This design comes from an exercise in tuning for small area and a short achievable clock period on the open sky130 flow, not from production work.
RTL that was checked went through simulation tests only; none was proved equivalent to the original.
Not every run is shown, and edits may drop behaviour that the tests do not exercise.
Only the layout flow was run in runs 1 to 6; the RTL was not checked for function there.
No activity file was given, so power comes from the tool's default toggle rates.

==> run_1/routing.png <==
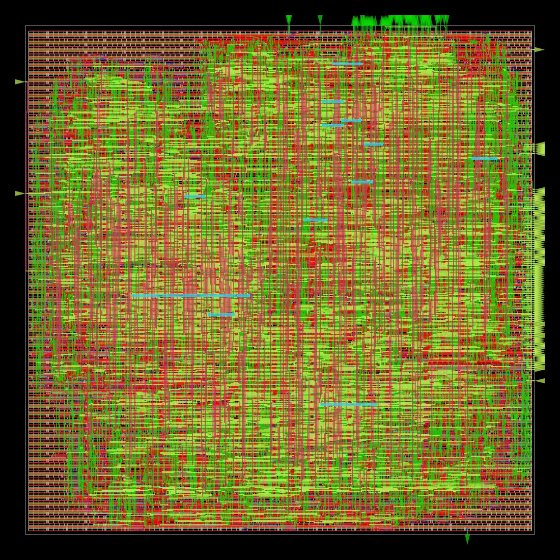
==> run_1/logic_types.png <==
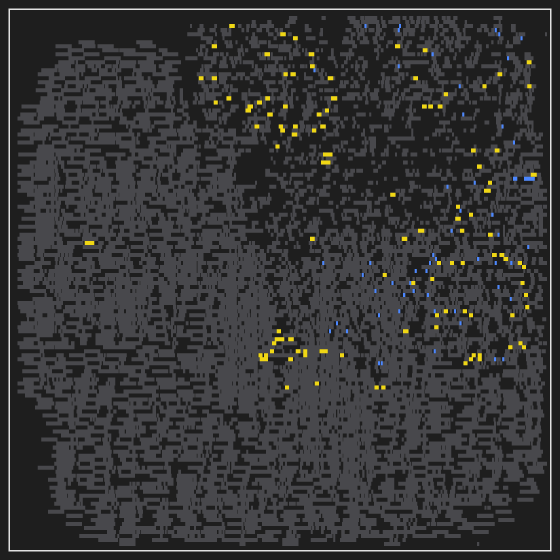
==> run_1/wires.png <==
Bar = 100 um. Two of the layers only.
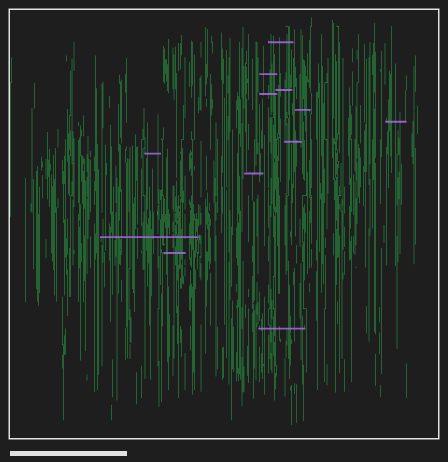
==> run_1/io_placement.png <==
Pins as bars across the die edge, other pins in gray.
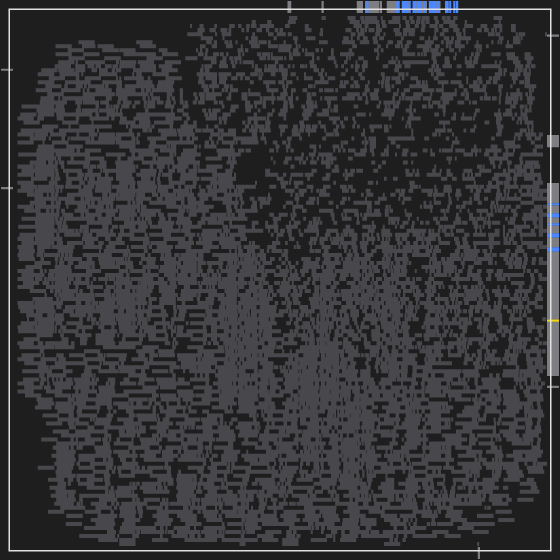
--- flow/design.v: outline only ---
// module riscv_core_ref: 185 lines
// module rf_rd_bit: 18 lines
// module agu_add: 756 lines
// module alu_add: 879 lines
// module pc_add: 441 lines
// module c_inv: 3 lines
// module c_nand2: 3 lines
// module c_nor2: 3 lines
// module c_nor3: 3 lines
// module c_nand3: 3 lines
// module c_nand4: 3 lines
// module c_a21oi: 3 lines
// module c_o21ai: 3 lines
// module c_o22ai: 3 lines
// module c_xor2: 3 lines
// module c_mux2: 3 lines
// module c_mux4: 3 lines
// module c_xnor2: 3 lines
module riscv_core_ref (
input clk,
input rstn,
output [31:0] instr_mem_addr,
input  [31:0] instr_mem_rdata,
output [31:0] data_mem_addr,
output        data_mem_write,
output [31:0] data_mem_wdata,
input  [31:0] data_mem_rdata
);
  // ...
==> flow/flow/run.sh <==
#!/bin/bash
# Own layout flow: the standard synthesis unchanged, then the standard ORFS
# layout with the I/O port buffers made from buf_4 and the delay cells kept
# out of the resizer's choices.  Each step's output goes to its own log here.
set -euo pipefail
DU="sky130_fd_sc_hd__probe_p_8 sky130_fd_sc_hd__probec_p_8 sky130_fd_sc_hd__lpflow_bleeder_1 sky130_fd_sc_hd__lpflow_clkbufkapwr_1 sky130_fd_sc_hd__lpflow_clkbufkapwr_16 sky130_fd_sc_hd__lpflow_clkbufkapwr_2 sky130_fd_sc_hd__lpflow_clkbufkapwr_4 sky130_fd_sc_hd__lpflow_clkbufkapwr_8 sky130_fd_sc_hd__lpflow_clkinvkapwr_1 sky130_fd_sc_hd__lpflow_clkinvkapwr_16 sky130_fd_sc_hd__lpflow_clkinvkapwr_2 sky130_fd_sc_hd__lpflow_clkinvkapwr_4 sky130_fd_sc_hd__lpflow_clkinvkapwr_8 sky130_fd_sc_hd__lpflow_decapkapwr_12 sky130_fd_sc_hd__lpflow_decapkapwr_3 sky130_fd_sc_hd__lpflow_decapkapwr_4 sky130_fd_sc_hd__lpflow_decapkapwr_6 sky130_fd_sc_hd__lpflow_decapkapwr_8 sky130_fd_sc_hd__lpflow_inputiso0n_1 sky130_fd_sc_hd__lpflow_inputiso0p_1 sky130_fd_sc_hd__lpflow_inputiso1n_1 sky130_fd_sc_hd__lpflow_inputiso1p_1 sky130_fd_sc_hd__lpflow_inputisolatch_1 sky130_fd_sc_hd__lpflow_isobufsrc_1 sky130_fd_sc_hd__lpflow_isobufsrc_16 sky130_fd_sc_hd__lpflow_isobufsrc_2 sky130_fd_sc_hd__lpflow_isobufsrc_4 sky130_fd_sc_hd__lpflow_isobufsrc_8 sky130_fd_sc_hd__lpflow_isobufsrckapwr_16 sky130_fd_sc_hd__lpflow_lsbuf_lh_hl_isowell_tap_1 sky130_fd_sc_hd__lpflow_lsbuf_lh_hl_isowell_tap_2 sky130_fd_sc_hd__lpflow_lsbuf_lh_hl_isowell_tap_4 sky130_fd_sc_hd__lpflow_lsbuf_lh_isowell_4 sky130_fd_sc_hd__lpflow_lsbuf_lh_isowell_tap_1 sky130_fd_sc_hd__lpflow_lsbuf_lh_isowell_tap_2 sky130_fd_sc_hd__lpflow_lsbuf_lh_isowell_tap_4"
DU="$DU sky130_fd_sc_hd__clkdlybuf4s15_1 sky130_fd_sc_hd__clkdlybuf4s15_2 sky130_fd_sc_hd__clkdlybuf4s18_1 sky130_fd_sc_hd__clkdlybuf4s18_2 sky130_fd_sc_hd__clkdlybuf4s25_1 sky130_fd_sc_hd__clkdlybuf4s25_2 sky130_fd_sc_hd__clkdlybuf4s50_1 sky130_fd_sc_hd__clkdlybuf4s50_2 sky130_fd_sc_hd__dlygate4sd1_1 sky130_fd_sc_hd__dlygate4sd2_1 sky130_fd_sc_hd__dlygate4sd3_1 sky130_fd_sc_hd__dlymetal6s2s_1 sky130_fd_sc_hd__dlymetal6s4s_1 sky130_fd_sc_hd__dlymetal6s6s_1"
bash standard.sh synth > std_synth.log 2>&1
bash standard.sh "DONT_USE_CELLS=$DU" "BUFFER_PORTS_ARGS=-buffer_cell sky130_fd_sc_hd__buf_4" finish > std_layout.log 2>&1
==> flow/standard.sh <==
#!/bin/bash
# synth_recipe.tcl (not shown) runs the flow's synth.tcl, then flattens the netlist and writes it again
# the make line also repeats each setting of config.mk as NAME=value (left out here)
make -C /OpenROAD-flow-scripts/flow DESIGN_CONFIG=/design/flow/config.mk WORK_HOME=/design/flow/orfs CLKGATE_MAP_FILE= SYNTH_SCRIPT=/design/flow/synth_recipe.tcl "${@:-finish}"
==> flow/config.mk <==
export PLATFORM = sky130hd
export DESIGN_NAME = riscv_core_ref
export DESIGN_NICKNAME = riscv_core_ref
export VERILOG_FILES = /design/flow/design.v
export SDC_FILE = /design/flow/constraint.sdc
export NUM_CORES = 4
export LEC_CHECK = 0
export CAP_MARGIN = 20
export CORE_MARGIN = 2
export CORE_UTILIZATION = 45
export CTS_CLUSTER_DIAMETER = 80
export CTS_CLUSTER_SIZE = 20
export PLACE_DENSITY = 0.6
export SETUP_SLACK_MARGIN = 4.2
export SLEW_MARGIN = 20
export SYNTH_HIERARCHICAL = 1
==> flow/constraint.sdc <==
create_clock -name core_clock -period 12.0 [get_ports {clk}]
set_input_delay 2.4000 -clock core_clock [delete_from_list [all_inputs] [get_ports {clk}]]
set_output_delay 2.4000 -clock core_clock [all_outputs]
set_load 0.01 [all_outputs]
==> flow_summary.yaml, run 1 <==
yosys:
  synth_edf_count: 992
  synth.avg_cell_area_um2: 10.3
  synth_top_area_cell: "edfxtp_1"
  synth_cells: 5717
  ys_async_sr_fraction: 0.0588
  yosysWarningCount: 11
  ys_seq_area_frac: 0.532
  synth_top_area_frac: 0.505
  yosysMostFrequentCell: "nor2_1"
  yosys-top-cells-area: "edfxtp_1 (51%), o22ai_1 (10%), nor2_1 (6.4%)"
  ys_ff_latch: 1054
  synthTopCellsByCount: "nor2_1 (1009), edfxtp_1 (992), o22ai_1 (970)"
  ys.flop_type: "edfxtp_1"
  syn-cell-area_mm2: 0.0589
  synth.distinct_cells: 96
route:
  ant_nets: 0
  drt_iter0_markers: 11653
  viasPerCell: 7.23
  drc: 0
  drt-pass1-iter-count: 12
sta:
  slew_viol_final: 3
  skew_ps: 93.5
  totalNegativeSetupSlack_ps: 0
  max_slew_margin: -0.118
  finalSetupViolations: 0
  rsz0062_at_grt: "yes"
  tightest_slew_ps: 1660
  post-route-min-period_ps: 8150
  final_hold_viol_count: 0
  fmax_mhz: 123
  post-route-period-util: 0.679
finish:
  n_fill_cell: 11116
  layout-drive-gt1-share: 0.252
  syn2layout_area_growth_pct: 23.8
  seq_area_mm2: 0.0313
  largest_reg_flops: 992
  multi_input_area_mm2: 0.0293
  layout.nets: 6516
placed_design:
  gp_congestion: 1.15
  hpwlAfterDp_mm: 214
  placedCellCount: 7520
global_route:
  antenna_found_initial: 24
  grt_pass1_wl_mm: 424
  first_global_vias: 52429
  overflow: 0
  grt_start_max_net_pins: 66
die:
  initial_utilization: 0.454
  rows: 132
  ios: 163
  fp.dieArea_mm2: 0.134
  core_mm2: 0.130
power_and_ir_drop:
  power_leakage_nw: 25.3
  peakVddDrop_mv: 0.137
  p_per_area_mw_per_mm2: 120
hold_path:
  whs_path_depth: 1
  hold_path_class: "flop to flop"
clock_tree:
  cts_tree: "built"
  cts_max_level: 3
  clockBufferDepth: 3
  clk_pin_slew_ps: 90
  cts.sinks: 1054
  cts_hold_buf: 0
  clockRootBuffer: "clkbuf_16"
  cts_buffers: 66
  insertion_delay_ps: 720
flow_run:
  cap_violations: 2
critical_path:
  crit_path_top_delay_cell: "nor3_4"
  end_kind: "output port"
  start_kind: "input port"
  worst-r2r-setup-slack_ps: 5370
  cp_cell_sequence: "buf_16 -> nor3b_4 -> buf_6 -> buf_8 -> nand3_4 -> buf_4 -> o22ai_1 -> nor2_2 -> nand4_1 -> buf_6 -> nor3_4 -> o21ai_2 -> a21oi_4 -> o21ai_2 -> a21oi_2 -> o21ai_2 -> xor2_2 -> buf_6 -> buf_6"
  worstSetupPathType: "input port to output port"
  crit_fanout: 6
  required_ps: 9600
  cpMostUsedCell: "buf_6"
  max_stage_delay_ps: 330
  crit_arrival_ps: 5750
  r2r_cells: 23
run_status:
  status: "failed layout checks"
  violations: "max-capacitance violations, max-slew violations"
Notes on routing.png above:
routed wire length on met3: 53.7 mm
total track usage: 0.452
top sig layer: met5
wire length on met2: 125 mm
wl on met1: 112 mm

Notes on logic_types.png above:
- blue: inv cells (cells 55; most used inv_1)
- yellow: non-inverting ao/oa cells (cells 110; most used a21o_1)
Non-Filler Instances: 8210
most common cell after layout, fill and taps aside: edfxtp_1
multi-input combinational area share: 0.402

Notes on wires.png above:
- green: metal 4 (wire length 31.2 mm)
- purple: metal 5 (wire length 270 um)
via count: 59324
drt wl/cell: 39.3 um
drt total wl: 322 mm

Notes on io_placement.png above:
- blue: data_mem_rdata (pins 32; direction input; edge 24 north, 8 east)
- yellow: data_mem_write (pins 1; direction output; edge east)
PortBufs: 159
Die W: 366 um
Die Y-Extent: 366 um

[run 1: where the power goes]
group,switching [mW],internal (mW)
clock network,1.27,1.03
registers,0.138,4.17
logic,1.48,0.632
[run 1: critical path, delay by kind of cell]
kind / cells / cell delay (ps)
xor gates and xnor gates: 1 / 150
buffers and inverters: 7 / 1060
and+or+nand+nor: 5 / 1150
AOI/OAI and AO/OA: 6 / 950
[run 1: area by class of cell]
cell class	instances	area share
Sequential cell	1054	0.430
Multi-Input combinational cell	4285	0.402
Timing Repair Buffer	973	0.109
Tap cell	1742	0.0299
Clock buffer	78	0.0234
Inverter	55	0.00310
Clock inverter	12	0.00238
Antenna cell	11	0.000377
[run 1: cell families after synthesis]
logic type / count (synthesis) / share of synthesized area
fa+ha+maj: 15 / 0.00318
mux: 151 / 0.0329
flops: 1054 / 0.532
other cells: 1 / 0.0000636
xor+xnor: 264 / 0.0392
simple gates: 1911 / 0.144
compound gates: 1919 / 0.209
buf+inv: 402 / 0.0403
[run 1: layout by cell type (no fill, tap or decap), types with 38 or more instances in the layout]
cell	count
buf_4	227
nand3_4	80
nor2_2	84
nand4_1	144
a21o_1	49
buf_2	166
nand3_1	65
xor2_1	175
buf_12	53
edfxtp_1	992
clkbuf_16	74
nor2_1	818
nand2_1	353
a21oi_2	138
a21oi_1	120
o22ai_1	955
buf_6	210
xnor2_1	55
o21ai_1	153
o21ai_0	120
dfrtp_1	62
o21ai_2	79
buf_1	226
mux2i_1	72
nor3_1	38
inv_1	50
nor2_4	113
[run 1: routing by layer]
layer / GRT usage / vias to the layer above
met4: 0.312 / 24
met1: 0.589 / 28950
met3: 0.173 / 1339
met2: 0.615 / 5520
li1: - / 23491
met5: 0 / -
[run 1: stage by stage]
stage / instance area [um^2] / setup slack, ps / hold WS, ps / utilization / total power [mW]
global route: 72900 / 3870 / 625 / 0.562 / 8.86
CTS: 70000 / 4120 / 559 / 0.539 / 8.48
global placement: 62100 / 1740 / 500 / 0.479 / 6.10
floorplan: 59100 / 4130 / 451 / - / 5.50
detailed placement: 62300 / 1900 / 509 / 0.480 / 6.10
finish: 72900 / 3850 / 615 / 0.562 / 8.72
[run 1: repair_timing]
item / CTS / global route
setup endpoints to repair: 1085 / 1034
resized for setup: 685 / 351
buffers inserted: 359 / 193
pin swaps: 228 / 151
cloned: 21 / 12
==> run_1/chip.png <==
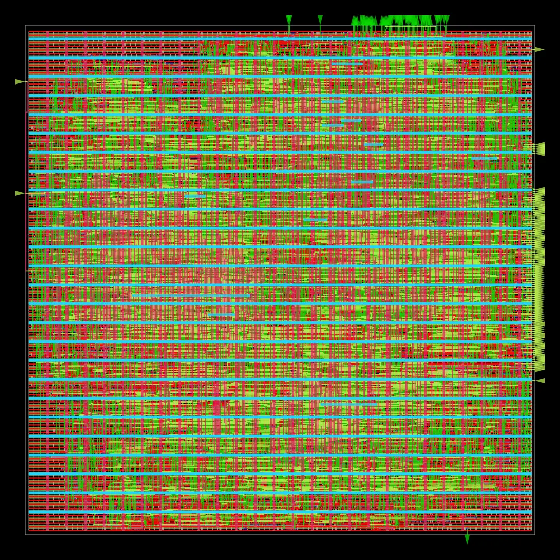

==> inputs of run 2 (changes only) <==
--- a/flow/design.v
+++ b/flow/design.v
@@ -40,4 +40,3 @@
 reg  [31:1] vld;
-wire [31:0] wd;
-wire [31:0] wdn = ~wd;
+wire [31:0] wdn;
 wire [3:0] pa_lo, pb_lo;
@@ -107,6 +106,11 @@
 wire [31:0] x_and, x_or, x_xor;
-alu_add u_alu (.an(rsa_n), .bn(alu_bn), .ci(do_sub), .s(sum), .co(alu_co),
+wire        c31;
+alu_add u_alu (.an(rsa_n), .bn(alu_bn), .ci(do_sub), .s(sum), .co(alu_co), .c31(c31),
                .xg(x_and), .xt(x_or), .xp(x_xor));
-wire        ltu     = ~alu_co;
-wire        lt      = (rsa[31] ^ opb[31]) ? rsa[31] : sum[31];
+wire        lt1     = ~x_xor[31] & rsa[31];
+wire        lt0     = x_xor[31] | rsa[31];
+wire        ltu1    = ~x_or[31];
+wire        ltu0    = ~x_and[31];
+wire        lt      = c31 ? lt1 : lt0;
+wire        ltu     = c31 ? ltu1 : ltu0;
 wire        eq      = &x_xor;
@@ -115,24 +119,31 @@
 wire        sh_fill = ins[30] & rsa[31];
-reg  [31:0] sh_in;
-integer m;
-always @(*) for (m = 0; m < 32; m = m + 1) sh_in[m] = sh_left ? rsa[31-m] : rsa[m];
-wire [31:0] sh_r    = $signed({sh_fill & ~sh_left, sh_in}) >>> shamt;
-reg  [31:0] sh_out;
-always @(*) for (m = 0; m < 32; m = m + 1) sh_out[m] = sh_left ? sh_r[31-m] : sh_r[m];
-reg [31:0] alu;
-always @(*) begin
-    case (f3)
-        3'b000: alu = sum;
-        3'b001: alu = sh_out;
-        3'b010: alu = {31'b0, lt};
-        3'b011: alu = {31'b0, ltu};
-        3'b100: alu = x_xor;
-        3'b101: alu = sh_out;
-        3'b110: alu = x_or;
-        default: alu = x_and;
-    endcase
+wire        sh_fp   = sh_fill & ~sh_left;        
+wire [31:0] sh_st [0:6];
+generate
+for (gj = 0; gj < 32; gj = gj + 1) begin : g_sh
+    c_mux2i u_r0 (.d0(rsa_n[gj]), .d1(rsa_n[31-gj]), .s(sh_left), .y(sh_st[0][gj]));
+    for (gi = 0; gi < 5; gi = gi + 1) begin : g_k
+        if (gj + (1 << gi) < 32) begin : g_in
+            c_mux2i u_s (.d0(sh_st[gi][gj]), .d1(sh_st[gi][gj + (1 << gi)]), .s(shamt[gi]), .y(sh_st[gi+1][gj]));
+        end else begin : g_fill
+            c_mux2i u_s (.d0(sh_st[gi][gj]), .d1((gi % 2 == 0) ? sh_fp : ~sh_fp), .s(shamt[gi]), .y(sh_st[gi+1][gj]));
+        end
+    end
+    c_mux2i u_r1 (.d0(sh_st[5][gj]), .d1(sh_st[5][31-gj]), .s(sh_left), .y(sh_st[6][gj]));
 end
-wire br_c  = f3[2] ? (f3[1] ? ltu : lt) : eq;
-wire taken = op_jal | (op_br & (br_c ^ f3[0]));
-wire [31:1] pc_nxt = op_jalr ? ag[31:1] : taken ? pc_sum[31:1] : pc4[31:1];
+endgenerate
+wire [31:0] sh_out = sh_st[6];
+wire br_c1  = f3[2] ? (f3[1] ? ltu1 : lt1) : eq;
+wire br_c0  = f3[2] ? (f3[1] ? ltu0 : lt0) : eq;
+wire taken1 = op_jal | (op_br & (br_c1 ^ f3[0]));
+wire taken0 = op_jal | (op_br & (br_c0 ^ f3[0]));
+wire [31:1] pc_oth = op_jalr ? ag[31:1] : pc4[31:1];
+wire [31:1] pc_n1  = taken1 ? pc_sum[31:1] : pc_oth;
+wire [31:1] pc_n0  = taken0 ? pc_sum[31:1] : pc_oth;
+wire [31:1] pc_nxt;
+generate
+for (gj = 1; gj < 32; gj = gj + 1) begin : g_pcn
+    c_mux2 u_m (.d0(pc_n0[gj]), .d1(pc_n1[gj]), .s(c31), .y(pc_nxt[gj]));
+end
+endgenerate
 always @(posedge clk or negedge rstn) begin
@@ -152,7 +163,26 @@
 end
-assign wd = op_load  ? ld :
-            op_lui   ? u_im :
-            op_auipc ? pc_sum :
-            op_link  ? pc4 :
-                       alu;
+wire        wb_alu  = ~(op_load | op_lui | op_auipc | op_link);
+wire        s_sum   = wb_alu & (f3 == 3'b000);
+wire        s_sh    = wb_alu & (f3[1:0] == 2'b01);
+reg  [31:0] alu_rest;
+always @(*) begin
+    case (f3)
+        3'b010:  alu_rest = {31'b0, lt};
+        3'b011:  alu_rest = {31'b0, ltu};
+        3'b100:  alu_rest = x_xor;
+        3'b110:  alu_rest = x_or;
+        3'b111:  alu_rest = x_and;
+        default: alu_rest = 32'b0;
+    endcase
+end
+wire [31:0] wb_rest = op_load  ? ld :
+                      op_lui   ? u_im :
+                      op_auipc ? pc_sum :
+                      op_link  ? pc4 :
+                                 alu_rest;
+generate
+for (gj = 0; gj < 32; gj = gj + 1) begin : g_wb
+    c_a221oi u_w (.a1(sum[gj]), .a2(s_sum), .b1(sh_out[gj]), .b2(s_sh), .c1(wb_rest[gj]), .y(wdn[gj]));
+end
+endgenerate
 reg [3:0] wm_tt [0:3];
@@ -959,3 +989,3 @@
 endmodule
-module alu_add (input [31:0] an, input [31:0] bn, input ci, output [31:0] s, output co, output [31:0] xg, output [31:0] xt, output [31:0] xp);
+module alu_add (input [31:0] an, input [31:0] bn, input ci, output [31:0] s, output co, output c31, output [31:0] xg, output [31:0] xt, output [31:0] xp);
 wire n1;
@@ -1334,2 +1364,3 @@
 wire s374;
+wire n375;
 c_nor2 u0 (.a(an[0]), .b(bn[0]), .y(n1));
@@ -1708,2 +1739,3 @@
 c_xnor2 u373 (.a(n96), .b(n339), .y(s374));
+c_inv u374 (.a(n339), .y(n375));
 assign s[0] = s343;
@@ -1741,2 +1773,3 @@
 assign co = n342;
+assign c31 = n375;
 assign xg[0] = n1;
@@ -2309,2 +2342,8 @@
 endmodule
+module c_a221oi (input a1, input a2, input b1, input b2, input c1, output y);
+assign y = ~((a1 & a2) | (b1 & b2) | c1);
+endmodule
+module c_mux2i (input d0, input d1, input s, output y);
+assign y = ~(s ? d1 : d0);
+endmodule
 module c_mux2 (input d0, input d1, input s, output y);
--- a/flow/config.mk
+++ b/flow/config.mk
@@ -13,3 +13,3 @@
 export PLACE_DENSITY = 0.6
-export SETUP_SLACK_MARGIN = 4.2
+export SETUP_SLACK_MARGIN = 3.0
 export SLEW_MARGIN = 20
==> run_2/chip.png <==
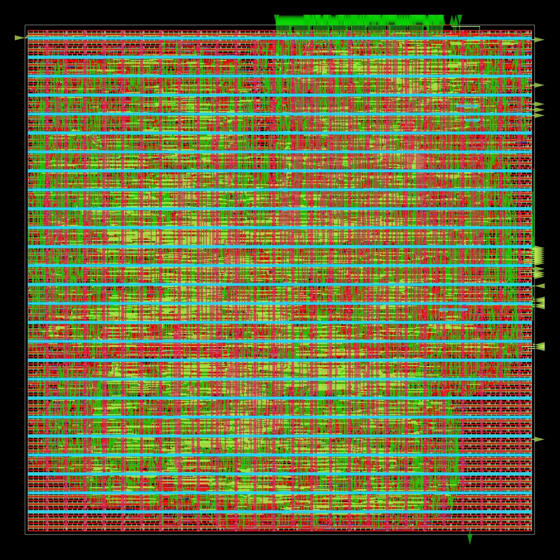
fin area: 0.0657 mm^2
Util after Layout: 0.506
Die Y-Extent: 366 um
drt total wl: 274 mm

==> run_2/wires.png <==
Bar = 100 um. Two of the layers only.
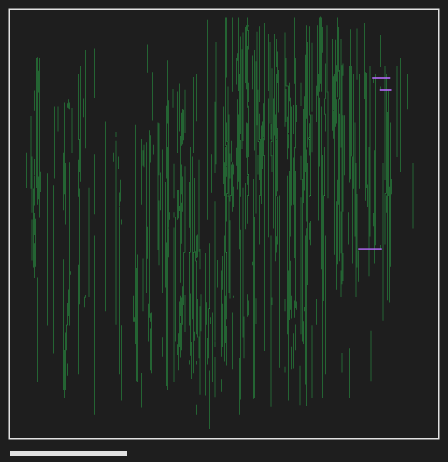
- green: metal 4 (wire length 22.9 mm)
- purple: metal 5 (wire length 40.5 um)

==> run 2 against run 1 <==
Compared with the run above:
- now clean on timing, DRC and antenna
- clock-buffer cell count rose by 6
- global-route usage decreased by 6.0 points
- die area is essentially flat
- sequential share of layout area up 4.7 points
- flip-flop and latch count stayed put
- routed wire length decreased by 15%
- cell count fell by 9.9%
- hold slack lost 70 ps
- utilization is 5.5 points lower
- via count down 13%
- final area shrank 9.9%
- maximum frequency fell by 12%
- highest routed layer unchanged
==> flow_summary.yaml, run 2 <==
sta:
  totalNegativeSetupSlack_ps: 0
  max_slew_margin: 0.156
  final_hold_viol_count: 0
  slew_viol_final: 0
  skew_ps: 54.7
  tightest_slew_ps: 1270
  rsz0062_at_grt: "yes"
  post-route-period-util: 0.773
  post-route-min-period_ps: 9280
  fmax_mhz: 108
  whs_ps: 545
  finalSetupViolations: 0
power_and_ir_drop:
  switching_share: 0.315
  peakVddDrop_mv: 0.130
  power_leakage_nw: 22.2
  p_seq_frac: 0.492
  p_per_area_mw_per_mm2: 132
  power_frac_comb: 0.217
  power_switching_mw: 2.74
  power_frac_clock: 0.290
  p_int_mw: 5.96
  power_mw: 8.71
critical_path:
  required_ps: 9600
  crit_buf_inv: 3
  worstSetupPathType: "input port to output port"
  max_stage_delay_ps: 980
  worst-r2r-setup-slack_ps: 4830
  crit_arrival_ps: 6880
  crit_path_top_delay_cell: "nor2_1"
  cpMostUsedCell: "buf_4"
  crit_fanout: 19
  end_kind: "output port"
  cp_cell_sequence: "buf_4 -> and3b_1 -> nand3_4 -> buf_4 -> o22ai_1 -> nor2_1 -> nand4_1 -> nor2_1 -> xor2_1 -> xor2_1 -> buf_4"
  critPathTopFamily: "simple AND/OR/NAND/NOR gates"
  start_kind: "input port"
  r2r_cells: 17
  cp_num_cells: 11
yosys:
  synth.avg_cell_area_um2: 10.8
  synth_cells: 5436
  syn-cell-area_mm2: 0.0589
  yosysWarningCount: 11
route:
  drt_iter0_markers: 8647
  drc: 0
  vias: 51834
  wl_per_cell_um: 37.1
  viasPerCell: 7.01
  ant_nets: 0
  drt-pass1-iter-count: 8
run_status:
  status: "complete, no violations"
clock_tree:
  clockRootBuffer: "clkbuf_16"
  insertion_delay_ps: 740
  clockBufferDepth: 3
  cts.sinks: 1054
  clk_pin_slew_ps: 80
  cts_tree: "built"
  cts_max_level: 3
  cts_buffers: 70
placed_design:
  gp_congestion: 1.10
  hpwlAfterDp_mm: 192
  numPortBuffers: 159
finish:
  n_fill_cell: 11757
  largest_reg_flops: 992
  layout-drive-gt1-share: 0.165
  syn2layout_area_growth_pct: 11.6
  layout.nets: 5697
  final_common_cell: "edfxtp_1"
  layout_common_cells: "edfxtp_1 (992), o22ai_1 (971), nor2_1 (893)"
global_route:
  grt_use_total: 0.392
  grt_pass1_wl_mm: 371
  antenna_found_initial: 11
  overflow: 0
  grt_start_max_net_pins: 58
  first_global_vias: 47230
die:
  die_width_um: 366
  ios: 163
  fp.dieArea_mm2: 0.134
  rows: 132
  initial_utilization: 0.454
  core_mm2: 0.130
hold_path:
  whs_path_depth: 1
  hold_path_class: "flop to flop"
flow_run:
  cap_violations: 0
==> run 2: cell types whose count changed in the layout (fill, tap and decap cells not counted), sizes merged, moves of 23 or more <==
| cell | delta |
|---|---|
| a21oi | -23 |
| buf | -544 |
| nor2 | -61 |
| nor3 | -29 |
| mux2i | +202 |
| nand3 | -39 |
| mux2 | +88 |
| o21ai | -89 |
| nand2 | -112 |
| a221oi | +36 |
| clkbuf | -31 |
| a211oi | -35 |
| or3 | -23 |
==> run 2: power by group through the flow <==
stage	logic [mW]	clock network [mW]	registers (mW)
after CTS	1.81	2.53	4.28
final	1.89	2.53	4.29
after floorplan	1.31	0	4.35
after detailed placement	1.80	0	4.36
after global routing	1.98	2.66	4.30
after global placement	1.77	0	4.36
==> run 2: final cells by class <==
| class | instances | area [um^2] | share of cell area |
|---|---|---|---|
| Sequential cell | 1054 | 31300 | 0.477 |
| Multi-Input combinational cell | 4030 | 27100 | 0.412 |
| Timing Repair Buffer | 392 | 2660 | 0.0405 |
| Tap cell | 1742 | 2180 | 0.0332 |
| Clock buffer | 84 | 1840 | 0.0279 |
| Clock inverter | 23 | 368 | 0.00560 |
| Inverter | 67 | 258 | 0.00392 |
| Antenna cell | 2 | 5.00 | 0.0000761 |
==> run 2: metal layers <==
layer	part of all wire	wire, um	up-vias	global-route usage
li1	-	-	21452	-
met5	0.00015	40	-	0
met4	0.083	22900	6	0.256
met2	0.42	115000	3917	0.572
met3	0.13	34400	828	0.108
met1	0.37	102000	25631	0.511
==> run 2: through the flow <==
step	worst slack [ps]	area [um^2]	std cells
floorplan	3030	58900	5438
global placement	1720	62300	7224
detailed placement	1850	62400	7230
CTS	3010	65100	7349
global route	2960	65700	7392
finish	2720	65700	7394
==> run 2: what timing repair did <==
action                                 CTS  global route
hold buffers                             0             0
setup buffers                            7            33
setup endpoints to repair              605           179
endpoints found under the hold margin    0             0
resized for setup                       91            39
pin swaps                                8            18
cloned                                   5             4
==> run_2/io_placement.png <==
Pins as bars across the die edge, other pins in gray.
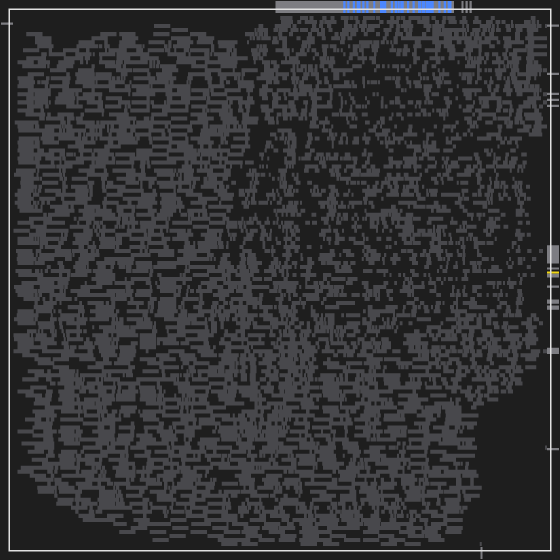

==> inputs of run 3 (changes only) <==
--- a/flow/design.v
+++ b/flow/design.v
@@ -113,5 +113,3 @@
 wire        ltu0    = ~x_and[31];
-wire        lt      = c31 ? lt1 : lt0;
-wire        ltu     = c31 ? ltu1 : ltu0;
-wire        eq      = &x_xor;
+wire        eq      = (rsa_n == rsb_n);
 wire [4:0]  shamt   = opb[4:0];
@@ -169,4 +167,2 @@
     case (f3)
-        3'b010:  alu_rest = {31'b0, lt};
-        3'b011:  alu_rest = {31'b0, ltu};
         3'b100:  alu_rest = x_xor;
@@ -182,5 +178,15 @@
                                  alu_rest;
+wire        s_lt    = wb_alu & (f3 == 3'b010);
+wire        s_ltu   = wb_alu & (f3 == 3'b011);
+wire        rest0_1 = wb_rest[0] | (s_lt & lt1) | (s_ltu & ltu1);
+wire        rest0_0 = wb_rest[0] | (s_lt & lt0) | (s_ltu & ltu0);
+wire        rest0;
+c_mux2 u_r0 (.d0(rest0_0), .d1(rest0_1), .s(c31), .y(rest0));
 generate
 for (gj = 0; gj < 32; gj = gj + 1) begin : g_wb
-    c_a221oi u_w (.a1(sum[gj]), .a2(s_sum), .b1(sh_out[gj]), .b2(s_sh), .c1(wb_rest[gj]), .y(wdn[gj]));
+    if (gj == 0) begin : g_b0
+        c_a221oi u_w (.a1(sum[gj]), .a2(s_sum), .b1(sh_out[gj]), .b2(s_sh), .c1(rest0), .y(wdn[gj]));
+    end else begin : g_bn
+        c_a221oi u_w (.a1(sum[gj]), .a2(s_sum), .b1(sh_out[gj]), .b2(s_sh), .c1(wb_rest[gj]), .y(wdn[gj]));
+    end
 end
@@ -207,6 +213,7 @@
 wire [31:0] st = f3[1] ? rsb : f3[0] ? {2{rsb[15:0]}} : {4{rsb[7:0]}};
-assign data_mem_wdata[7:0]   = wm[0] ? st[7:0]   : data_mem_rdata[7:0];
-assign data_mem_wdata[15:8]  = wm[1] ? st[15:8]  : data_mem_rdata[15:8];
-assign data_mem_wdata[23:16] = wm[2] ? st[23:16] : data_mem_rdata[23:16];
-assign data_mem_wdata[31:24] = wm[3] ? st[31:24] : data_mem_rdata[31:24];
+generate
+for (gj = 0; gj < 32; gj = gj + 1) begin : g_wdat
+    c_mux2 u_m (.d0(data_mem_rdata[gj]), .d1(st[gj]), .s(wm[gj / 8]), .y(data_mem_wdata[gj]));
+end
+endgenerate
 assign data_mem_write = op_store;
--- a/flow/config.mk
+++ b/flow/config.mk
@@ -13,3 +13,3 @@
 export PLACE_DENSITY = 0.6
-export SETUP_SLACK_MARGIN = 3.0
+export SETUP_SLACK_MARGIN = 3.5
 export SLEW_MARGIN = 20
==> run_3/io_placement.png <==
Pins as bars across the die edge, other pins in gray.
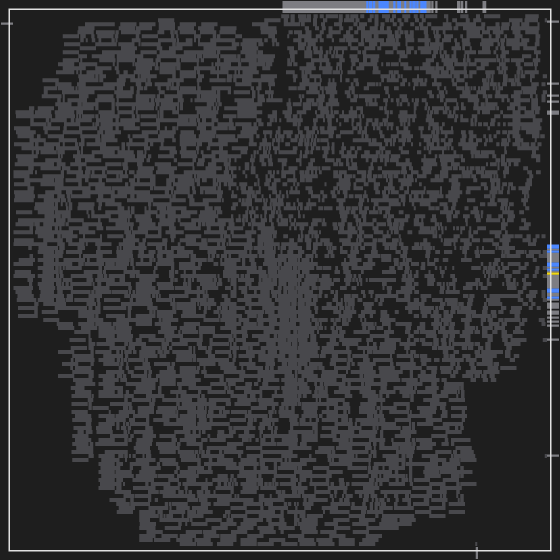
- blue: data_mem_rdata (pins 32; direction input; edge 23 north, 9 east)
- yellow: data_mem_write (pins 1; direction output; edge east)
Die W: 367 um
Die Y-Extent: 367 um

==> run 3 against run 2 <==
Compared with the run above:
- non-clock buffer count grew 120
- register-to-register slack gained 530 ps
- total power grew 0.86%
- sequential share of layout area shrank 1.3 points
- clock power is essentially flat
- still clean on timing, DRC and antenna
- die area grew 0.81%
- clock skew shrank 6.3 ps
- synthesized cell count shrank 0.57%
- clock-buffer cell count shrank 3
- first-iteration DRC count shrank 1.0%
- global-route usage shrank 0.50 points
==> flow_summary.yaml, run 3 <==
critical_path:
  crit_arrival_ps: 6300
  end_kind: "output port"
  crit_fanout: 25
  worst-r2r-setup-slack_ps: 5360
  r2r_cells: 15
  start_kind: "input port"
  required_ps: 9600
  worstSetupPathType: "input port to output port"
finish:
  layout-drive-gt1-share: 0.196
  final_common_cell: "edfxtp_1"
  final_area_mm2: 0.0676
  layout_common_cells: "edfxtp_1 (992), o22ai_1 (984), nor2_1 (890)"
  largest_reg_flops: 992
  instances_no_fill: 7509
  layout.nets: 5801
  post-route-util: 0.515
  n_fill_cell: 11455
  syn2layout_area_growth_pct: 13.8
global_route:
  grt_start_max_net_pins: 45
  first_global_vias: 48182
  overflow: 0
  antenna_found_initial: 4
  grt_pass1_wl_mm: 368
die:
  fp.dieArea_mm2: 0.135
  rows: 133
  core_mm2: 0.131
  initial_utilization: 0.452
  ios: 163
sta:
  post-route-period-util: 0.725
  worst_slack_ps: 3300
  totalNegativeSetupSlack_ps: 0
  skew_ps: 48.4
  slew_viol_final: 0
  post-route-min-period_ps: 8700
  rsz0062_at_grt: "yes"
  fmax_mhz: 115
  whs_ps: 617
  finalSetupViolations: 0
  max_slew_margin: 0.179
  tightest_slew_ps: 1230
  final_hold_viol_count: 0
clock_tree:
  cts_hold_buf: 0
  clk_pin_slew_ps: 90
  cts_tree: "built"
  clockRootBuffer: "clkbuf_16"
  insertion_delay_ps: 720
  cts_max_level: 3
  clockBufferDepth: 3
  cts_buffers: 70
  cts.sinks: 1054
yosys:
  yosysWarningCount: 11
  synth.avg_cell_area_um2: 11.0
  synth_cells: 5405
  syn-cell-area_mm2: 0.0594
placed_design:
  placed_area_mm2: 0.0630
  placedCellCount: 7246
  gp_congestion: 1.11
  hpwlAfterDp_mm: 186
  pre_cts_slack_ps: 2030
  numPortBuffers: 159
hold_path:
  whs_path_depth: 1
  hold_path_class: "flop to flop"
route:
  routed_wl_mm: 272
  ant_nets: 0
  drt-pass1-iter-count: 7
  drc: 0
  viasPerCell: 7.01
  drt_iter0_markers: 8558
flow_run:
  cap_violations: 0
power_and_ir_drop:
  power_leakage_nw: 24.5
  peakVddDrop_mv: 0.126
  power_mw: 8.78
  p_per_area_mw_per_mm2: 130
run_status:
  status: "complete, no violations"
==> run_3/routing.png <==
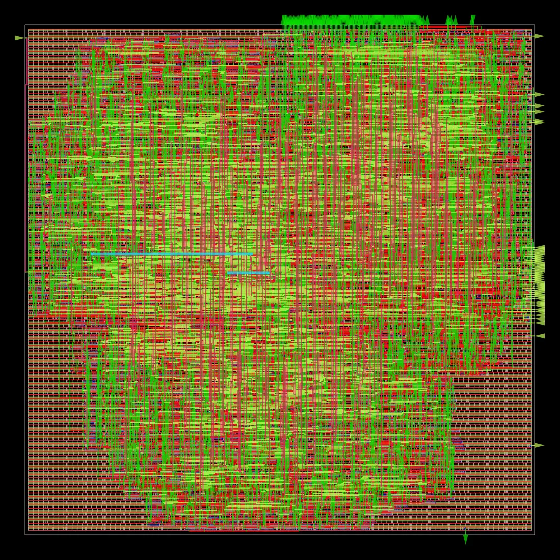
total track usage: 0.386
wl on met1: 95.9 mm
drt wl/cell: 36.2 um
via count: 52663
wire length on met2: 113 mm

run 3: routing by layer:
metal	wire length, um	global-route usage
met5	143	0
met4	23900	0.267
met3	38900	0.132
met1	95900	0.488
met2	113000	0.557
run 3: what timing repair did:
item                       CTS  global route
setup endpoints to repair  739           563
resized for setup          181            71
pin swaps                   44            19
setup buffers               77            58
cloned                      10             4
run 3: power breakdown:
group          switching [mW]  internal, mW  total [mW]  leakage [nW]
logic                    1.23         0.749        1.98          12.7
clock network            1.34          1.18        2.51          1.04
registers               0.161          4.13        4.29          10.7
run 3: final cells by class:
class	count	area, um^2	area share
Inverter	64	262	0.00387
Timing Repair Buffer	512	3620	0.0536
Antenna cell	3	7.51	0.000111
Tap cell	1755	2200	0.0325
Clock inverter	23	343	0.00507
Multi-Input combinational cell	4017	28000	0.414
Sequential cell	1054	31300	0.463
Clock buffer	81	1840	0.0271
run 3: critical path, cell delays in order:
cell,delay [ps]
buf_4,220
nor2b_4,210
buf_6,160
buf_6,130
nand3_4,330
buf_1,510
o22ai_1,180
nor2_1,180
nand4_1,450
nor2_1,590
mux2i_1,350
mux2_4,380
buf_4,140
==> run_3/logic_types.png <==
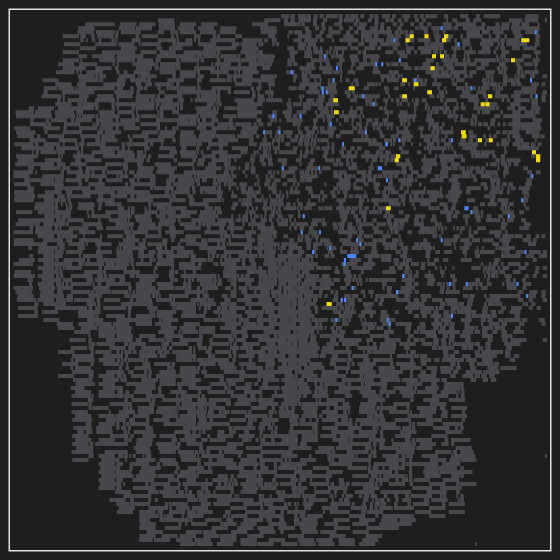

==> inputs of run 4 (changes only) <==
--- a/flow/config.mk
+++ b/flow/config.mk
@@ -13,3 +13,3 @@
 export PLACE_DENSITY = 0.6
-export SETUP_SLACK_MARGIN = 3.5
+export SETUP_SLACK_MARGIN = 3.8
 export SLEW_MARGIN = 20
==> run_4/logic_types.png <==
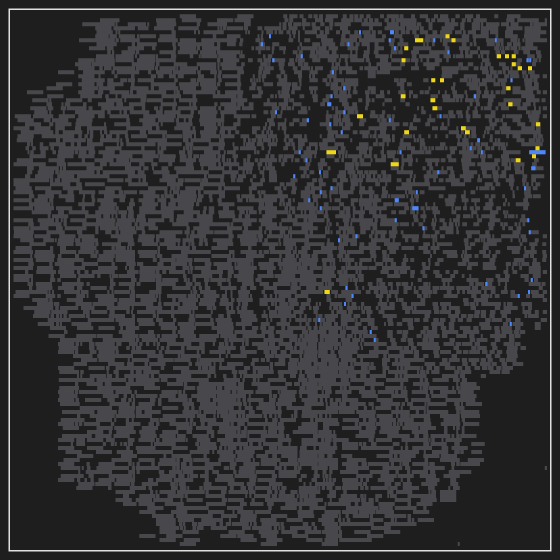
- blue: inv cells (cells 65; most used inv_1)
- yellow: non-inverting ao/oa cells (cells 32; most used a21o_1; where north-east)

==> run_4/chip.png <==
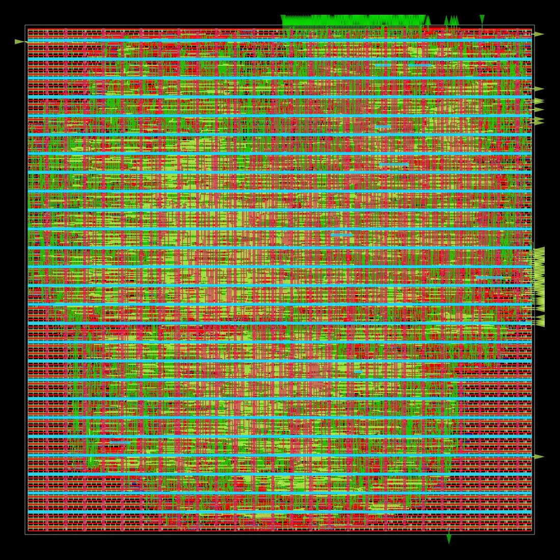
Non-Filler Instances: 7628
drt total wl: 278 mm
Util after Layout: 0.524

==> run 4 against run 3 <==
Compared with the run above:
- sequential share of layout area decreased by 0.82 points
- utilization increased by 0.93 points
- clock-buffer cell count increased by 4
- clock power decreased by 3%
- maximum frequency increased by 3.4%
- first-iteration DRC count increased by 2.6%
- flip-flop and latch count unchanged
- sequential power about the same
- largest power group unchanged
==> flow_summary.yaml, run 4 <==
run_status:
  status: "complete, no violations"
sta:
  post-route-min-period_ps: 8410
  finalSetupViolations: 0
  max_slew_margin: 0.153
  final_hold_viol_count: 0
  tightest_slew_ps: 1270
  fmax_mhz: 119
  slew_viol_final: 0
  totalNegativeSetupSlack_ps: 0
  whs_ps: 588
  rsz0062_at_grt: "yes"
  skew_ps: 50.8
  post-route-period-util: 0.701
clock_tree:
  cts_hold_buf: 0
  clk_pin_slew_ps: 80
  cts_tree: "built"
  clockBufferDepth: 3
  cts.sinks: 1054
  cts_max_level: 3
  insertion_delay_ps: 720
  cts_buffers: 70
  clockRootBuffer: "clkbuf_16"
die:
  core_mm2: 0.131
  die_width_um: 367
  dieHeight_um: 367
  ios: 163
  initial_utilization: 0.452
  fp.dieArea_mm2: 0.135
  rows: 133
power_and_ir_drop:
  peakVddDrop_mv: 0.143
  p_per_area_mw_per_mm2: 127
  power_leakage_nw: 25.0
route:
  drc: 0
  vias: 53557
  viasPerCell: 7.02
  drt-pass1-iter-count: 8
  ant_nets: 0
  wl_per_cell_um: 36.5
  drt_iter0_markers: 8779
finish:
  largest_reg_flops: 992
  layout_common_cells: "edfxtp_1 (992), o22ai_1 (982), nor2_1 (852)"
  final_common_cell: "edfxtp_1"
  syn2layout_area_growth_pct: 15.9
  layout.nets: 5920
  layout-drive-gt1-share: 0.219
critical_path:
  required_ps: 9600
  r2r_cells: 17
  worstSetupPathType: "input port to output port"
  worst-r2r-setup-slack_ps: 5410
  crit_arrival_ps: 6010
  start_kind: "input port"
  end_kind: "output port"
  crit_fanout: 12
hold_path:
  hold_path_class: "flop to flop"
  whs_path_depth: 1
global_route:
  grt_use_met2: 0.569
  grt.met3_usage: 0.135
  overflow: 0
  grt-busiest-layer: "met2"
  grt_start_max_net_pins: 63
  grt_pass1_wl_mm: 378
  grt_use_total: 0.398
  grt_util_met1: 0.504
  antenna_found_initial: 16
  first_global_vias: 48554
yosys:
  syn-cell-area_mm2: 0.0594
  synth_cells: 5405
  synth.avg_cell_area_um2: 11.0
  yosysWarningCount: 11
flow_run:
  cap_violations: 0
placed_design:
  numPortBuffers: 159
  gp_congestion: 1.07
  hpwlAfterDp_mm: 186
[run 4: repair_timing]
| item | CTS | global route |
|---|---|---|
| pin swaps | 74 | 36 |
| gates cloned | 20 | 1 |
| setup endpoints to repair | 1083 | 695 |
| setup buffers | 143 | 111 |
| resized for setup | 254 | 155 |
[run 4: critical path, cell delays in order]
cell	delay, ps
buf_4	320
and2_4	530
nand3_2	650
o22ai_1	300
nor2_1	80
nand4_1	260
nor2_1	80
buf_2	290
mux2i_1	210
nor2_1	70
a21oi_2	410
mux2_4	240
buf_4	110
[run 4: final cells by class]
| type | instances | area [um^2] |
|---|---|---|
| fillers | 11472 | 62400 |
| flip-flops and latches | 1054 | 31300 |
| multi-input cells | 4023 | 28400 |
| repair buffers | 624 | 4530 |
| well taps | 1755 | 2200 |
| clock buffers | 85 | 1830 |
| inverters | 64 | 275 |
| clock inverters | 17 | 243 |
| diodes | 5 | 12.5 |
| repair inverters | 1 | 11.3 |
[run 4: where the power goes]
part           internal [mW]  switching [mW]  leakage [nW]
Combinational          0.756            1.23          13.3
Sequential              4.13           0.167          10.7
Clock                   1.13            1.31          1.00
Total                   6.02            2.71          25.0
[run 4: routing by layer]
layer / up-vias / routed length, um / part of all wire
met5: - / 100 / 0.00036
met4: 16 / 25000 / 0.090
met3: 1053 / 39900 / 0.14
met2: 4533 / 114000 / 0.41
met1: 26114 / 98900 / 0.36
li1: 21841 / - / -
[run 4: stage by stage]
| stage | instances | worst slack, ps | area [um^2] | util | total power [mW] |
|---|---|---|---|---|---|
| global placement | 7236 | 2050 | 62900 | 0.479 | 6.17 |
| CTS | 7505 | 3730 | 67500 | 0.514 | 8.62 |
| global route | 7623 | 3750 | 68800 | 0.524 | 8.92 |
| detailed placement | 7240 | 2030 | 62900 | 0.479 | 6.20 |
| floorplan | 5407 | 3690 | 59500 | - | 5.72 |
| finish | 7628 | 3590 | 68900 | 0.524 | 8.73 |
==> run_4/io_placement.png <==
Pins as bars across the die edge, other pins in gray.
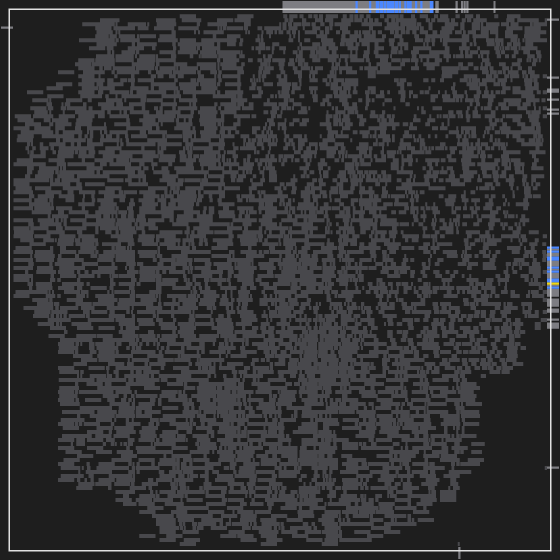

==> inputs of run 5 (changes only) <==
--- a/flow/design.v
+++ b/flow/design.v
@@ -101,4 +101,4 @@
 for (gj = 0; gj < 32; gj = gj + 1) begin : g_bn
-    c_xor2 u_x (.a(rsb_n[gj]), .b(do_sub), .y(bn_reg[gj]));
-    c_mux2 u_m (.d0(bn_reg[gj]), .d1(bn_imm[gj]), .s(use_imm), .y(alu_bn[gj]));
+    c_xnor2 u_x (.a(rsb_n[gj]), .b(do_sub), .y(bn_reg[gj]));       
+    c_mux2i u_m (.d0(bn_reg[gj]), .d1(~bn_imm[gj]), .s(use_imm), .y(alu_bn[gj]));
 end
@@ -113,3 +113,3 @@
 wire        ltu0    = ~x_and[31];
-wire        eq      = (rsa_n == rsb_n);
+wire        eq      = &x_xor;
 wire [4:0]  shamt   = opb[4:0];
@@ -137,5 +137,5 @@
 wire taken0 = op_jal | (op_br & (br_c0 ^ f3[0]));
+wire taken;
+c_mux2 u_tk (.d0(taken0), .d1(taken1), .s(c31), .y(taken));
 wire [31:1] pc_oth = op_jalr ? ag[31:1] : pc4[31:1];
-wire [31:1] pc_n1  = taken1 ? pc_sum[31:1] : pc_oth;
-wire [31:1] pc_n0  = taken0 ? pc_sum[31:1] : pc_oth;
 wire [31:1] pc_nxt;
@@ -143,3 +143,3 @@
 for (gj = 1; gj < 32; gj = gj + 1) begin : g_pcn
-    c_mux2 u_m (.d0(pc_n0[gj]), .d1(pc_n1[gj]), .s(c31), .y(pc_nxt[gj]));
+    c_mux2i u_m (.d0(~pc_oth[gj]), .d1(~pc_sum[gj]), .s(taken), .y(pc_nxt[gj]));
 end
@@ -213,7 +213,6 @@
 wire [31:0] st = f3[1] ? rsb : f3[0] ? {2{rsb[15:0]}} : {4{rsb[7:0]}};
-generate
-for (gj = 0; gj < 32; gj = gj + 1) begin : g_wdat
-    c_mux2 u_m (.d0(data_mem_rdata[gj]), .d1(st[gj]), .s(wm[gj / 8]), .y(data_mem_wdata[gj]));
-end
-endgenerate
+assign data_mem_wdata[7:0]   = wm[0] ? st[7:0]   : data_mem_rdata[7:0];
+assign data_mem_wdata[15:8]  = wm[1] ? st[15:8]  : data_mem_rdata[15:8];
+assign data_mem_wdata[23:16] = wm[2] ? st[23:16] : data_mem_rdata[23:16];
+assign data_mem_wdata[31:24] = wm[3] ? st[31:24] : data_mem_rdata[31:24];
 assign data_mem_write = op_store;
--- a/flow/config.mk
+++ b/flow/config.mk
@@ -13,3 +13,3 @@
 export PLACE_DENSITY = 0.6
-export SETUP_SLACK_MARGIN = 3.8
+export SETUP_SLACK_MARGIN = 3.5
 export SLEW_MARGIN = 20
==> run_5/io_placement.png <==
Pins as bars across the die edge, other pins in gray.
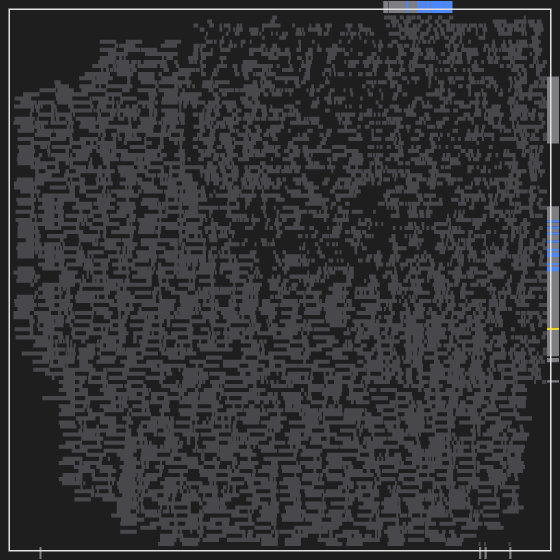
- yellow: data_mem_write (pins 1; direction output; edge east)
- blue: data_mem_rdata (pins 32; direction input; edge 22 north, 10 east)

==> run 5 against run 4 <==
Compared with the run above:
- clock skew decreased by 10 ps
- cell count is 3.6% lower
- combinational power decreased by 11%
- die area down 2.5%
- highest routed layer unchanged
- hold slack lost 15 ps
- largest power group unchanged
- first-iteration DRC count rose by 3.9%
- synthesized cell count fell by 1.0%
- non-clock buffer count fell by 107
- global-route usage is 0.16 points lower
- flip-flop and latch count unchanged
- clock-buffer cell count shrank 7
==> flow_summary.yaml, run 5 <==
placed_design:
  gp_congestion: 1.07
  placed_area_mm2: 0.0613
  placedCellCount: 7079
  numPortBuffers: 159
  hpwlAfterDp_mm: 188
power_and_ir_drop:
  power_frac_clock: 0.285
  power_frac_comb: 0.209
  p_per_area_mw_per_mm2: 129
  switching_share: 0.316
  power_switching_mw: 2.69
  power_leakage_nw: 22.7
  peakVddDrop_mv: 0.128
  p_int_mw: 5.83
  p_seq_frac: 0.506
route:
  drt-pass1-iter-count: 8
  viasPerCell: 7.00
  vias: 51469
  ant_nets: 0
  drt_iter0_markers: 9123
  routed_wl_mm: 270
  drc: 0
  wl_per_cell_um: 36.8
sta:
  post-route-min-period_ps: 8900
  skew_ps: 40.3
  tightest_slew_ps: 1270
  totalNegativeSetupSlack_ps: 0
  rsz0062_at_grt: "yes"
  fmax_mhz: 112
  post-route-period-util: 0.741
  final_hold_viol_count: 0
  max_slew_margin: 0.153
  slew_viol_final: 0
  finalSetupViolations: 0
die:
  fp.dieArea_mm2: 0.132
  die_width_um: 363
  core_mm2: 0.128
  initial_utilization: 0.453
  ios: 163
  dieHeight_um: 363
  rows: 131
clock_tree:
  clockBufferDepth: 3
  cts_max_level: 3
  cts_hold_buf: 0
  cts_buffers: 69
  insertion_delay_ps: 720
  cts_tree: "built"
  clk_pin_slew_ps: 80
  cts.sinks: 1054
  clockRootBuffer: "clkbuf_16"
flow_run:
  cap_violations: 0
critical_path:
  crit_arrival_ps: 9220
  end_kind: "flop"
  worst-r2r-setup-slack_ps: 4880
  crit_fanout: 31
  start_kind: "input port"
  worstSetupPathType: "input port to flop"
  required_ps: 12320
  r2r_cells: 16
global_route:
  antenna_found_initial: 16
  grt_pass1_wl_mm: 365
  grt_use_total: 0.396
  overflow: 0
  grt_start_max_net_pins: 63
  first_global_vias: 46534
finish:
  layout-drive-gt1-share: 0.179
  largest_reg_flops: 992
  final_area_mm2: 0.0659
  syn2layout_area_growth_pct: 13.9
  layout_common_cells: "edfxtp_1 (992), o22ai_1 (976), nor2_1 (831)"
  instances_no_fill: 7355
  layout.nets: 5746
  final_common_cell: "edfxtp_1"
yosys:
  synth.avg_cell_area_um2: 10.8
  synth_cells: 5349
  yosysWarningCount: 11
  syn-cell-area_mm2: 0.0579
run_status:
  status: "complete, no violations"
hold_path:
  hold_path_class: "flop to flop"
  whs_path_depth: 1
==> run_5/wires.png <==
Bar = 100 um. Two of the layers only.
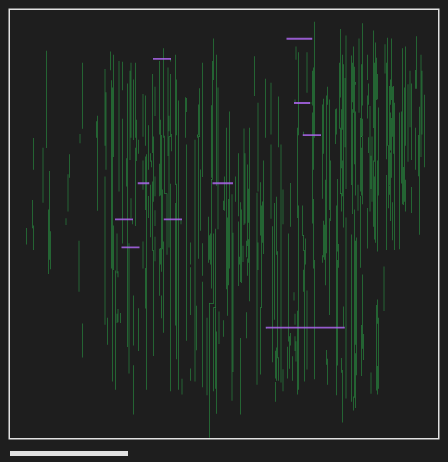
- purple: metal 5 (wire length 190 um)
- green: metal 4 (wire length 18700 um)

[run 5: power by group through the flow]
| stage | Sequential [mW] | Clock (mW) | Combinational, mW |
|---|---|---|---|
| 6_report | 4.31 | 2.43 | 1.78 |
| 5_1_grt | 4.31 | 2.56 | 1.86 |
| 4_1_cts | 4.30 | 2.44 | 1.69 |
| 3_5_place_dp | 4.38 | 0 | 1.64 |
| 3_3_place_gp | 4.38 | 0 | 1.63 |
| 2_1_floorplan | 4.35 | 0 | 1.16 |
[run 5: final cells by class]
| type | instances | area [um^2] |
|---|---|---|
| tap | 1662 | 2080 |
| multi-input combinational | 3928 | 26300 |
| clock inverter | 20 | 269 |
| clock buffer | 78 | 1810 |
| sequential | 1054 | 31300 |
| fill | 11319 | 61800 |
| timing repair buffer | 517 | 3740 |
| antenna | 2 | 5.00 |
| inverter | 94 | 354 |
[run 5: metrics by stage]
stage               hold WS, ps  power (mW)  worst slack (ps)   util
floorplan                   454        5.51              3440      -
finish                      573        8.52              3100  0.516
global placement            530        6.01              1450  0.479
global route                581        8.73              3380  0.516
detailed placement          528        6.02              1440  0.480
CTS                         558        8.43              3370  0.508
[run 5: what timing repair did]
| action | CTS | global route |
|---|---|---|
| cloned | 11 | 3 |
| resized for setup | 155 | 87 |
| setup buffers | 74 | 84 |
| setup endpoints to repair | 779 | 314 |
| pin swaps | 37 | 35 |
| hold endpoints to repair | 0 | 0 |
[run 5: routing by layer]
| layer | GRT usage | vias to the layer above | wire length, um |
|---|---|---|---|
| met2 | 0.549 | 4068 | 108000 |
| met3 | 0.126 | 686 | 40300 |
| met1 | 0.546 | 25384 | 103000 |
| met5 | 0 | - | 190 |
| met4 | 0.222 | 20 | 18700 |
| li1 | - | 21311 | - |
[run 5: critical path: stages]
cell      delay (ps)
buf_4            240
inv_1            220
nor2_2           450
buf_1            410
nand3_2          440
buf_4            410
o22ai_1          170
nor2_1            70
nand4_1          370
nor2_2           240
xnor2_1          180
mux2i_1          250
xor2_1           620
mux2i_1          140
o21ai_0          890
a21oi_1          170
o22a_1           220
o22ai_1          750
a221oi_4          60
buf_2            420
==> run_5/io_fan.png <==
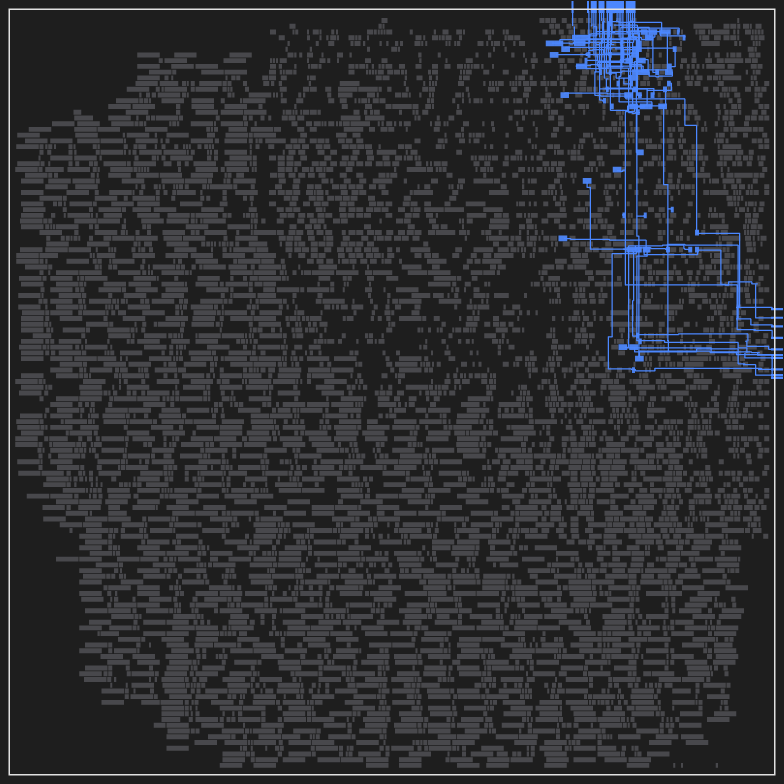

==> inputs of run 6 (changes only) <==
--- a/flow/config.mk
+++ b/flow/config.mk
@@ -13,3 +13,3 @@
 export PLACE_DENSITY = 0.6
-export SETUP_SLACK_MARGIN = 3.5
+export SETUP_SLACK_MARGIN = 3.8
 export SLEW_MARGIN = 20
==> run_6/io_fan.png <==
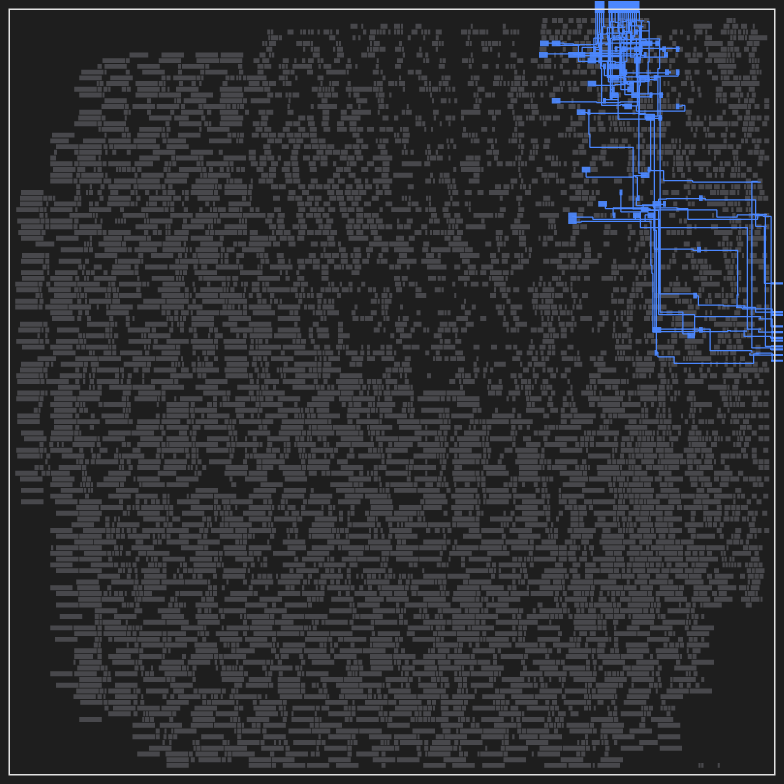
- blue: data_mem_rdata (bits 32; direction input; end cells 74; buffers 32; wire 3410 um)

==> run_6/wires.png <==
Bar = 100 um. Two of the layers only.
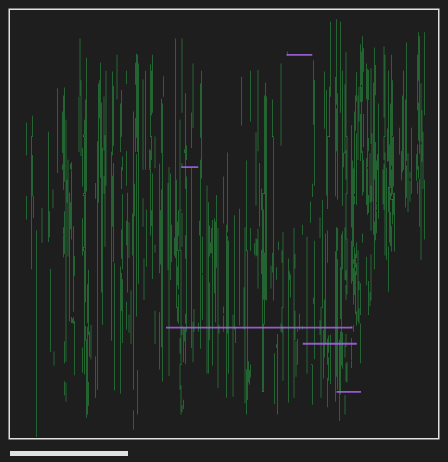
- green: metal 4 (wire length 21.2 mm)
- purple: metal 5 (wire length 253 um)

==> run 6 against run 5 <==
Compared with the run above:
- register-to-register slack gained 460 ps
- clock power about the same
- maximum frequency increased by 4.3%
- cell count is 2.9% higher
- utilization increased by 1.7 points
- largest cell class unchanged
- critical path depth down 6
- via count rose by 3.9%
- synthesized cell count unchanged
- clock skew fell by 5.6 ps
- worst setup slack better by 370 ps
- combinational power up 3%
- global-route usage increased by 1.4 points
- largest power group unchanged
==> flow_summary.yaml, run 6 <==
sta:
  rsz0062_at_grt: "yes"
  final_hold_viol_count: 0
  whs_ps: 592
  skew_ps: 34.7
  tightest_slew_ps: 1310
  post-route-min-period_ps: 8530
  max_slew_margin: 0.116
  totalNegativeSetupSlack_ps: 0
  fmax_mhz: 117
  slew_viol_final: 0
  post-route-period-util: 0.711
  worst_slack_ps: 3470
  finalSetupViolations: 0
placed_design:
  placedCellCount: 7086
  gp_congestion: 1.07
  pre_cts_slack_ps: 1760
  hpwlAfterDp_mm: 192
  placed_area_mm2: 0.0614
  numPortBuffers: 159
hold_path:
  hold_path_class: "flop to flop"
  whs_path_depth: 1
die:
  rows: 131
  ios: 163
  die_width_um: 363
  fp.dieArea_mm2: 0.132
  dieHeight_um: 363
  initial_utilization: 0.453
  core_mm2: 0.128
finish:
  final_area_mm2: 0.0682
  layout-drive-gt1-share: 0.211
  layout.nets: 5954
  layout_common_cells: "edfxtp_1 (992), o22ai_1 (976), nor2_1 (796)"
  syn2layout_area_growth_pct: 17.7
  final_common_cell: "edfxtp_1"
  instances_no_fill: 7565
  largest_reg_flops: 992
  post-route-util: 0.534
critical_path:
  cp_num_cells: 14
  crit_buf_inv: 5
  r2r_cells: 15
  worstSetupPathType: "input port to output port"
  start_kind: "input port"
  worst-r2r-setup-slack_ps: 5340
  crit_path_top_delay_cell: "nor2_1"
  required_ps: 9600
  critPathTopFamily: "simple AND/OR/NAND/NOR gates"
  max_stage_delay_ps: 440
  crit_arrival_ps: 6130
  cp_cell_sequence: "buf_4 -> inv_1 -> nor2_1 -> buf_2 -> nand3_2 -> buf_6 -> o22ai_1 -> nor2_1 -> nand4_1 -> nor2_2 -> nand2_1 -> o21ai_0 -> a21oi_2 -> buf_4"
  end_kind: "output port"
  crit_fanout: 22
power_and_ir_drop:
  peakVddDrop_mv: 0.111
  power_leakage_nw: 23.5
  power_mw: 8.55
  p_per_area_mw_per_mm2: 125
clock_tree:
  cts_hold_buf: 0
  insertion_delay_ps: 700
  cts_buffers: 68
  clockBufferDepth: 3
  cts_max_level: 3
  clk_pin_slew_ps: 90
  cts.sinks: 1054
  cts_tree: "built"
  clockRootBuffer: "clkbuf_16"
route:
  viasPerCell: 7.07
  drt_iter0_markers: 9924
  drc: 0
  drt-pass1-iter-count: 10
  vias: 53457
  routed_wl_mm: 281
  wl_per_cell_um: 37.2
  ant_nets: 0
yosys:
  yosysWarningCount: 11
  synth_cells: 5349
  synth.avg_cell_area_um2: 10.8
  syn-cell-area_mm2: 0.0579
global_route:
  grt_use_total: 0.410
  overflow: 0
  antenna_found_initial: 9
  first_global_vias: 47522
  grt_start_max_net_pins: 65
  grt_pass1_wl_mm: 378
run_status:
  status: "complete, no violations"
flow_run:
  cap_violations: 0
-- run 6: report_power, final --
part	switching (mW)	total (mW)	internal (mW)
Sequential	0.167	4.31	4.14
Combinational	1.26	1.84	0.576
Clock	1.32	2.41	1.09
Total	2.75	8.55	5.80
-- run 6: layout make-up --
class / instances / area (um^2)
fillers: 11159 / 59500
well taps: 1662 / 2080
clock buffers: 71 / 1710
inverters: 94 / 357
diodes: 4 / 10.0
flip-flops and latches: 1054 / 31300
repair buffers: 723 / 5280
clock inverters: 26 / 295
multi-input cells: 3931 / 27100
-- run 6: repair_timing --
action / 4_1_cts / 5_1_grt
setup endpoints to repair: 1058 / 641
pin swaps: 74 / 57
resized for setup: 258 / 194
setup buffers: 147 / 209
cloned: 16 / 3
-- run 6: layer usage --
| metal | up-vias | track usage | part of all wire |
|---|---|---|---|
| met5 | - | 0 | 0.00090 |
| met4 | 11 | 0.247 | 0.075 |
| met3 | 871 | 0.128 | 0.15 |
| met2 | 4543 | 0.570 | 0.40 |
| met1 | 26264 | 0.559 | 0.38 |
| li1 | 21768 | - | - |
==> run_6/io_placement.png <==
Pins as bars across the die edge, other pins in gray.
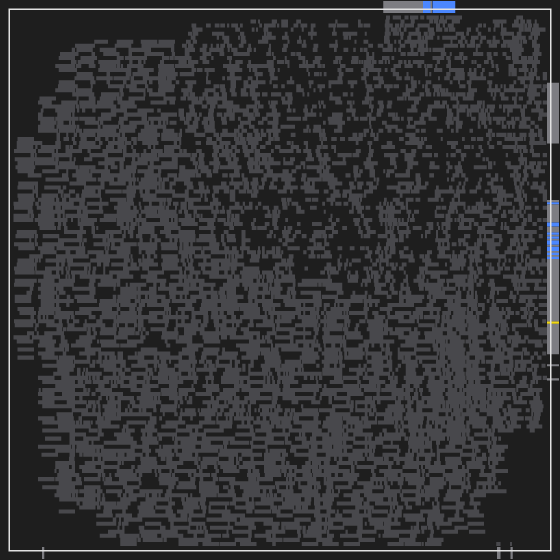

==> inputs of run 7 (changes only) <==
--- a/flow/design.v
+++ b/flow/design.v
@@ -164,16 +164,16 @@
 wire        s_sh    = wb_alu & (f3[1:0] == 2'b01);
-reg  [31:0] alu_rest;
-always @(*) begin
-    case (f3)
-        3'b100:  alu_rest = x_xor;
-        3'b110:  alu_rest = x_or;
-        3'b111:  alu_rest = x_and;
-        default: alu_rest = 32'b0;
-    endcase
+wire        s_xor   = wb_alu & (f3 == 3'b100);
+wire        s_or    = wb_alu & (f3 == 3'b110);
+wire        s_and   = wb_alu & (f3 == 3'b111);
+wire [31:0] wb_early = op_lui   ? u_im :
+                       op_auipc ? pc_sum :
+                       op_link  ? pc4 : 32'b0;
+wire [31:0] wb_l1n, wb_l2n, wb_rest;
+generate
+for (gj = 0; gj < 32; gj = gj + 1) begin : g_wr
+    c_a222oi u_l1 (.a1(x_xor[gj]), .a2(s_xor), .b1(x_or[gj]), .b2(s_or), .c1(x_and[gj]), .c2(s_and), .y(wb_l1n[gj]));
+    c_a21oi  u_l2 (.a1(ld[gj]), .a2(op_load), .b1(wb_early[gj]), .y(wb_l2n[gj]));
+    c_nand2  u_r  (.a(wb_l1n[gj]), .b(wb_l2n[gj]), .y(wb_rest[gj]));
 end
-wire [31:0] wb_rest = op_load  ? ld :
-                      op_lui   ? u_im :
-                      op_auipc ? pc_sum :
-                      op_link  ? pc4 :
-                                 alu_rest;
+endgenerate
 wire        s_lt    = wb_alu & (f3 == 3'b010);
@@ -2348,2 +2348,5 @@
 endmodule
+module c_a222oi (input a1, input a2, input b1, input b2, input c1, input c2, output y);
+assign y = ~((a1 & a2) | (b1 & b2) | (c1 & c2));
+endmodule
 module c_a221oi (input a1, input a2, input b1, input b2, input c1, output y);
==> run_7/io_placement.png <==
Pins as bars across the die edge, other pins in gray.
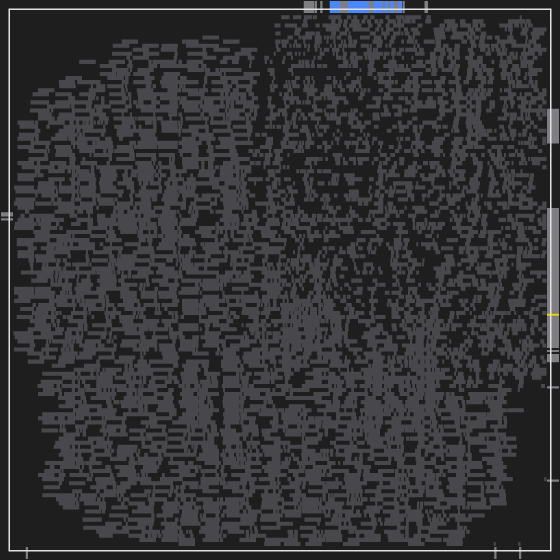
- yellow: data_mem_write (pins 1; direction output; edge east)
- blue: data_mem_rdata (pins 32; direction input; edge north)
- all pins by edge: 93 east, 64 north, 3 south, 3 west
Die Y-Extent: 363 um
Die W: 363 um

==> run 7 against run 6 <==
Compared with the run above:
- still clean on timing, DRC and antenna
- maximum frequency is 0.16% lower
- non-clock buffer count fell by 76
- global-route usage is 0.45 points higher
==> flow_summary.yaml, run 7 <==
run_status:
  status: "complete, no violations"
power_and_ir_drop:
  power_leakage_nw: 23.9
  peakVddDrop_mv: 0.123
  p_per_area_mw_per_mm2: 124
  power_mw: 8.44
critical_path:
  worst-r2r-setup-slack_ps: 5580
  required_ps: 9600
  r2r_cells: 20
  start_kind: "input port"
  crit_fanout: 16
  worstSetupPathType: "input port to output port"
  end_kind: "output port"
  crit_arrival_ps: 6140
global_route:
  overflow: 0
  first_global_vias: 47969
  grt_pass1_wl_mm: 380
  antenna_found_initial: 20
  grt_use_total: 0.415
  grt_start_max_net_pins: 63
flow_run:
  cap_violations: 0
die:
  initial_utilization: 0.454
  ios: 163
  rows: 131
  core_mm2: 0.128
hold_path:
  whs_path_depth: 1
  hold_path_class: "flop to flop"
route:
  highest-signal-layer: "met5"
  drt-pass1-iter-count: 9
  drt_iter0_markers: 10010
  vias: 54075
  wl_per_cell_um: 38.4
  ant_nets: 0
  viasPerCell: 7.18
  met1_length_mm: 102
  met3_wirelength_mm: 47.2
  drc: 0
  wl_met2_mm: 115
clock_tree:
  clk_pin_slew_ps: 90
  cts_hold_buf: 0
  cts_max_level: 3
  cts_buffers: 68
  clockRootBuffer: "clkbuf_16"
  clockBufferDepth: 3
  insertion_delay_ps: 740
  cts_tree: "built"
  cts.sinks: 1054
sta:
  tightest_slew_ps: 1270
  fmax_mhz: 117
  post-route-period-util: 0.712
  max_slew_margin: 0.155
  totalNegativeSetupSlack_ps: 0
  final_hold_viol_count: 0
  skew_ps: 63.6
  finalSetupViolations: 0
  slew_viol_final: 0
  rsz0062_at_grt: "yes"
  post-route-min-period_ps: 8540
placed_design:
  pre_cts_slack_ps: 2160
  gp_congestion: 1.08
  hpwlAfterDp_mm: 181
  numPortBuffers: 159
finish:
  multi_input_area_mm2: 0.0273
  seq_area_mm2: 0.0313
  final_common_cell: "edfxtp_1"
  layout-drive-gt1-share: 0.205
  layout.nets: 5911
  n_fill_cell: 11056
  largest_reg_flops: 992
  syn2layout_area_growth_pct: 17.7
  layout_common_cells: "edfxtp_1 (992), o22ai_1 (972), nor2_1 (776)"
yosys:
  synth.avg_cell_area_um2: 10.8
  yosysWarningCount: 11
  syn-cell-area_mm2: 0.0579
  synth_cells: 5341
==> run_7/chip.png <==
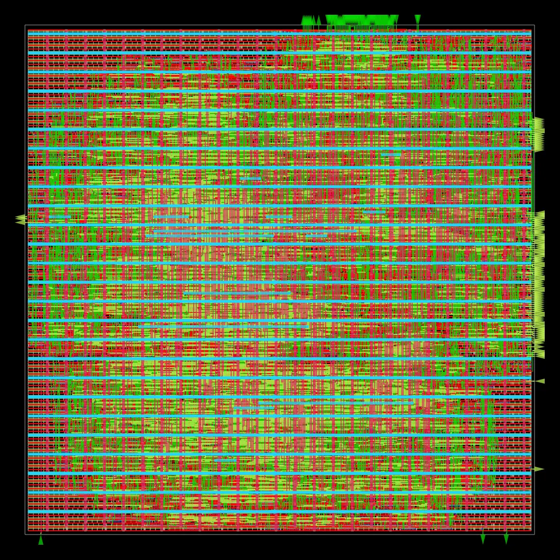
fin area: 0.0681 mm^2
Util after Layout: 0.534
full die area: 0.131 mm^2
drt total wl: 289 mm

==> run 7: timing repair <==
item / in CTS / in global routing
endpoints found under the setup margin: 745 / 276
setup buffers: 163 / 120
cloned: 24 / 12
gates resized for setup: 217 / 163
pin swaps: 96 / 51
==> run 7: cell type report <==
class	instances	area share
multi-input combinational	3957	0.401
timing repair buffer	647	0.0722
clock buffer	82	0.0264
antenna	9	0.000331
inverter	103	0.00588
tap	1662	0.0305
clock inverter	18	0.00342
sequential	1054	0.460
==> run 7: metal layers <==
| metal | up-vias | track usage |
|---|---|---|
| li1 | 21814 | - |
| met1 | 26346 | 0.538 |
| met2 | 4835 | 0.568 |
| met3 | 1052 | 0.159 |
| met4 | 28 | 0.284 |
| met5 | - | 0.0155 |
==> run 7: metrics by stage <==
step	hold slack, ps	utilization	instances	area [um^2]
after floorplan	487	-	5344	58400
after global placement	521	0.483	7084	61600
after detailed placement	535	0.485	7099	61800
after CTS	585	0.521	7386	66400
after global routing	647	0.534	7527	68100
final	639	0.534	7532	68100
==> run 7: critical path: stages <==
cell	delay (ps)
buf_4	210
clkinvlp_4	270
nor2_4	220
buf_8	210
buf_1	210
nand3_4	380
o22ai_1	300
nor2_1	70
nand4_1	220
nor2_2	150
buf_2	230
mux2i_1	410
o21ai_0	250
a21oi_4	370
buf_4	190
==> run 7: report_power, final <==
part           internal (mW)  switching, mW  leakage, nW  total, mW
clock network           1.09           1.31        0.977       2.40
registers               4.14          0.168         10.2       4.31
logic                  0.574           1.15         12.7       1.72
total                   5.81           2.63         23.9       8.44
==> run_7/logic_types.png <==
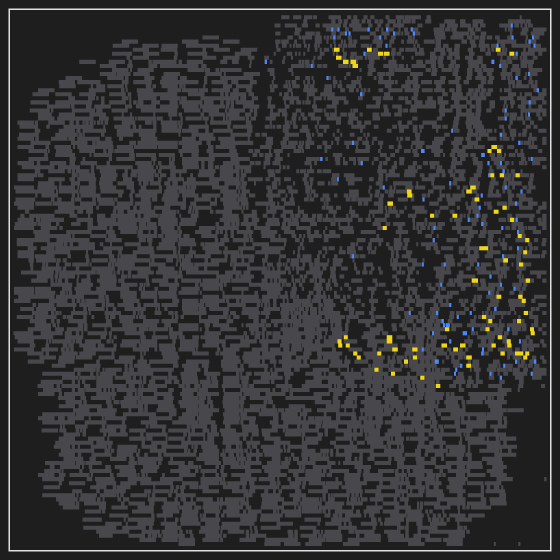

==> inputs of run 8 (changes only) <==
--- a/flow/flow/run.sh
+++ b/flow/flow/run.sh
@@ -1,5 +1,2 @@
 #!/bin/bash
-# Own layout flow: the standard synthesis unchanged, then the standard ORFS
-# layout with the I/O port buffers made from buf_4 and the delay cells kept
-# out of the resizer's choices.  Each step's output goes to its own log here.
 set -euo pipefail
@@ -8,2 +5,2 @@
 bash standard.sh synth > std_synth.log 2>&1
-bash standard.sh "DONT_USE_CELLS=$DU" "BUFFER_PORTS_ARGS=-buffer_cell sky130_fd_sc_hd__buf_4" finish > std_layout.log 2>&1
+bash standard.sh "DONT_USE_CELLS=$DU" "BUFFER_PORTS_ARGS=-buffer_cell sky130_fd_sc_hd__buf_4" "LAYER_PARASITICS_FILE=$PWD/flow/setRC_pess.tcl" finish > std_layout.log 2>&1
==> flow/flow/setRC_pess.tcl (new file) <==
# The platform's setRC.tcl with every layer's wire resistance and capacitance
# raised by 20%, so that the resizer's estimates before detailed routing lean
# pessimistic on long wires.
set_layer_rc -layer li1 -capacitance 1.799e-04 -resistance 8.611e-02
set_layer_rc -layer met1 -capacitance 2.0685E-04 -resistance 1.0715e-03
set_layer_rc -layer met2 -capacitance 1.6348E-04 -resistance 1.0715e-03
set_layer_rc -layer met3 -capacitance 2.57954E-04 -resistance 1.8804e-04
set_layer_rc -layer met4 -capacitance 1.77754E-04 -resistance 1.8804e-04
set_layer_rc -layer met5 -capacitance 1.84904E-04 -resistance 2.1372e-05

set_layer_rc -via mcon -resistance 9.249146E-3
set_layer_rc -via via -resistance 4.5E-3
set_layer_rc -via via2 -resistance 3.368786E-3
set_layer_rc -via via3 -resistance 0.376635E-3
set_layer_rc -via via4 -resistance 0.00580E-3

set_wire_rc -signal -layer met1
set_wire_rc -clock -layer met3
--- a/flow/config.mk
+++ b/flow/config.mk
@@ -13,3 +13,3 @@
 export PLACE_DENSITY = 0.6
-export SETUP_SLACK_MARGIN = 3.8
+export SETUP_SLACK_MARGIN = 3.5
 export SLEW_MARGIN = 20
==> run_8/logic_types.png <==
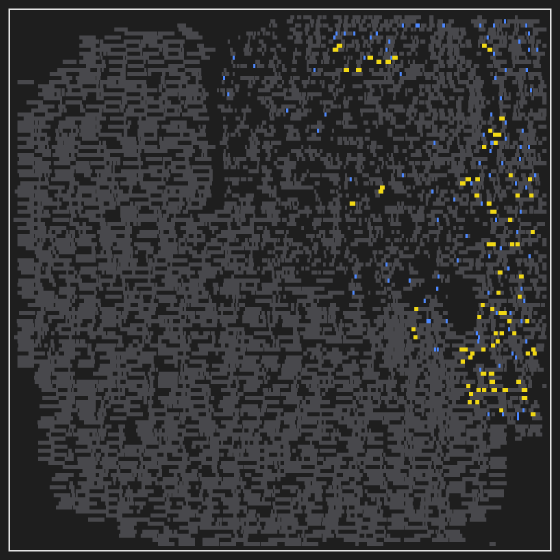
- yellow: non-inverting ao/oa cells (cells 79; most used a21o_1)
- blue: inv cells (cells 103; most used inv_1)

==> run 8 against run 7 <==
Compared with the run above:
- still clean
- combinational power decreased by 2%
- non-clock buffer count fell by 63
- cell count decreased by 1.4%
- sequential share of layout area is 0.90 points higher
- utilization shrank 1.0 points
- hold slack worse by 50 ps
- first-iteration DRC count shrank 16%
- critical path depth is 1 lower
- total power shrank 1.1%
- critical endpoint is now data_mem_wdata[31]
- largest cell class unchanged
==> flow_summary.yaml, run 8 <==
run_status:
  status: "complete, no violations"
global_route:
  grt_use_total: 0.405
  grt_start_max_net_pins: 63
  overflow: 0
  grt_pass1_wl_mm: 374
  antenna_found_initial: 5
  first_global_vias: 48139
finish:
  post-route-util: 0.524
  layout.nets: 5823
  final_area_mm2: 0.0668
  layout-drive-gt1-share: 0.190
  layout_common_cells: "edfxtp_1 (992), o22ai_1 (971), nor2_1 (808)"
  syn2layout_area_growth_pct: 15.4
  final_common_cell: "edfxtp_1"
  largest_reg_flops: 992
sta:
  fmax_mhz: 120
  totalNegativeSetupSlack_ps: 0
  slew_viol_final: 0
  rsz0062_at_grt: "yes"
  whs_ps: 589
  skew_ps: 37.1
  tightest_slew_ps: 1040
  post-route-period-util: 0.695
  max_slew_margin: 0.286
  final_hold_viol_count: 0
  finalSetupViolations: 0
  post-route-min-period_ps: 8350
die:
  core_mm2: 0.128
  initial_utilization: 0.454
  die_width_um: 363
  ios: 163
  dieHeight_um: 363
  fp.dieArea_mm2: 0.131
  rows: 131
placed_design:
  hpwlAfterDp_mm: 188
  numPortBuffers: 159
  gp_congestion: 1.13
  placed_area_mm2: 0.0621
hold_path:
  whs_path_depth: 1
  hold_path_class: "flop to flop"
clock_tree:
  clk_pin_slew_ps: 80
  cts_tree: "built"
  clockRootBuffer: "clkbuf_16"
  cts.sinks: 1054
  cts_buffers: 68
  cts_max_level: 3
  clockBufferDepth: 3
  insertion_delay_ps: 710
  cts_hold_buf: 0
yosys:
  synth.avg_cell_area_um2: 10.8
  synth_cells: 5341
  syn-cell-area_mm2: 0.0579
  yosysWarningCount: 11
power_and_ir_drop:
  power_frac_clock: 0.283
  p_int_mw: 5.77
  peakVddDrop_mv: 0.138
  power_mw: 8.34
  power_switching_mw: 2.57
  power_frac_comb: 0.201
  p_per_area_mw_per_mm2: 125
  p_seq_frac: 0.516
  switching_share: 0.308
  power_leakage_nw: 23.6
critical_path:
  crit_fanout: 22
  r2r_cells: 20
  worstSetupPathType: "input port to output port"
  end_kind: "output port"
  required_ps: 9600
  worst-r2r-setup-slack_ps: 5580
  crit_arrival_ps: 5950
  start_kind: "input port"
route:
  viasPerCell: 7.02
  drc: 0
  drt-pass1-iter-count: 9
  drt_iter0_markers: 8404
  routed_wl_mm: 274
  ant_nets: 0
flow_run:
  cap_violations: 0
==> run_8/wires.png <==
Bar = 100 um. Two of the layers only.
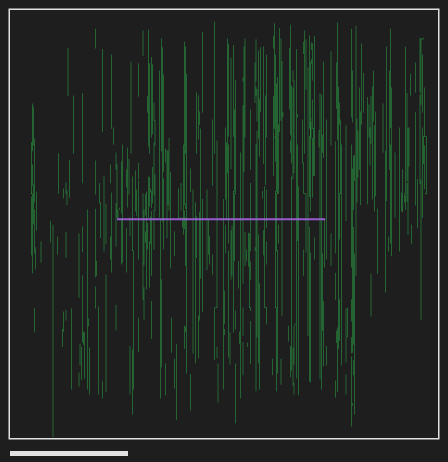
- purple: metal 5 (wire length 175 um)
- green: metal 4 (wire length 21.0 mm)
via count: 52149
drt wl/cell: 36.8 um

run 8: critical path, stage by stage:
cell and delay (ps):
buf_4 160, inv_1 370, and3_4 440, nand3_4 410, buf_2 420, o22ai_1 180, nor2_1 80, nand4_1 370
nor2_4 40, buf_6 150, mux2i_1 130, o21ai_0 140, a21oi_4 380, buf_4 190
run 8: power by group through the flow:
| stage | Combinational, mW | Sequential [mW] | Clock [mW] |
|---|---|---|---|
| after CTS | 1.69 | 4.31 | 2.49 |
| after floorplan | 1.15 | 4.35 | 0 |
| after detailed placement | 1.56 | 4.37 | 0 |
| final | 1.68 | 4.30 | 2.36 |
| after global routing | 1.89 | 4.32 | 2.64 |
| after global placement | 1.62 | 4.38 | 0 |
run 8: timing repair:
action	CTS	global route
resized for setup	157	83
pin swaps	61	27
endpoints found under the setup margin	693	345
setup buffers	112	73
gates cloned	9	1
run 8: final cells by class:
type / instances / area [um^2]
fill: 11115 / 60700
sequential: 1054 / 31300
multi-input combinational: 3932 / 26600
timing repair buffer: 584 / 4350
tap: 1662 / 2080
clock buffer: 70 / 1730
inverter: 103 / 394
clock inverter: 18 / 246
antenna: 5 / 12.5
run 8: layer usage:
layer / vias up / wire length, um / GRT usage
li1: 21513 / - / -
met1: 25708 / 100000 / 0.530
met2: 4147 / 114000 / 0.575
met3: 779 / 38900 / 0.127
met4: 2 / 21000 / 0.266
met5: - / 174 / 0.00925
run 8: metrics by stage:
stage	setup slack (ps)	std cells
floorplan	3610	5344
global placement	1650	7123
detailed placement	2080	7136
CTS	3450	7345
global route	3380	7424
finish	3650	7428
==> run_8/io_fan.png <==
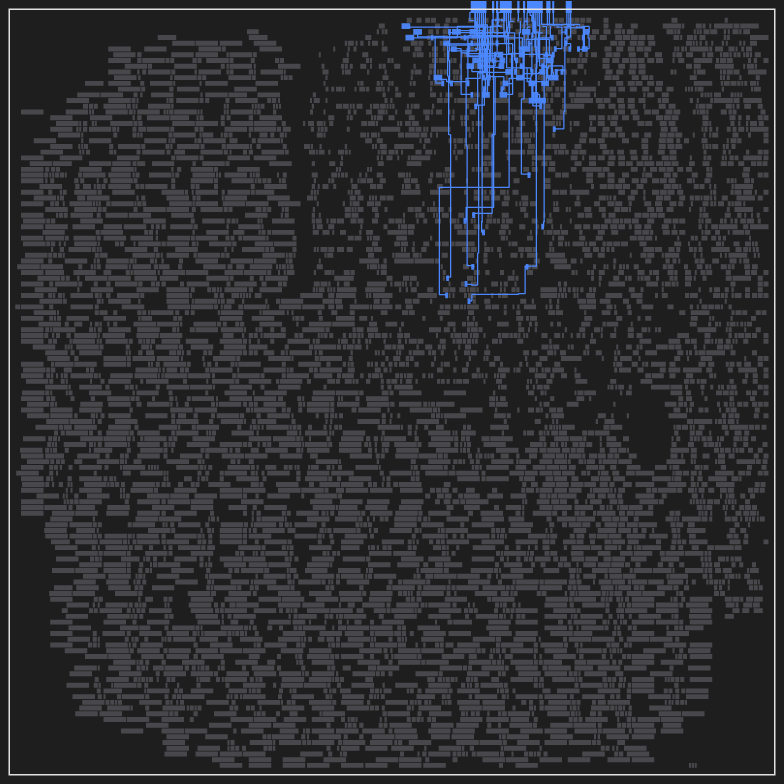

==> inputs of run 9 (changes only) <==
==> flow/flow/setRC_pess.tcl (replaced) <==
# The platform's setRC.tcl with every layer's wire resistance and capacitance
# raised by 10%, so that the resizer's estimates before detailed routing lean
# pessimistic on long wires.
set_layer_rc -layer li1 -capacitance 1.648900e-04 -resistance 7.893600e-02
set_layer_rc -layer met1 -capacitance 1.896125e-04 -resistance 9.821900e-04
set_layer_rc -layer met2 -capacitance 1.498563e-04 -resistance 9.821900e-04
set_layer_rc -layer met3 -capacitance 2.364582e-04 -resistance 1.723700e-04
set_layer_rc -layer met4 -capacitance 1.629408e-04 -resistance 1.723700e-04
set_layer_rc -layer met5 -capacitance 1.694957e-04 -resistance 1.959100e-05

set_layer_rc -via mcon -resistance 9.249146E-3
set_layer_rc -via via -resistance 4.5E-3
set_layer_rc -via via2 -resistance 3.368786E-3
set_layer_rc -via via3 -resistance 0.376635E-3
set_layer_rc -via via4 -resistance 0.00580E-3

set_wire_rc -signal -layer met1
set_wire_rc -clock -layer met3
==> run_9/io_fan.png <==
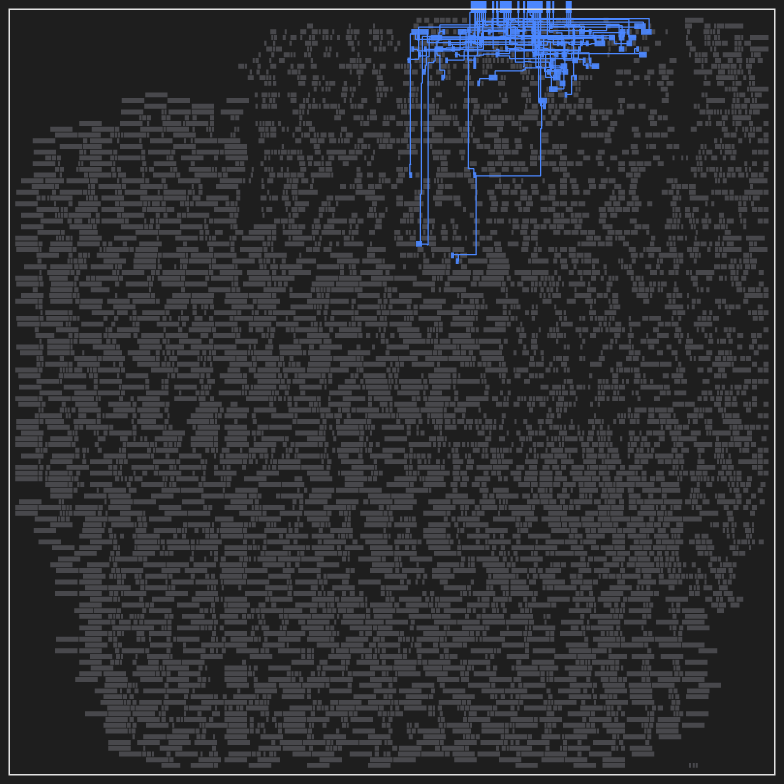
- blue: data_mem_rdata (bits 32; direction input; end cells 91; buffers 32; wire 3020 um)
I/O pins: 163

==> run_9/chip.png <==
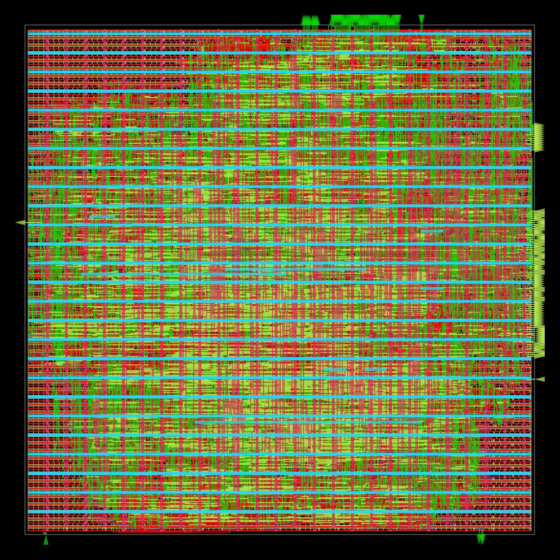
fin area: 0.0667 mm^2
Util after Layout: 0.523
# rows: 131
Non-Filler Instances: 7413
drt total wl: 286 mm

==> run 9 against run 8 <==
Compared with the run above:
- still clean on timing, DRC and antenna
- die area stayed put
- global-route usage is 1.4 points higher
- utilization down 0.10 points
- synthesized area is the same
- via count grew 2.7%
- clock skew is 12 ps higher
- final area shrank 0.19%
- non-clock buffer count fell by 33
- hold slack improved by 13 ps
- routed wire length increased by 4.5%
- worst setup slack got worse by 260 ps
- critical path depth is 1 lower
- critical endpoint unchanged
- highest routed layer unchanged
==> flow_summary.yaml, run 9 <==
sta:
  finalSetupViolations: 0
  totalNegativeSetupSlack_ps: 0
  tightest_slew_ps: 1200
  rsz0062_at_grt: "yes"
  post-route-min-period_ps: 8600
  slew_viol_final: 0
  max_slew_margin: 0.179
  final_hold_viol_count: 0
  skew_ps: 49.4
  post-route-period-util: 0.717
  fmax_mhz: 116
die:
  dieHeight_um: 363
  fp.dieArea_mm2: 0.131
  core_mm2: 0.128
  die_width_um: 363
  initial_utilization: 0.454
global_route:
  grt_pass1_wl_mm: 383
  overflow: 0
  grt_use_total: 0.419
  grt_start_max_net_pins: 63
  antenna_found_initial: 10
  first_global_vias: 48013
clock_tree:
  clockRootBuffer: "clkbuf_16"
  cts_hold_buf: 0
  cts_tree: "built"
  clockBufferDepth: 3
  clk_pin_slew_ps: 70
  cts.sinks: 1054
  cts_buffers: 68
  insertion_delay_ps: 720
  cts_max_level: 3
finish:
  layout_common_cells: "edfxtp_1 (992), o22ai_1 (972), nor2_1 (812)"
  n_fill_cell: 11155
  final_common_cell: "edfxtp_1"
  seq_area_mm2: 0.0313
  largest_reg_flops: 992
  layout.nets: 5803
  layout-drive-gt1-share: 0.182
  multi_input_area_mm2: 0.0267
  syn2layout_area_growth_pct: 15.2
power_and_ir_drop:
  power_frac_clock: 0.290
  p_seq_frac: 0.508
  power_leakage_nw: 23.4
  power_switching_mw: 2.65
  power_frac_comb: 0.202
  p_per_area_mw_per_mm2: 127
  peakVddDrop_mv: 0.122
  switching_share: 0.312
  p_int_mw: 5.84
yosys:
  synth.avg_cell_area_um2: 10.8
  syn-cell-area_mm2: 0.0579
  yosysWarningCount: 11
  synth_cells: 5341
route:
  ant_nets: 0
  drt-pass1-iter-count: 10
  drc: 0
  viasPerCell: 7.23
  vias: 53572
  wl_per_cell_um: 38.6
  drt_iter0_markers: 10161
critical_path:
  start_kind: "input port"
  worstSetupPathType: "input port to output port"
  cpMostUsedCell: "buf_4"
  crit_path_top_delay_cell: "nor2_4"
  crit_fanout: 15
  required_ps: 9600
  max_stage_delay_ps: 580
  end_kind: "output port"
  cp_cell_sequence: "buf_4 -> nand2_1 -> nor2_4 -> nand3_4 -> o22ai_1 -> nor2_1 -> nand4_1 -> nor2_2 -> buf_2 -> mux2i_1 -> o21ai_0 -> a21oi_4 -> buf_4"
  worst-r2r-setup-slack_ps: 5220
  r2r_cells: 20
  crit_arrival_ps: 6200
placed_design:
  hpwlAfterDp_mm: 185
  numPortBuffers: 159
  gp_congestion: 1.07
  placedCellCount: 7114
hold_path:
  hold_path_class: "flop to flop"
  whs_path_depth: 1
run_status:
  status: "complete, no violations"
flow_run:
  cap_violations: 0
## run 9: timing repair
item | 4_1_cts | 5_1_grt
gates resized for setup | 136 | 65
setup endpoints to repair | 911 | 120
cloned | 21 | 2
pin swaps | 69 | 27
setup buffers | 126 | 48
## run 9: per-stage QoR
| step | hold slack, ps | cell area, um^2 | power [mW] | worst slack [ps] |
|---|---|---|---|---|
| after floorplan | 487 | 58400 | 5.50 | 3610 |
| after global placement | 530 | 61700 | 6.00 | 1600 |
| after detailed placement | 536 | 61900 | 5.96 | 1880 |
| after CTS | 604 | 65900 | 8.51 | 3450 |
| after global routing | 630 | 66700 | 8.83 | 3320 |
| final | 602 | 66700 | 8.50 | 3400 |
## run 9: worst max-delay path, delay by kind of cell
| family | cells | cell delay (ps) |
|---|---|---|
| buf+inv | 3 | 790 |
| compound gates | 3 | 830 |
| simple gates | 6 | 1990 |
| mux | 1 | 150 |
## run 9: layout make-up
class                      count  share of cell area
clock buffer                  69              0.0256
inverter                     103             0.00591
sequential                  1054               0.470
timing repair buffer         551              0.0614
tap                         1662              0.0312
multi-input combinational   3945               0.400
clock inverter                25             0.00593
antenna                        4            0.000150
## run 9: power by group through the flow
stage	Combinational [mW]	Clock, mW	Sequential [mW]
finish	1.72	2.46	4.32
global route	1.86	2.65	4.33
CTS	1.68	2.52	4.31
detailed placement	1.58	0	4.38
global placement	1.61	0	4.39
floorplan	1.15	0	4.35
## run 9: routing by layer
metal	GRT usage	wire (um)	vias up
met5	0.00777	471	-
met4	0.263	22300	16
met3	0.154	45400	939
met2	0.580	115000	4791
met1	0.552	103000	26284
li1	-	-	21542
==> run_9/routing.png <==
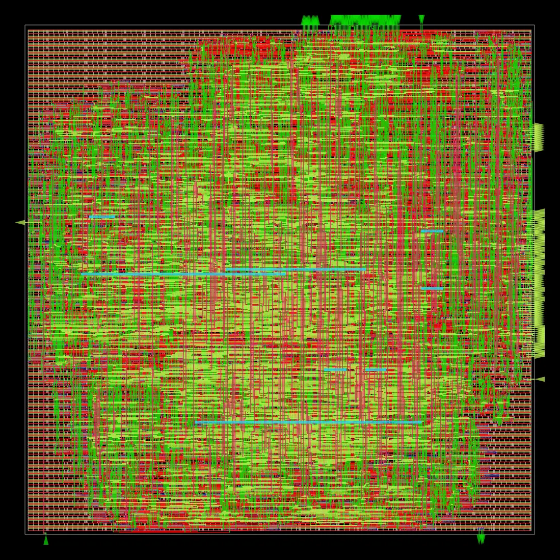

==> inputs of run 10 (changes only) <==
==> flow/flow/setRC_pess.tcl (replaced) <==
# The platform's setRC.tcl with every layer's wire resistance and capacitance
# raised by 20%, so that the resizer's estimates before detailed routing lean
# pessimistic on long wires.
set_layer_rc -layer li1 -capacitance 1.798800e-04 -resistance 8.611200e-02
set_layer_rc -layer met1 -capacitance 2.068500e-04 -resistance 1.071480e-03
set_layer_rc -layer met2 -capacitance 1.634796e-04 -resistance 1.071480e-03
set_layer_rc -layer met3 -capacitance 2.579544e-04 -resistance 1.880400e-04
set_layer_rc -layer met4 -capacitance 1.777536e-04 -resistance 1.880400e-04
set_layer_rc -layer met5 -capacitance 1.849044e-04 -resistance 2.137200e-05

set_layer_rc -via mcon -resistance 9.249146E-3
set_layer_rc -via via -resistance 4.5E-3
set_layer_rc -via via2 -resistance 3.368786E-3
set_layer_rc -via via3 -resistance 0.376635E-3
set_layer_rc -via via4 -resistance 0.00580E-3

set_wire_rc -signal -layer met1
set_wire_rc -clock -layer met3
--- a/flow/config.mk
+++ b/flow/config.mk
@@ -13,3 +13,3 @@
 export PLACE_DENSITY = 0.6
-export SETUP_SLACK_MARGIN = 3.5
+export SETUP_SLACK_MARGIN = 3.3
 export SLEW_MARGIN = 20
==> run_10/routing.png <==
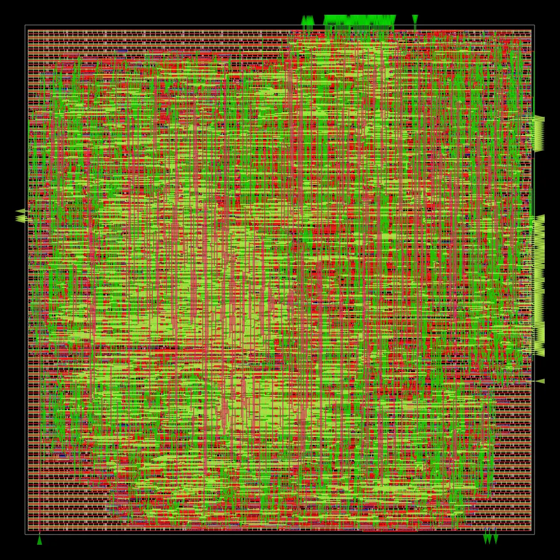
drt wl/cell: 37.6 um
wire length on met2: 116 mm
wl on met1: 102 mm

==> run 10 against run 9 <==
Compared with the run above:
- synthesized cell count unchanged
- synthesized area did not move
- global-route usage down 0.96 points
- total power is 0.15% lower
- first-iteration DRC count shrank 5.7%
- clock skew rose by 30 ps
- hold slack worse by 7.5 ps
- worst setup slack lost 43 ps
- flip-flop and latch count is the same
- sequential power is essentially flat
- cell count up 0.73%
- die area unchanged
- largest power group unchanged
==> flow_summary.yaml, run 10 <==
critical_path:
  worstSetupPathType: "input port to output port"
  end_kind: "output port"
  start_kind: "input port"
  crit_arrival_ps: 6240
  r2r_cells: 19
  max_stage_delay_ps: 510
  worst-r2r-setup-slack_ps: 5770
  crit_path_top_delay_cell: "o21ai_0"
  crit_fanout: 17
  cp_cell_sequence: "buf_4 -> inv_1 -> nor2_4 -> buf_6 -> nand3_4 -> buf_2 -> o22ai_1 -> nor2_1 -> nand4_1 -> nor2_4 -> mux2i_1 -> o21ai_0 -> a21oi_1 -> buf_4"
  required_ps: 9600
die:
  ios: 163
  fp.dieArea_mm2: 0.131
  core_mm2: 0.128
  rows: 131
  dieHeight_um: 363
  initial_utilization: 0.454
  die_width_um: 363
yosys:
  synth.avg_cell_area_um2: 10.8
  syn-cell-area_mm2: 0.0579
  yosysWarningCount: 11
  synth_cells: 5341
sta:
  post-route-min-period_ps: 8640
  totalNegativeSetupSlack_ps: 0
  max_slew_margin: 0.262
  fmax_mhz: 116
  skew_ps: 79.3
  slew_viol_final: 0
  finalSetupViolations: 0
  post-route-period-util: 0.720
  rsz0062_at_grt: "yes"
  final_hold_viol_count: 0
  tightest_slew_ps: 1110
route:
  drc: 0
  ant_nets: 0
  drt-pass1-iter-count: 10
  met3_wirelength_mm: 41.3
  drt_iter0_markers: 9582
  vias: 53084
  highest-signal-layer: "met4"
  viasPerCell: 7.11
  routed_wl_mm: 281
finish:
  layout-drive-gt1-share: 0.186
  layout.nets: 5852
  syn2layout_area_growth_pct: 15.7
  final_area_mm2: 0.0669
  final_common_cell: "edfxtp_1"
  largest_reg_flops: 992
  layout_common_cells: "edfxtp_1 (992), o22ai_1 (970), nor2_1 (820)"
clock_tree:
  clk_pin_slew_ps: 50
  clockBufferDepth: 3
  clockRootBuffer: "clkbuf_16"
  cts_buffers: 71
  cts_tree: "built"
  cts.sinks: 1054
  cts_hold_buf: 0
  cts_max_level: 3
  insertion_delay_ps: 730
global_route:
  antenna_found_initial: 5
  grt_start_max_net_pins: 63
  first_global_vias: 47727
  grt_use_total: 0.409
  overflow: 0
  grt_pass1_wl_mm: 376
placed_design:
  gp_congestion: 1.09
  hpwlAfterDp_mm: 187
  placed_area_mm2: 0.0622
  numPortBuffers: 159
flow_run:
  cap_violations: 0
run_status:
  status: "complete, no violations"
power_and_ir_drop:
  p_per_area_mw_per_mm2: 127
  power_leakage_nw: 23.6
  peakVddDrop_mv: 0.167
hold_path:
  hold_path_class: "flop to flop"
  whs_path_depth: 1
==> run_10/io_fan.png <==
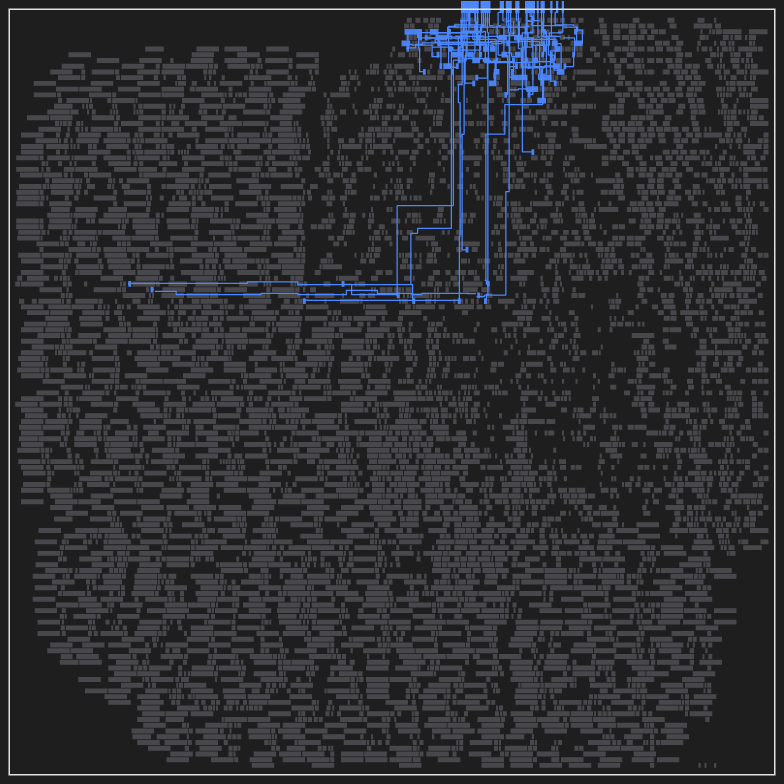
- blue: data_mem_rdata (bits 32; direction input; end cells 91; buffers 32; wire 3010 um)

run 10: cell types whose count changed in the layout (fill, tap and decap cells not counted), sizes merged:
cell / previous run / this run
buf: 542 / 585
clkbuf: 78 / 95
inv: 103 / 108
clkinvlp: 5 / 2
bufinv: 4 / 2
nand3: 109 / 107
a221oi: 34 / 33
clkinv: 16 / 15
diode: 4 / 3
mux2i: 324 / 323
run 10: final cells by class:
class	instances	area [um^2]
Fill cell	11314	60600
Sequential cell	1054	31300
Multi-Input combinational cell	3941	26500
Timing Repair Buffer	601	4410
Tap cell	1662	2080
Clock buffer	79	1830
Inverter	103	395
Clock inverter	24	345
Antenna cell	3	7.51
run 10: routing by layer:
metal	vias to the layer above	GRT usage
li1	21624	-
met1	26153	0.537
met2	4456	0.595
met3	851	0.130
met4	0	0.239
met5	-	0
run 10: through the flow:
stage	utilization	cells	hold slack [ps]	worst slack, ps	power (mW)
after global placement	0.485	7116	554	1620	6.01
final	0.525	7467	595	3360	8.48
after CTS	0.517	7381	574	3280	8.63
after global routing	0.525	7464	622	3240	8.97
after floorplan	-	5344	487	3390	5.50
after detailed placement	0.488	7136	547	2220	5.94
run 10: repair_timing:
action | CTS | global route
setup buffers | 128 | 74
gates resized for setup | 113 | 66
setup endpoints to repair | 914 | 248
pin swaps | 64 | 33
cloned | 14 | 5
run 10: report_power, final:
part	switching [mW]	leakage, nW	total [mW]	internal (mW)
clock	1.34	1.05	2.51	1.17
combinational	1.12	12.3	1.67	0.551
sequential	0.159	10.2	4.30	4.14
run 10: worst max-delay path: cells and delay by family:
family / cells / cell delay, ps
buffers and inverters: 5 / 1190
multiplexers: 1 / 200
AO/OA/AOI/OAI: 3 / 880
AND/OR/NAND/NOR: 5 / 1510
==> run_10/wires.png <==
Bar = 100 um. Two of the layers only.
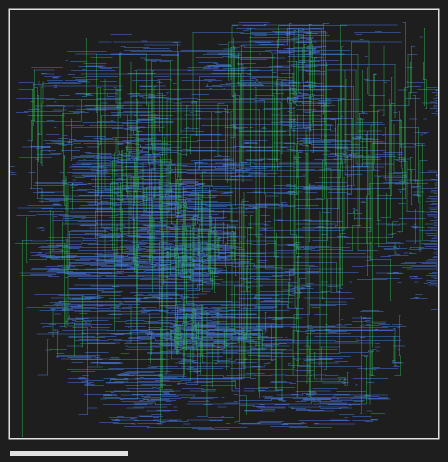

==> inputs of run 11 (changes only) <==
==> flow/flow/setRC_pess.tcl (replaced) <==
# The platform's setRC.tcl with every layer's wire resistance and capacitance
# raised by 25%, so that the resizer's estimates before detailed routing lean
# pessimistic on long wires.
set_layer_rc -layer li1 -capacitance 1.873750e-04 -resistance 8.970000e-02
set_layer_rc -layer met1 -capacitance 2.154688e-04 -resistance 1.116125e-03
set_layer_rc -layer met2 -capacitance 1.702913e-04 -resistance 1.116125e-03
set_layer_rc -layer met3 -capacitance 2.687025e-04 -resistance 1.958750e-04
set_layer_rc -layer met4 -capacitance 1.851600e-04 -resistance 1.958750e-04
set_layer_rc -layer met5 -capacitance 1.926087e-04 -resistance 2.226250e-05

set_layer_rc -via mcon -resistance 9.249146E-3
set_layer_rc -via via -resistance 4.5E-3
set_layer_rc -via via2 -resistance 3.368786E-3
set_layer_rc -via via3 -resistance 0.376635E-3
set_layer_rc -via via4 -resistance 0.00580E-3

set_wire_rc -signal -layer met1
set_wire_rc -clock -layer met3
--- a/flow/config.mk
+++ b/flow/config.mk
@@ -13,3 +13,3 @@
 export PLACE_DENSITY = 0.6
-export SETUP_SLACK_MARGIN = 3.3
+export SETUP_SLACK_MARGIN = 3.5
 export SLEW_MARGIN = 20
==> run_11/wires.png <==
Bar = 100 um. Two of the layers only.
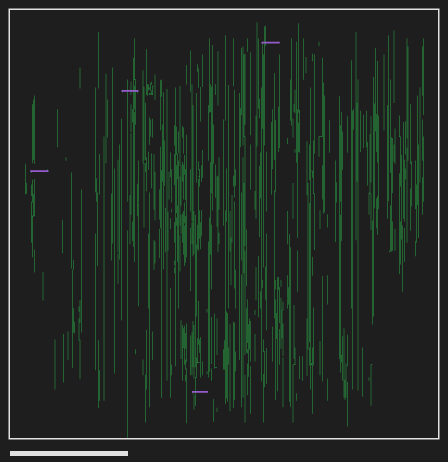
- green: metal 4 (wire length 22.5 mm)
- purple: metal 5 (wire length 52.4 um)

==> run_11/io_fan.png <==
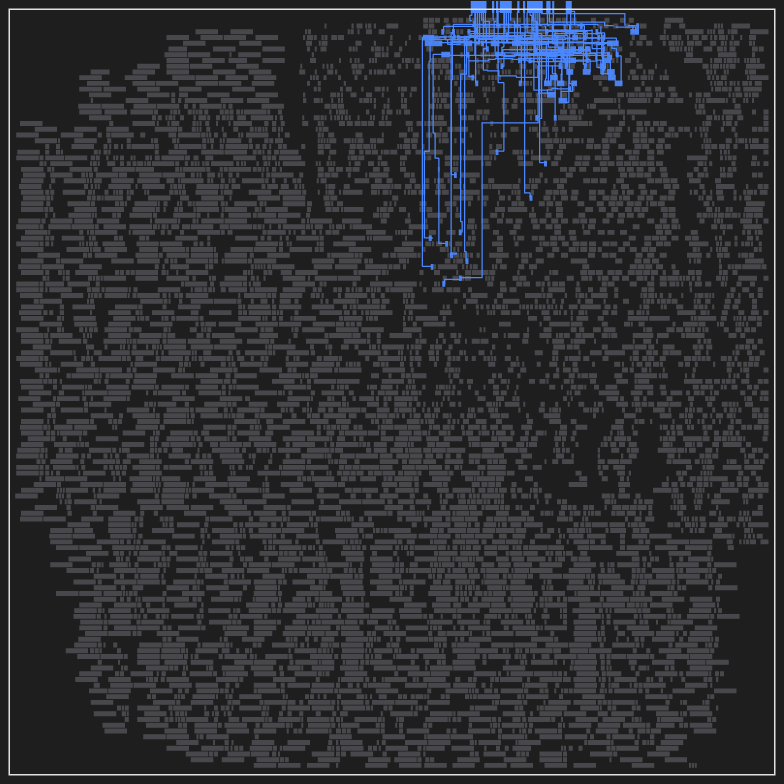
- blue: data_mem_rdata (bits 32; direction input; end cells 91; buffers 32; wire 3500 um)

==> run 11 against run 10 <==
Compared with the run above:
- hold slack better by 12 ps
- synthesized cell count is the same
- routed wire length increased by 1.4%
- clock power is essentially flat
- global-route usage grew 0.87 points
- maximum frequency rose by 3.9%
- critical path type unchanged
- critical endpoint is now data_mem_addr[25]
- highest routed layer is now met5
==> flow_summary.yaml, run 11 <==
yosys:
  synth.avg_cell_area_um2: 10.8
  synth_cells: 5341
  syn-cell-area_mm2: 0.0579
  yosysWarningCount: 11
sta:
  final_hold_viol_count: 0
  whs_ps: 607
  skew_ps: 73.8
  rsz0062_at_grt: "yes"
  totalNegativeSetupSlack_ps: 0
  slew_viol_final: 0
  post-route-min-period_ps: 8320
  max_slew_margin: 0.285
  tightest_slew_ps: 1070
  finalSetupViolations: 0
  fmax_mhz: 120
  post-route-period-util: 0.693
critical_path:
  crit_fanout: 10
  end_kind: "output port"
  worst-r2r-setup-slack_ps: 5900
  required_ps: 9600
  start_kind: "input port"
  r2r_cells: 18
  worstSetupPathType: "input port to output port"
  crit_arrival_ps: 5920
finish:
  syn2layout_area_growth_pct: 19.3
  post-route-util: 0.541
  layout_common_cells: "edfxtp_1 (992), o22ai_1 (965), nor2_1 (790)"
  layout.nets: 6012
  final_common_cell: "edfxtp_1"
  largest_reg_flops: 992
  layout-drive-gt1-share: 0.215
  instances_no_fill: 7638
  n_fill_cell: 11117
  final_area_mm2: 0.0690
route:
  wl_met2_mm: 116
  drc: 0
  vias: 54017
  ant_nets: 0
  wl_per_cell_um: 37.2
  drt-pass1-iter-count: 12
  met1_length_mm: 104
  routed_wl_mm: 284
  met3_wirelength_mm: 42.1
  highest-signal-layer: "met5"
  viasPerCell: 7.07
  drt_iter0_markers: 9450
hold_path:
  hold_path_class: "flop to flop"
  whs_path_depth: 1
die:
  dieHeight_um: 363
  initial_utilization: 0.454
  core_mm2: 0.128
  die_width_um: 363
  rows: 131
  ios: 163
  fp.dieArea_mm2: 0.131
placed_design:
  placedCellCount: 7153
  hpwlAfterDp_mm: 191
  numPortBuffers: 159
  placed_area_mm2: 0.0621
  gp_congestion: 1.06
global_route:
  grt_start_max_net_pins: 63
  grt_use_total: 0.418
  grt_pass1_wl_mm: 384
  antenna_found_initial: 11
  overflow: 0
  first_global_vias: 48909
flow_run:
  cap_violations: 0
clock_tree:
  cts_max_level: 3
  cts.sinks: 1054
  insertion_delay_ps: 740
  cts_tree: "built"
  cts_hold_buf: 0
  clk_pin_slew_ps: 70
  clockBufferDepth: 3
  clockRootBuffer: "clkbuf_16"
  cts_buffers: 70
power_and_ir_drop:
  power_leakage_nw: 24.3
  p_per_area_mw_per_mm2: 124
  peakVddDrop_mv: 0.137
run_status:
  status: "complete, no violations"
-- run 11: routing by layer --
metal,vias up,GRT usage
met3,947,0.143
met5,-,0
met1,26534,0.545
li1,21969,-
met4,8,0.265
met2,4559,0.594
-- run 11: layout make-up --
type	instances	area [um^2]	share of cell area
clock inverter	26	384	0.00556
multi-input combinational	3945	27400	0.397
sequential	1054	31300	0.454
tap	1662	2080	0.0301
inverter	103	409	0.00593
clock buffer	85	1830	0.0265
timing repair buffer	758	5610	0.0812
antenna	5	12.5	0.000181
-- run 11: report_power, final --
group | leakage, nW | switching (mW) | internal (mW)
sequential | 10.2 | 0.166 | 4.14
clock | 1.06 | 1.35 | 1.17
combinational | 13.1 | 1.16 | 0.572
total | 24.3 | 2.68 | 5.89
-- run 11: repair_timing --
action | 4_1_cts | 5_1_grt
setup buffers | 222 | 120
cloned | 23 | 1
pin swaps | 121 | 73
endpoints found under the setup margin | 941 | 647
resized for setup | 254 | 144
-- run 11: stage by stage --
| step | worst slack (ps) | power, mW |
|---|---|---|
| after CTS | 3440 | 8.76 |
| final | 3680 | 8.56 |
| after global routing | 3410 | 9.13 |
| after floorplan | 3610 | 5.50 |
| after detailed placement | 2160 | 5.95 |
| after global placement | 1570 | 6.06 |
-- run 11: worst max-delay path, stage by stage --
cell and delay (ps):
buf_16 140, nor3b_4 200, buf_6 170, nand3_4 200
buf_2 210, buf_4 210, buf_2 200, o22ai_1 140
nor2_1 70, nand4_1 120, buf_6 200, o21ai_1 120
o21ai_1 440, a21oi_2 190, o21ai_1 300, a21oi_2 120
o21ai_4 120, xor2_4 230, buf_6 130
==> run_11/routing.png <==
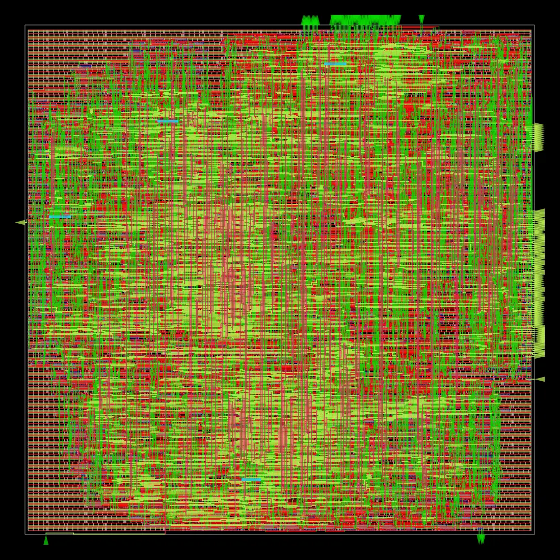

==> inputs of run 12 (changes only) <==
--- a/flow/design.v
+++ b/flow/design.v
@@ -101,4 +101,4 @@
 for (gj = 0; gj < 32; gj = gj + 1) begin : g_bn
-    c_xnor2 u_x (.a(rsb_n[gj]), .b(do_sub), .y(bn_reg[gj]));       
-    c_mux2i u_m (.d0(bn_reg[gj]), .d1(~bn_imm[gj]), .s(use_imm), .y(alu_bn[gj]));
+    c_xor2 u_x (.a(rsb_n[gj]), .b(do_sub), .y(bn_reg[gj]));
+    c_mux2 u_m (.d0(bn_reg[gj]), .d1(bn_imm[gj]), .s(use_imm), .y(alu_bn[gj]));
 end
@@ -113,2 +113,4 @@
 wire        ltu0    = ~x_and[31];
+wire        lt      = c31 ? lt1 : lt0;
+wire        ltu     = c31 ? ltu1 : ltu0;
 wire        eq      = &x_xor;
@@ -117,18 +119,8 @@
 wire        sh_fill = ins[30] & rsa[31];
-wire        sh_fp   = sh_fill & ~sh_left;        
-wire [31:0] sh_st [0:6];
-generate
-for (gj = 0; gj < 32; gj = gj + 1) begin : g_sh
-    c_mux2i u_r0 (.d0(rsa_n[gj]), .d1(rsa_n[31-gj]), .s(sh_left), .y(sh_st[0][gj]));
-    for (gi = 0; gi < 5; gi = gi + 1) begin : g_k
-        if (gj + (1 << gi) < 32) begin : g_in
-            c_mux2i u_s (.d0(sh_st[gi][gj]), .d1(sh_st[gi][gj + (1 << gi)]), .s(shamt[gi]), .y(sh_st[gi+1][gj]));
-        end else begin : g_fill
-            c_mux2i u_s (.d0(sh_st[gi][gj]), .d1((gi % 2 == 0) ? sh_fp : ~sh_fp), .s(shamt[gi]), .y(sh_st[gi+1][gj]));
-        end
-    end
-    c_mux2i u_r1 (.d0(sh_st[5][gj]), .d1(sh_st[5][31-gj]), .s(sh_left), .y(sh_st[6][gj]));
-end
-endgenerate
-wire [31:0] sh_out = sh_st[6];
+reg  [31:0] sh_in;
+integer m;
+always @(*) for (m = 0; m < 32; m = m + 1) sh_in[m] = sh_left ? rsa[31-m] : rsa[m];
+wire [31:0] sh_r    = $signed({sh_fill & ~sh_left, sh_in}) >>> shamt;
+reg  [31:0] sh_out;
+always @(*) for (m = 0; m < 32; m = m + 1) sh_out[m] = sh_left ? sh_r[31-m] : sh_r[m];
 wire br_c1  = f3[2] ? (f3[1] ? ltu1 : lt1) : eq;
@@ -137,5 +129,5 @@
 wire taken0 = op_jal | (op_br & (br_c0 ^ f3[0]));
-wire taken;
-c_mux2 u_tk (.d0(taken0), .d1(taken1), .s(c31), .y(taken));
 wire [31:1] pc_oth = op_jalr ? ag[31:1] : pc4[31:1];
+wire [31:1] pc_n1  = taken1 ? pc_sum[31:1] : pc_oth;
+wire [31:1] pc_n0  = taken0 ? pc_sum[31:1] : pc_oth;
 wire [31:1] pc_nxt;
@@ -143,3 +135,3 @@
 for (gj = 1; gj < 32; gj = gj + 1) begin : g_pcn
-    c_mux2i u_m (.d0(~pc_oth[gj]), .d1(~pc_sum[gj]), .s(taken), .y(pc_nxt[gj]));
+    c_mux2 u_m (.d0(pc_n0[gj]), .d1(pc_n1[gj]), .s(c31), .y(pc_nxt[gj]));
 end
@@ -164,29 +156,21 @@
 wire        s_sh    = wb_alu & (f3[1:0] == 2'b01);
-wire        s_xor   = wb_alu & (f3 == 3'b100);
-wire        s_or    = wb_alu & (f3 == 3'b110);
-wire        s_and   = wb_alu & (f3 == 3'b111);
-wire [31:0] wb_early = op_lui   ? u_im :
-                       op_auipc ? pc_sum :
-                       op_link  ? pc4 : 32'b0;
-wire [31:0] wb_l1n, wb_l2n, wb_rest;
-generate
-for (gj = 0; gj < 32; gj = gj + 1) begin : g_wr
-    c_a222oi u_l1 (.a1(x_xor[gj]), .a2(s_xor), .b1(x_or[gj]), .b2(s_or), .c1(x_and[gj]), .c2(s_and), .y(wb_l1n[gj]));
-    c_a21oi  u_l2 (.a1(ld[gj]), .a2(op_load), .b1(wb_early[gj]), .y(wb_l2n[gj]));
-    c_nand2  u_r  (.a(wb_l1n[gj]), .b(wb_l2n[gj]), .y(wb_rest[gj]));
+reg  [31:0] alu_rest;
+always @(*) begin
+    case (f3)
+        3'b010:  alu_rest = {31'b0, lt};
+        3'b011:  alu_rest = {31'b0, ltu};
+        3'b100:  alu_rest = x_xor;
+        3'b110:  alu_rest = x_or;
+        3'b111:  alu_rest = x_and;
+        default: alu_rest = 32'b0;
+    endcase
 end
-endgenerate
-wire        s_lt    = wb_alu & (f3 == 3'b010);
-wire        s_ltu   = wb_alu & (f3 == 3'b011);
-wire        rest0_1 = wb_rest[0] | (s_lt & lt1) | (s_ltu & ltu1);
-wire        rest0_0 = wb_rest[0] | (s_lt & lt0) | (s_ltu & ltu0);
-wire        rest0;
-c_mux2 u_r0 (.d0(rest0_0), .d1(rest0_1), .s(c31), .y(rest0));
+wire [31:0] wb_rest = op_load  ? ld :
+                      op_lui   ? u_im :
+                      op_auipc ? pc_sum :
+                      op_link  ? pc4 :
+                                 alu_rest;
 generate
 for (gj = 0; gj < 32; gj = gj + 1) begin : g_wb
-    if (gj == 0) begin : g_b0
-        c_a221oi u_w (.a1(sum[gj]), .a2(s_sum), .b1(sh_out[gj]), .b2(s_sh), .c1(rest0), .y(wdn[gj]));
-    end else begin : g_bn
-        c_a221oi u_w (.a1(sum[gj]), .a2(s_sum), .b1(sh_out[gj]), .b2(s_sh), .c1(wb_rest[gj]), .y(wdn[gj]));
-    end
+    c_a221oi u_w (.a1(sum[gj]), .a2(s_sum), .b1(sh_out[gj]), .b2(s_sh), .c1(wb_rest[gj]), .y(wdn[gj]));
 end
@@ -2348,5 +2332,2 @@
 endmodule
-module c_a222oi (input a1, input a2, input b1, input b2, input c1, input c2, output y);
-assign y = ~((a1 & a2) | (b1 & b2) | (c1 & c2));
-endmodule
 module c_a221oi (input a1, input a2, input b1, input b2, input c1, output y);
@@ -2354,5 +2335,2 @@
 endmodule
-module c_mux2i (input d0, input d1, input s, output y);
-assign y = ~(s ? d1 : d0);
-endmodule
 module c_mux2 (input d0, input d1, input s, output y);
--- a/flow/flow/run.sh
+++ b/flow/flow/run.sh
@@ -1,2 +1,5 @@
 #!/bin/bash
+# Own layout flow: the standard synthesis unchanged, then the standard ORFS
+# layout with the I/O port buffers made from buf_4 and the delay cells kept
+# out of the resizer's choices.  Each step's output goes to its own log here.
 set -euo pipefail
@@ -5,2 +8,2 @@
 bash standard.sh synth > std_synth.log 2>&1
-bash standard.sh "DONT_USE_CELLS=$DU" "BUFFER_PORTS_ARGS=-buffer_cell sky130_fd_sc_hd__buf_4" "LAYER_PARASITICS_FILE=$PWD/flow/setRC_pess.tcl" finish > std_layout.log 2>&1
+bash standard.sh "DONT_USE_CELLS=$DU" "BUFFER_PORTS_ARGS=-buffer_cell sky130_fd_sc_hd__buf_4" finish > std_layout.log 2>&1
removed: flow/flow/setRC_pess.tcl
==> run_12/routing.png <==
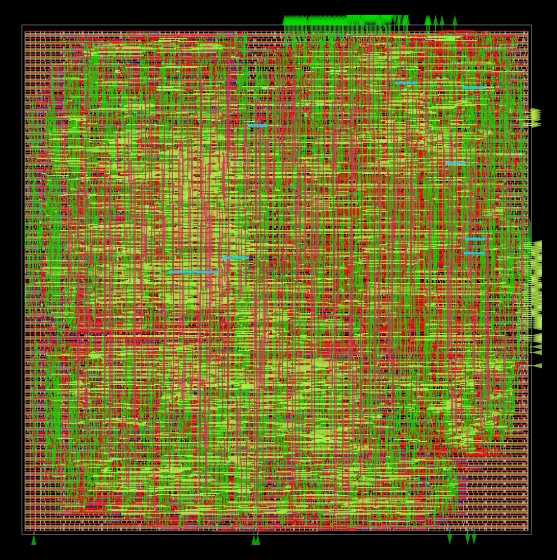
drt total wl: 296 mm
total track usage: 0.421

==> run_12/io_placement.png <==
Pins as bars across the die edge, other pins in gray.
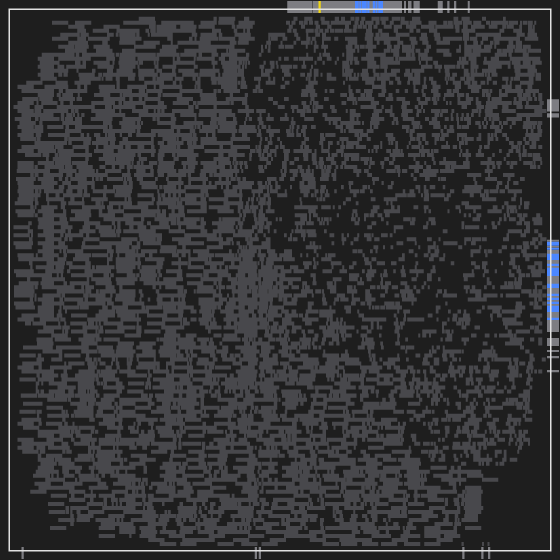
- blue: data_mem_rdata (pins 32; direction input; edge 20 east, 12 north)
- yellow: data_mem_write (pins 1; direction output; edge north)

==> run 12 against run 11 <==
Compared with the run above:
- largest power group unchanged
- still clean
- clock power decreased by 5%
- global-route usage increased by 0.26 points
- final area decreased by 2.9%
- clock skew increased by 0.69 ps
==> flow_summary.yaml, run 12 <==
run_status:
  status: "complete, no violations"
sta:
  finalSetupViolations: 0
  slew_viol_final: 0
  post-route-period-util: 0.723
  max_slew_margin: 0.181
  post-route-min-period_ps: 8670
  rsz0062_at_grt: "yes"
  worst_slack_ps: 3330
  totalNegativeSetupSlack_ps: 0
  whs_ps: 553
  fmax_mhz: 115
  final_hold_viol_count: 0
critical_path:
  crit_fanout: 21
  required_ps: 9600
  crit_arrival_ps: 6270
  end_kind: "output port"
  start_kind: "input port"
finish:
  layout-drive-gt1-share: 0.191
  post-route-util: 0.516
  layout.nets: 5946
  layout_common_cells: "o22ai_1 (1009), edfxtp_1 (992), nor2_1 (938)"
  syn2layout_area_growth_pct: 13.5
  largest_reg_flops: 992
  final_common_cell: "o22ai_1"
clock_tree:
  clockRootBuffer: "clkbuf_16"
  clockBufferDepth: 3
  clk_pin_slew_ps: 90
  cts_tree: "built"
  insertion_delay_ps: 730
flow_run:
  cap_violations: 0
route:
  viasPerCell: 7.12
  drc: 0
  vias: 54396
  drt-pass1-iter-count: 10
die:
  initial_utilization: 0.455
  ios: 163
  core_mm2: 0.130
  die_width_um: 366
  fp.dieArea_mm2: 0.134
  rows: 132
global_route:
  grt_start_max_net_pins: 63
  overflow: 0
  first_global_vias: 49332
power_and_ir_drop:
  p_per_area_mw_per_mm2: 135
  peakVddDrop_mv: 0.115
placed_design:
  pre_cts_slack_ps: 1670
  hpwlAfterDp_mm: 206
  gp_congestion: 1.08
  numPortBuffers: 159
hold_path:
  hold_path_class: "flop to flop"
  whs_path_depth: 1
yosys:
  yosysWarningCount: 11
  synth.avg_cell_area_um2: 10.6
  synth_cells: 5576
[run 12: cell type report]
cell class	instances	area [um^2]
Fill cell	11544	62800
Clock inverter	17	239
Clock buffer	82	1780
Timing Repair Buffer	533	3790
Inverter	66	255
Antenna cell	5	12.5
Sequential cell	1054	31300
Tap cell	1742	2180
Multi-Input combinational cell	4142	27400
[run 12: worst max-delay path, stage by stage]
cell and delay, ps:
buf_4 250, nor3b_4 230, buf_6 160, nand3_4 440, buf_2 420, o22ai_1 140, nor2_1 180, nand4_1 450
nor2_2 470, mux2i_1 120, o21ai_0 590, a21oi_1 170, buf_4 180
[run 12: timing repair]
item,CTS,global route
endpoints found under the setup margin,1067,275
resized for setup,183,85
pin swaps,44,37
gates cloned,7,8
buffers inserted,64,85
[run 12: stage by stage]
stage                     power (mW)  std cells  area, um^2
after floorplan                 5.90       5578       59100
after global placement          6.54       7359       62300
after detailed placement        6.56       7369       62500
after CTS                       8.93       7539       66000
after global routing            9.26       7638       67000
final                           9.05       7641       67000
[run 12: per-layer routing]
layer  share of wire  vias to the layer above  GRT usage
met3            0.13                      959      0.122
met1            0.36                    26720      0.530
met2            0.42                     4472      0.628
met4           0.088                       16      0.281
li1                -                    22229          -
met5         0.00043                        -          0
[run 12: where the power goes]
part           internal [mW]  leakage, nW  switching, mW
combinational          0.759         11.6           1.52
sequential              4.19         9.75          0.177
clock                   1.09        0.979           1.31

==> what the ideal ports hide <==
How much do the figures lean on ideal ports? The routed layouts below were timed once more, with nothing changed but the port constraints.
Step 1 assumes that a clkbuf_16 drives the clock port and a buf_2 every other input.
Step 2 times the ports against the registers' clock, not the clock port: input delays grow and output delays shrink by t, the midpoint of the rising clock arrivals with the driver on.
Three values: ideal, step 1, step 2; two values: the first two.
| run | shift t [ns] | slack for setup (ns) | slew at the worst register clock pin (ns) | worst slew at a driven data input, ns | pins driven straight from the clock port |
|---|---|---|---|---|---|
| run 1 | 0.752 | 3.850 / 3.694 / 3.088 | 0.09 / 0.09 | 0.25 | 1 |
| run 2 | 0.790 | 2.720 / 2.692 / 2.170 | 0.09 / 0.09 | 0.13 | 1 |
| run 3 | 0.776 | 3.304 / 3.274 / 2.835 | 0.09 / 0.09 | 0.14 | 1 |
| run 4 | 0.780 | 3.593 / 3.569 / 2.919 | 0.09 / 0.09 | 0.14 | 1 |
| run 5 | 0.767 | 3.104 / 3.147 / 2.380 | 0.09 / 0.09 | 0.05 | 1 |
| run 6 | 0.766 | 3.474 / 3.443 / 2.999 | 0.09 / 0.09 | 0.08 | 1 |
| run 7 | 0.790 | 3.460 / 3.425 / 3.159 | 0.09 / 0.09 | 0.07 | 1 |
| run 8 | 0.778 | 3.655 / 3.628 / 3.345 | 0.09 / 0.09 | 0.06 | 1 |
| run 9 | 0.782 | 3.399 / 3.368 / 2.950 | 0.09 / 0.09 | 0.06 | 1 |
| run 10 | 0.770 | 3.356 / 3.330 / 3.104 | 0.09 / 0.09 | 0.08 | 1 |
| run 11 | 0.786 | 3.682 / 3.528 / 3.221 | 0.09 / 0.09 | 0.20 | 1 |
| run 12 | 0.781 | 3.326 / 3.300 / 2.713 | 0.09 / 0.09 | 0.13 | 1 |
The setup slack of run 1, which loses most, moves by -0.156 ns with the drivers and by -0.762 ns with both steps.
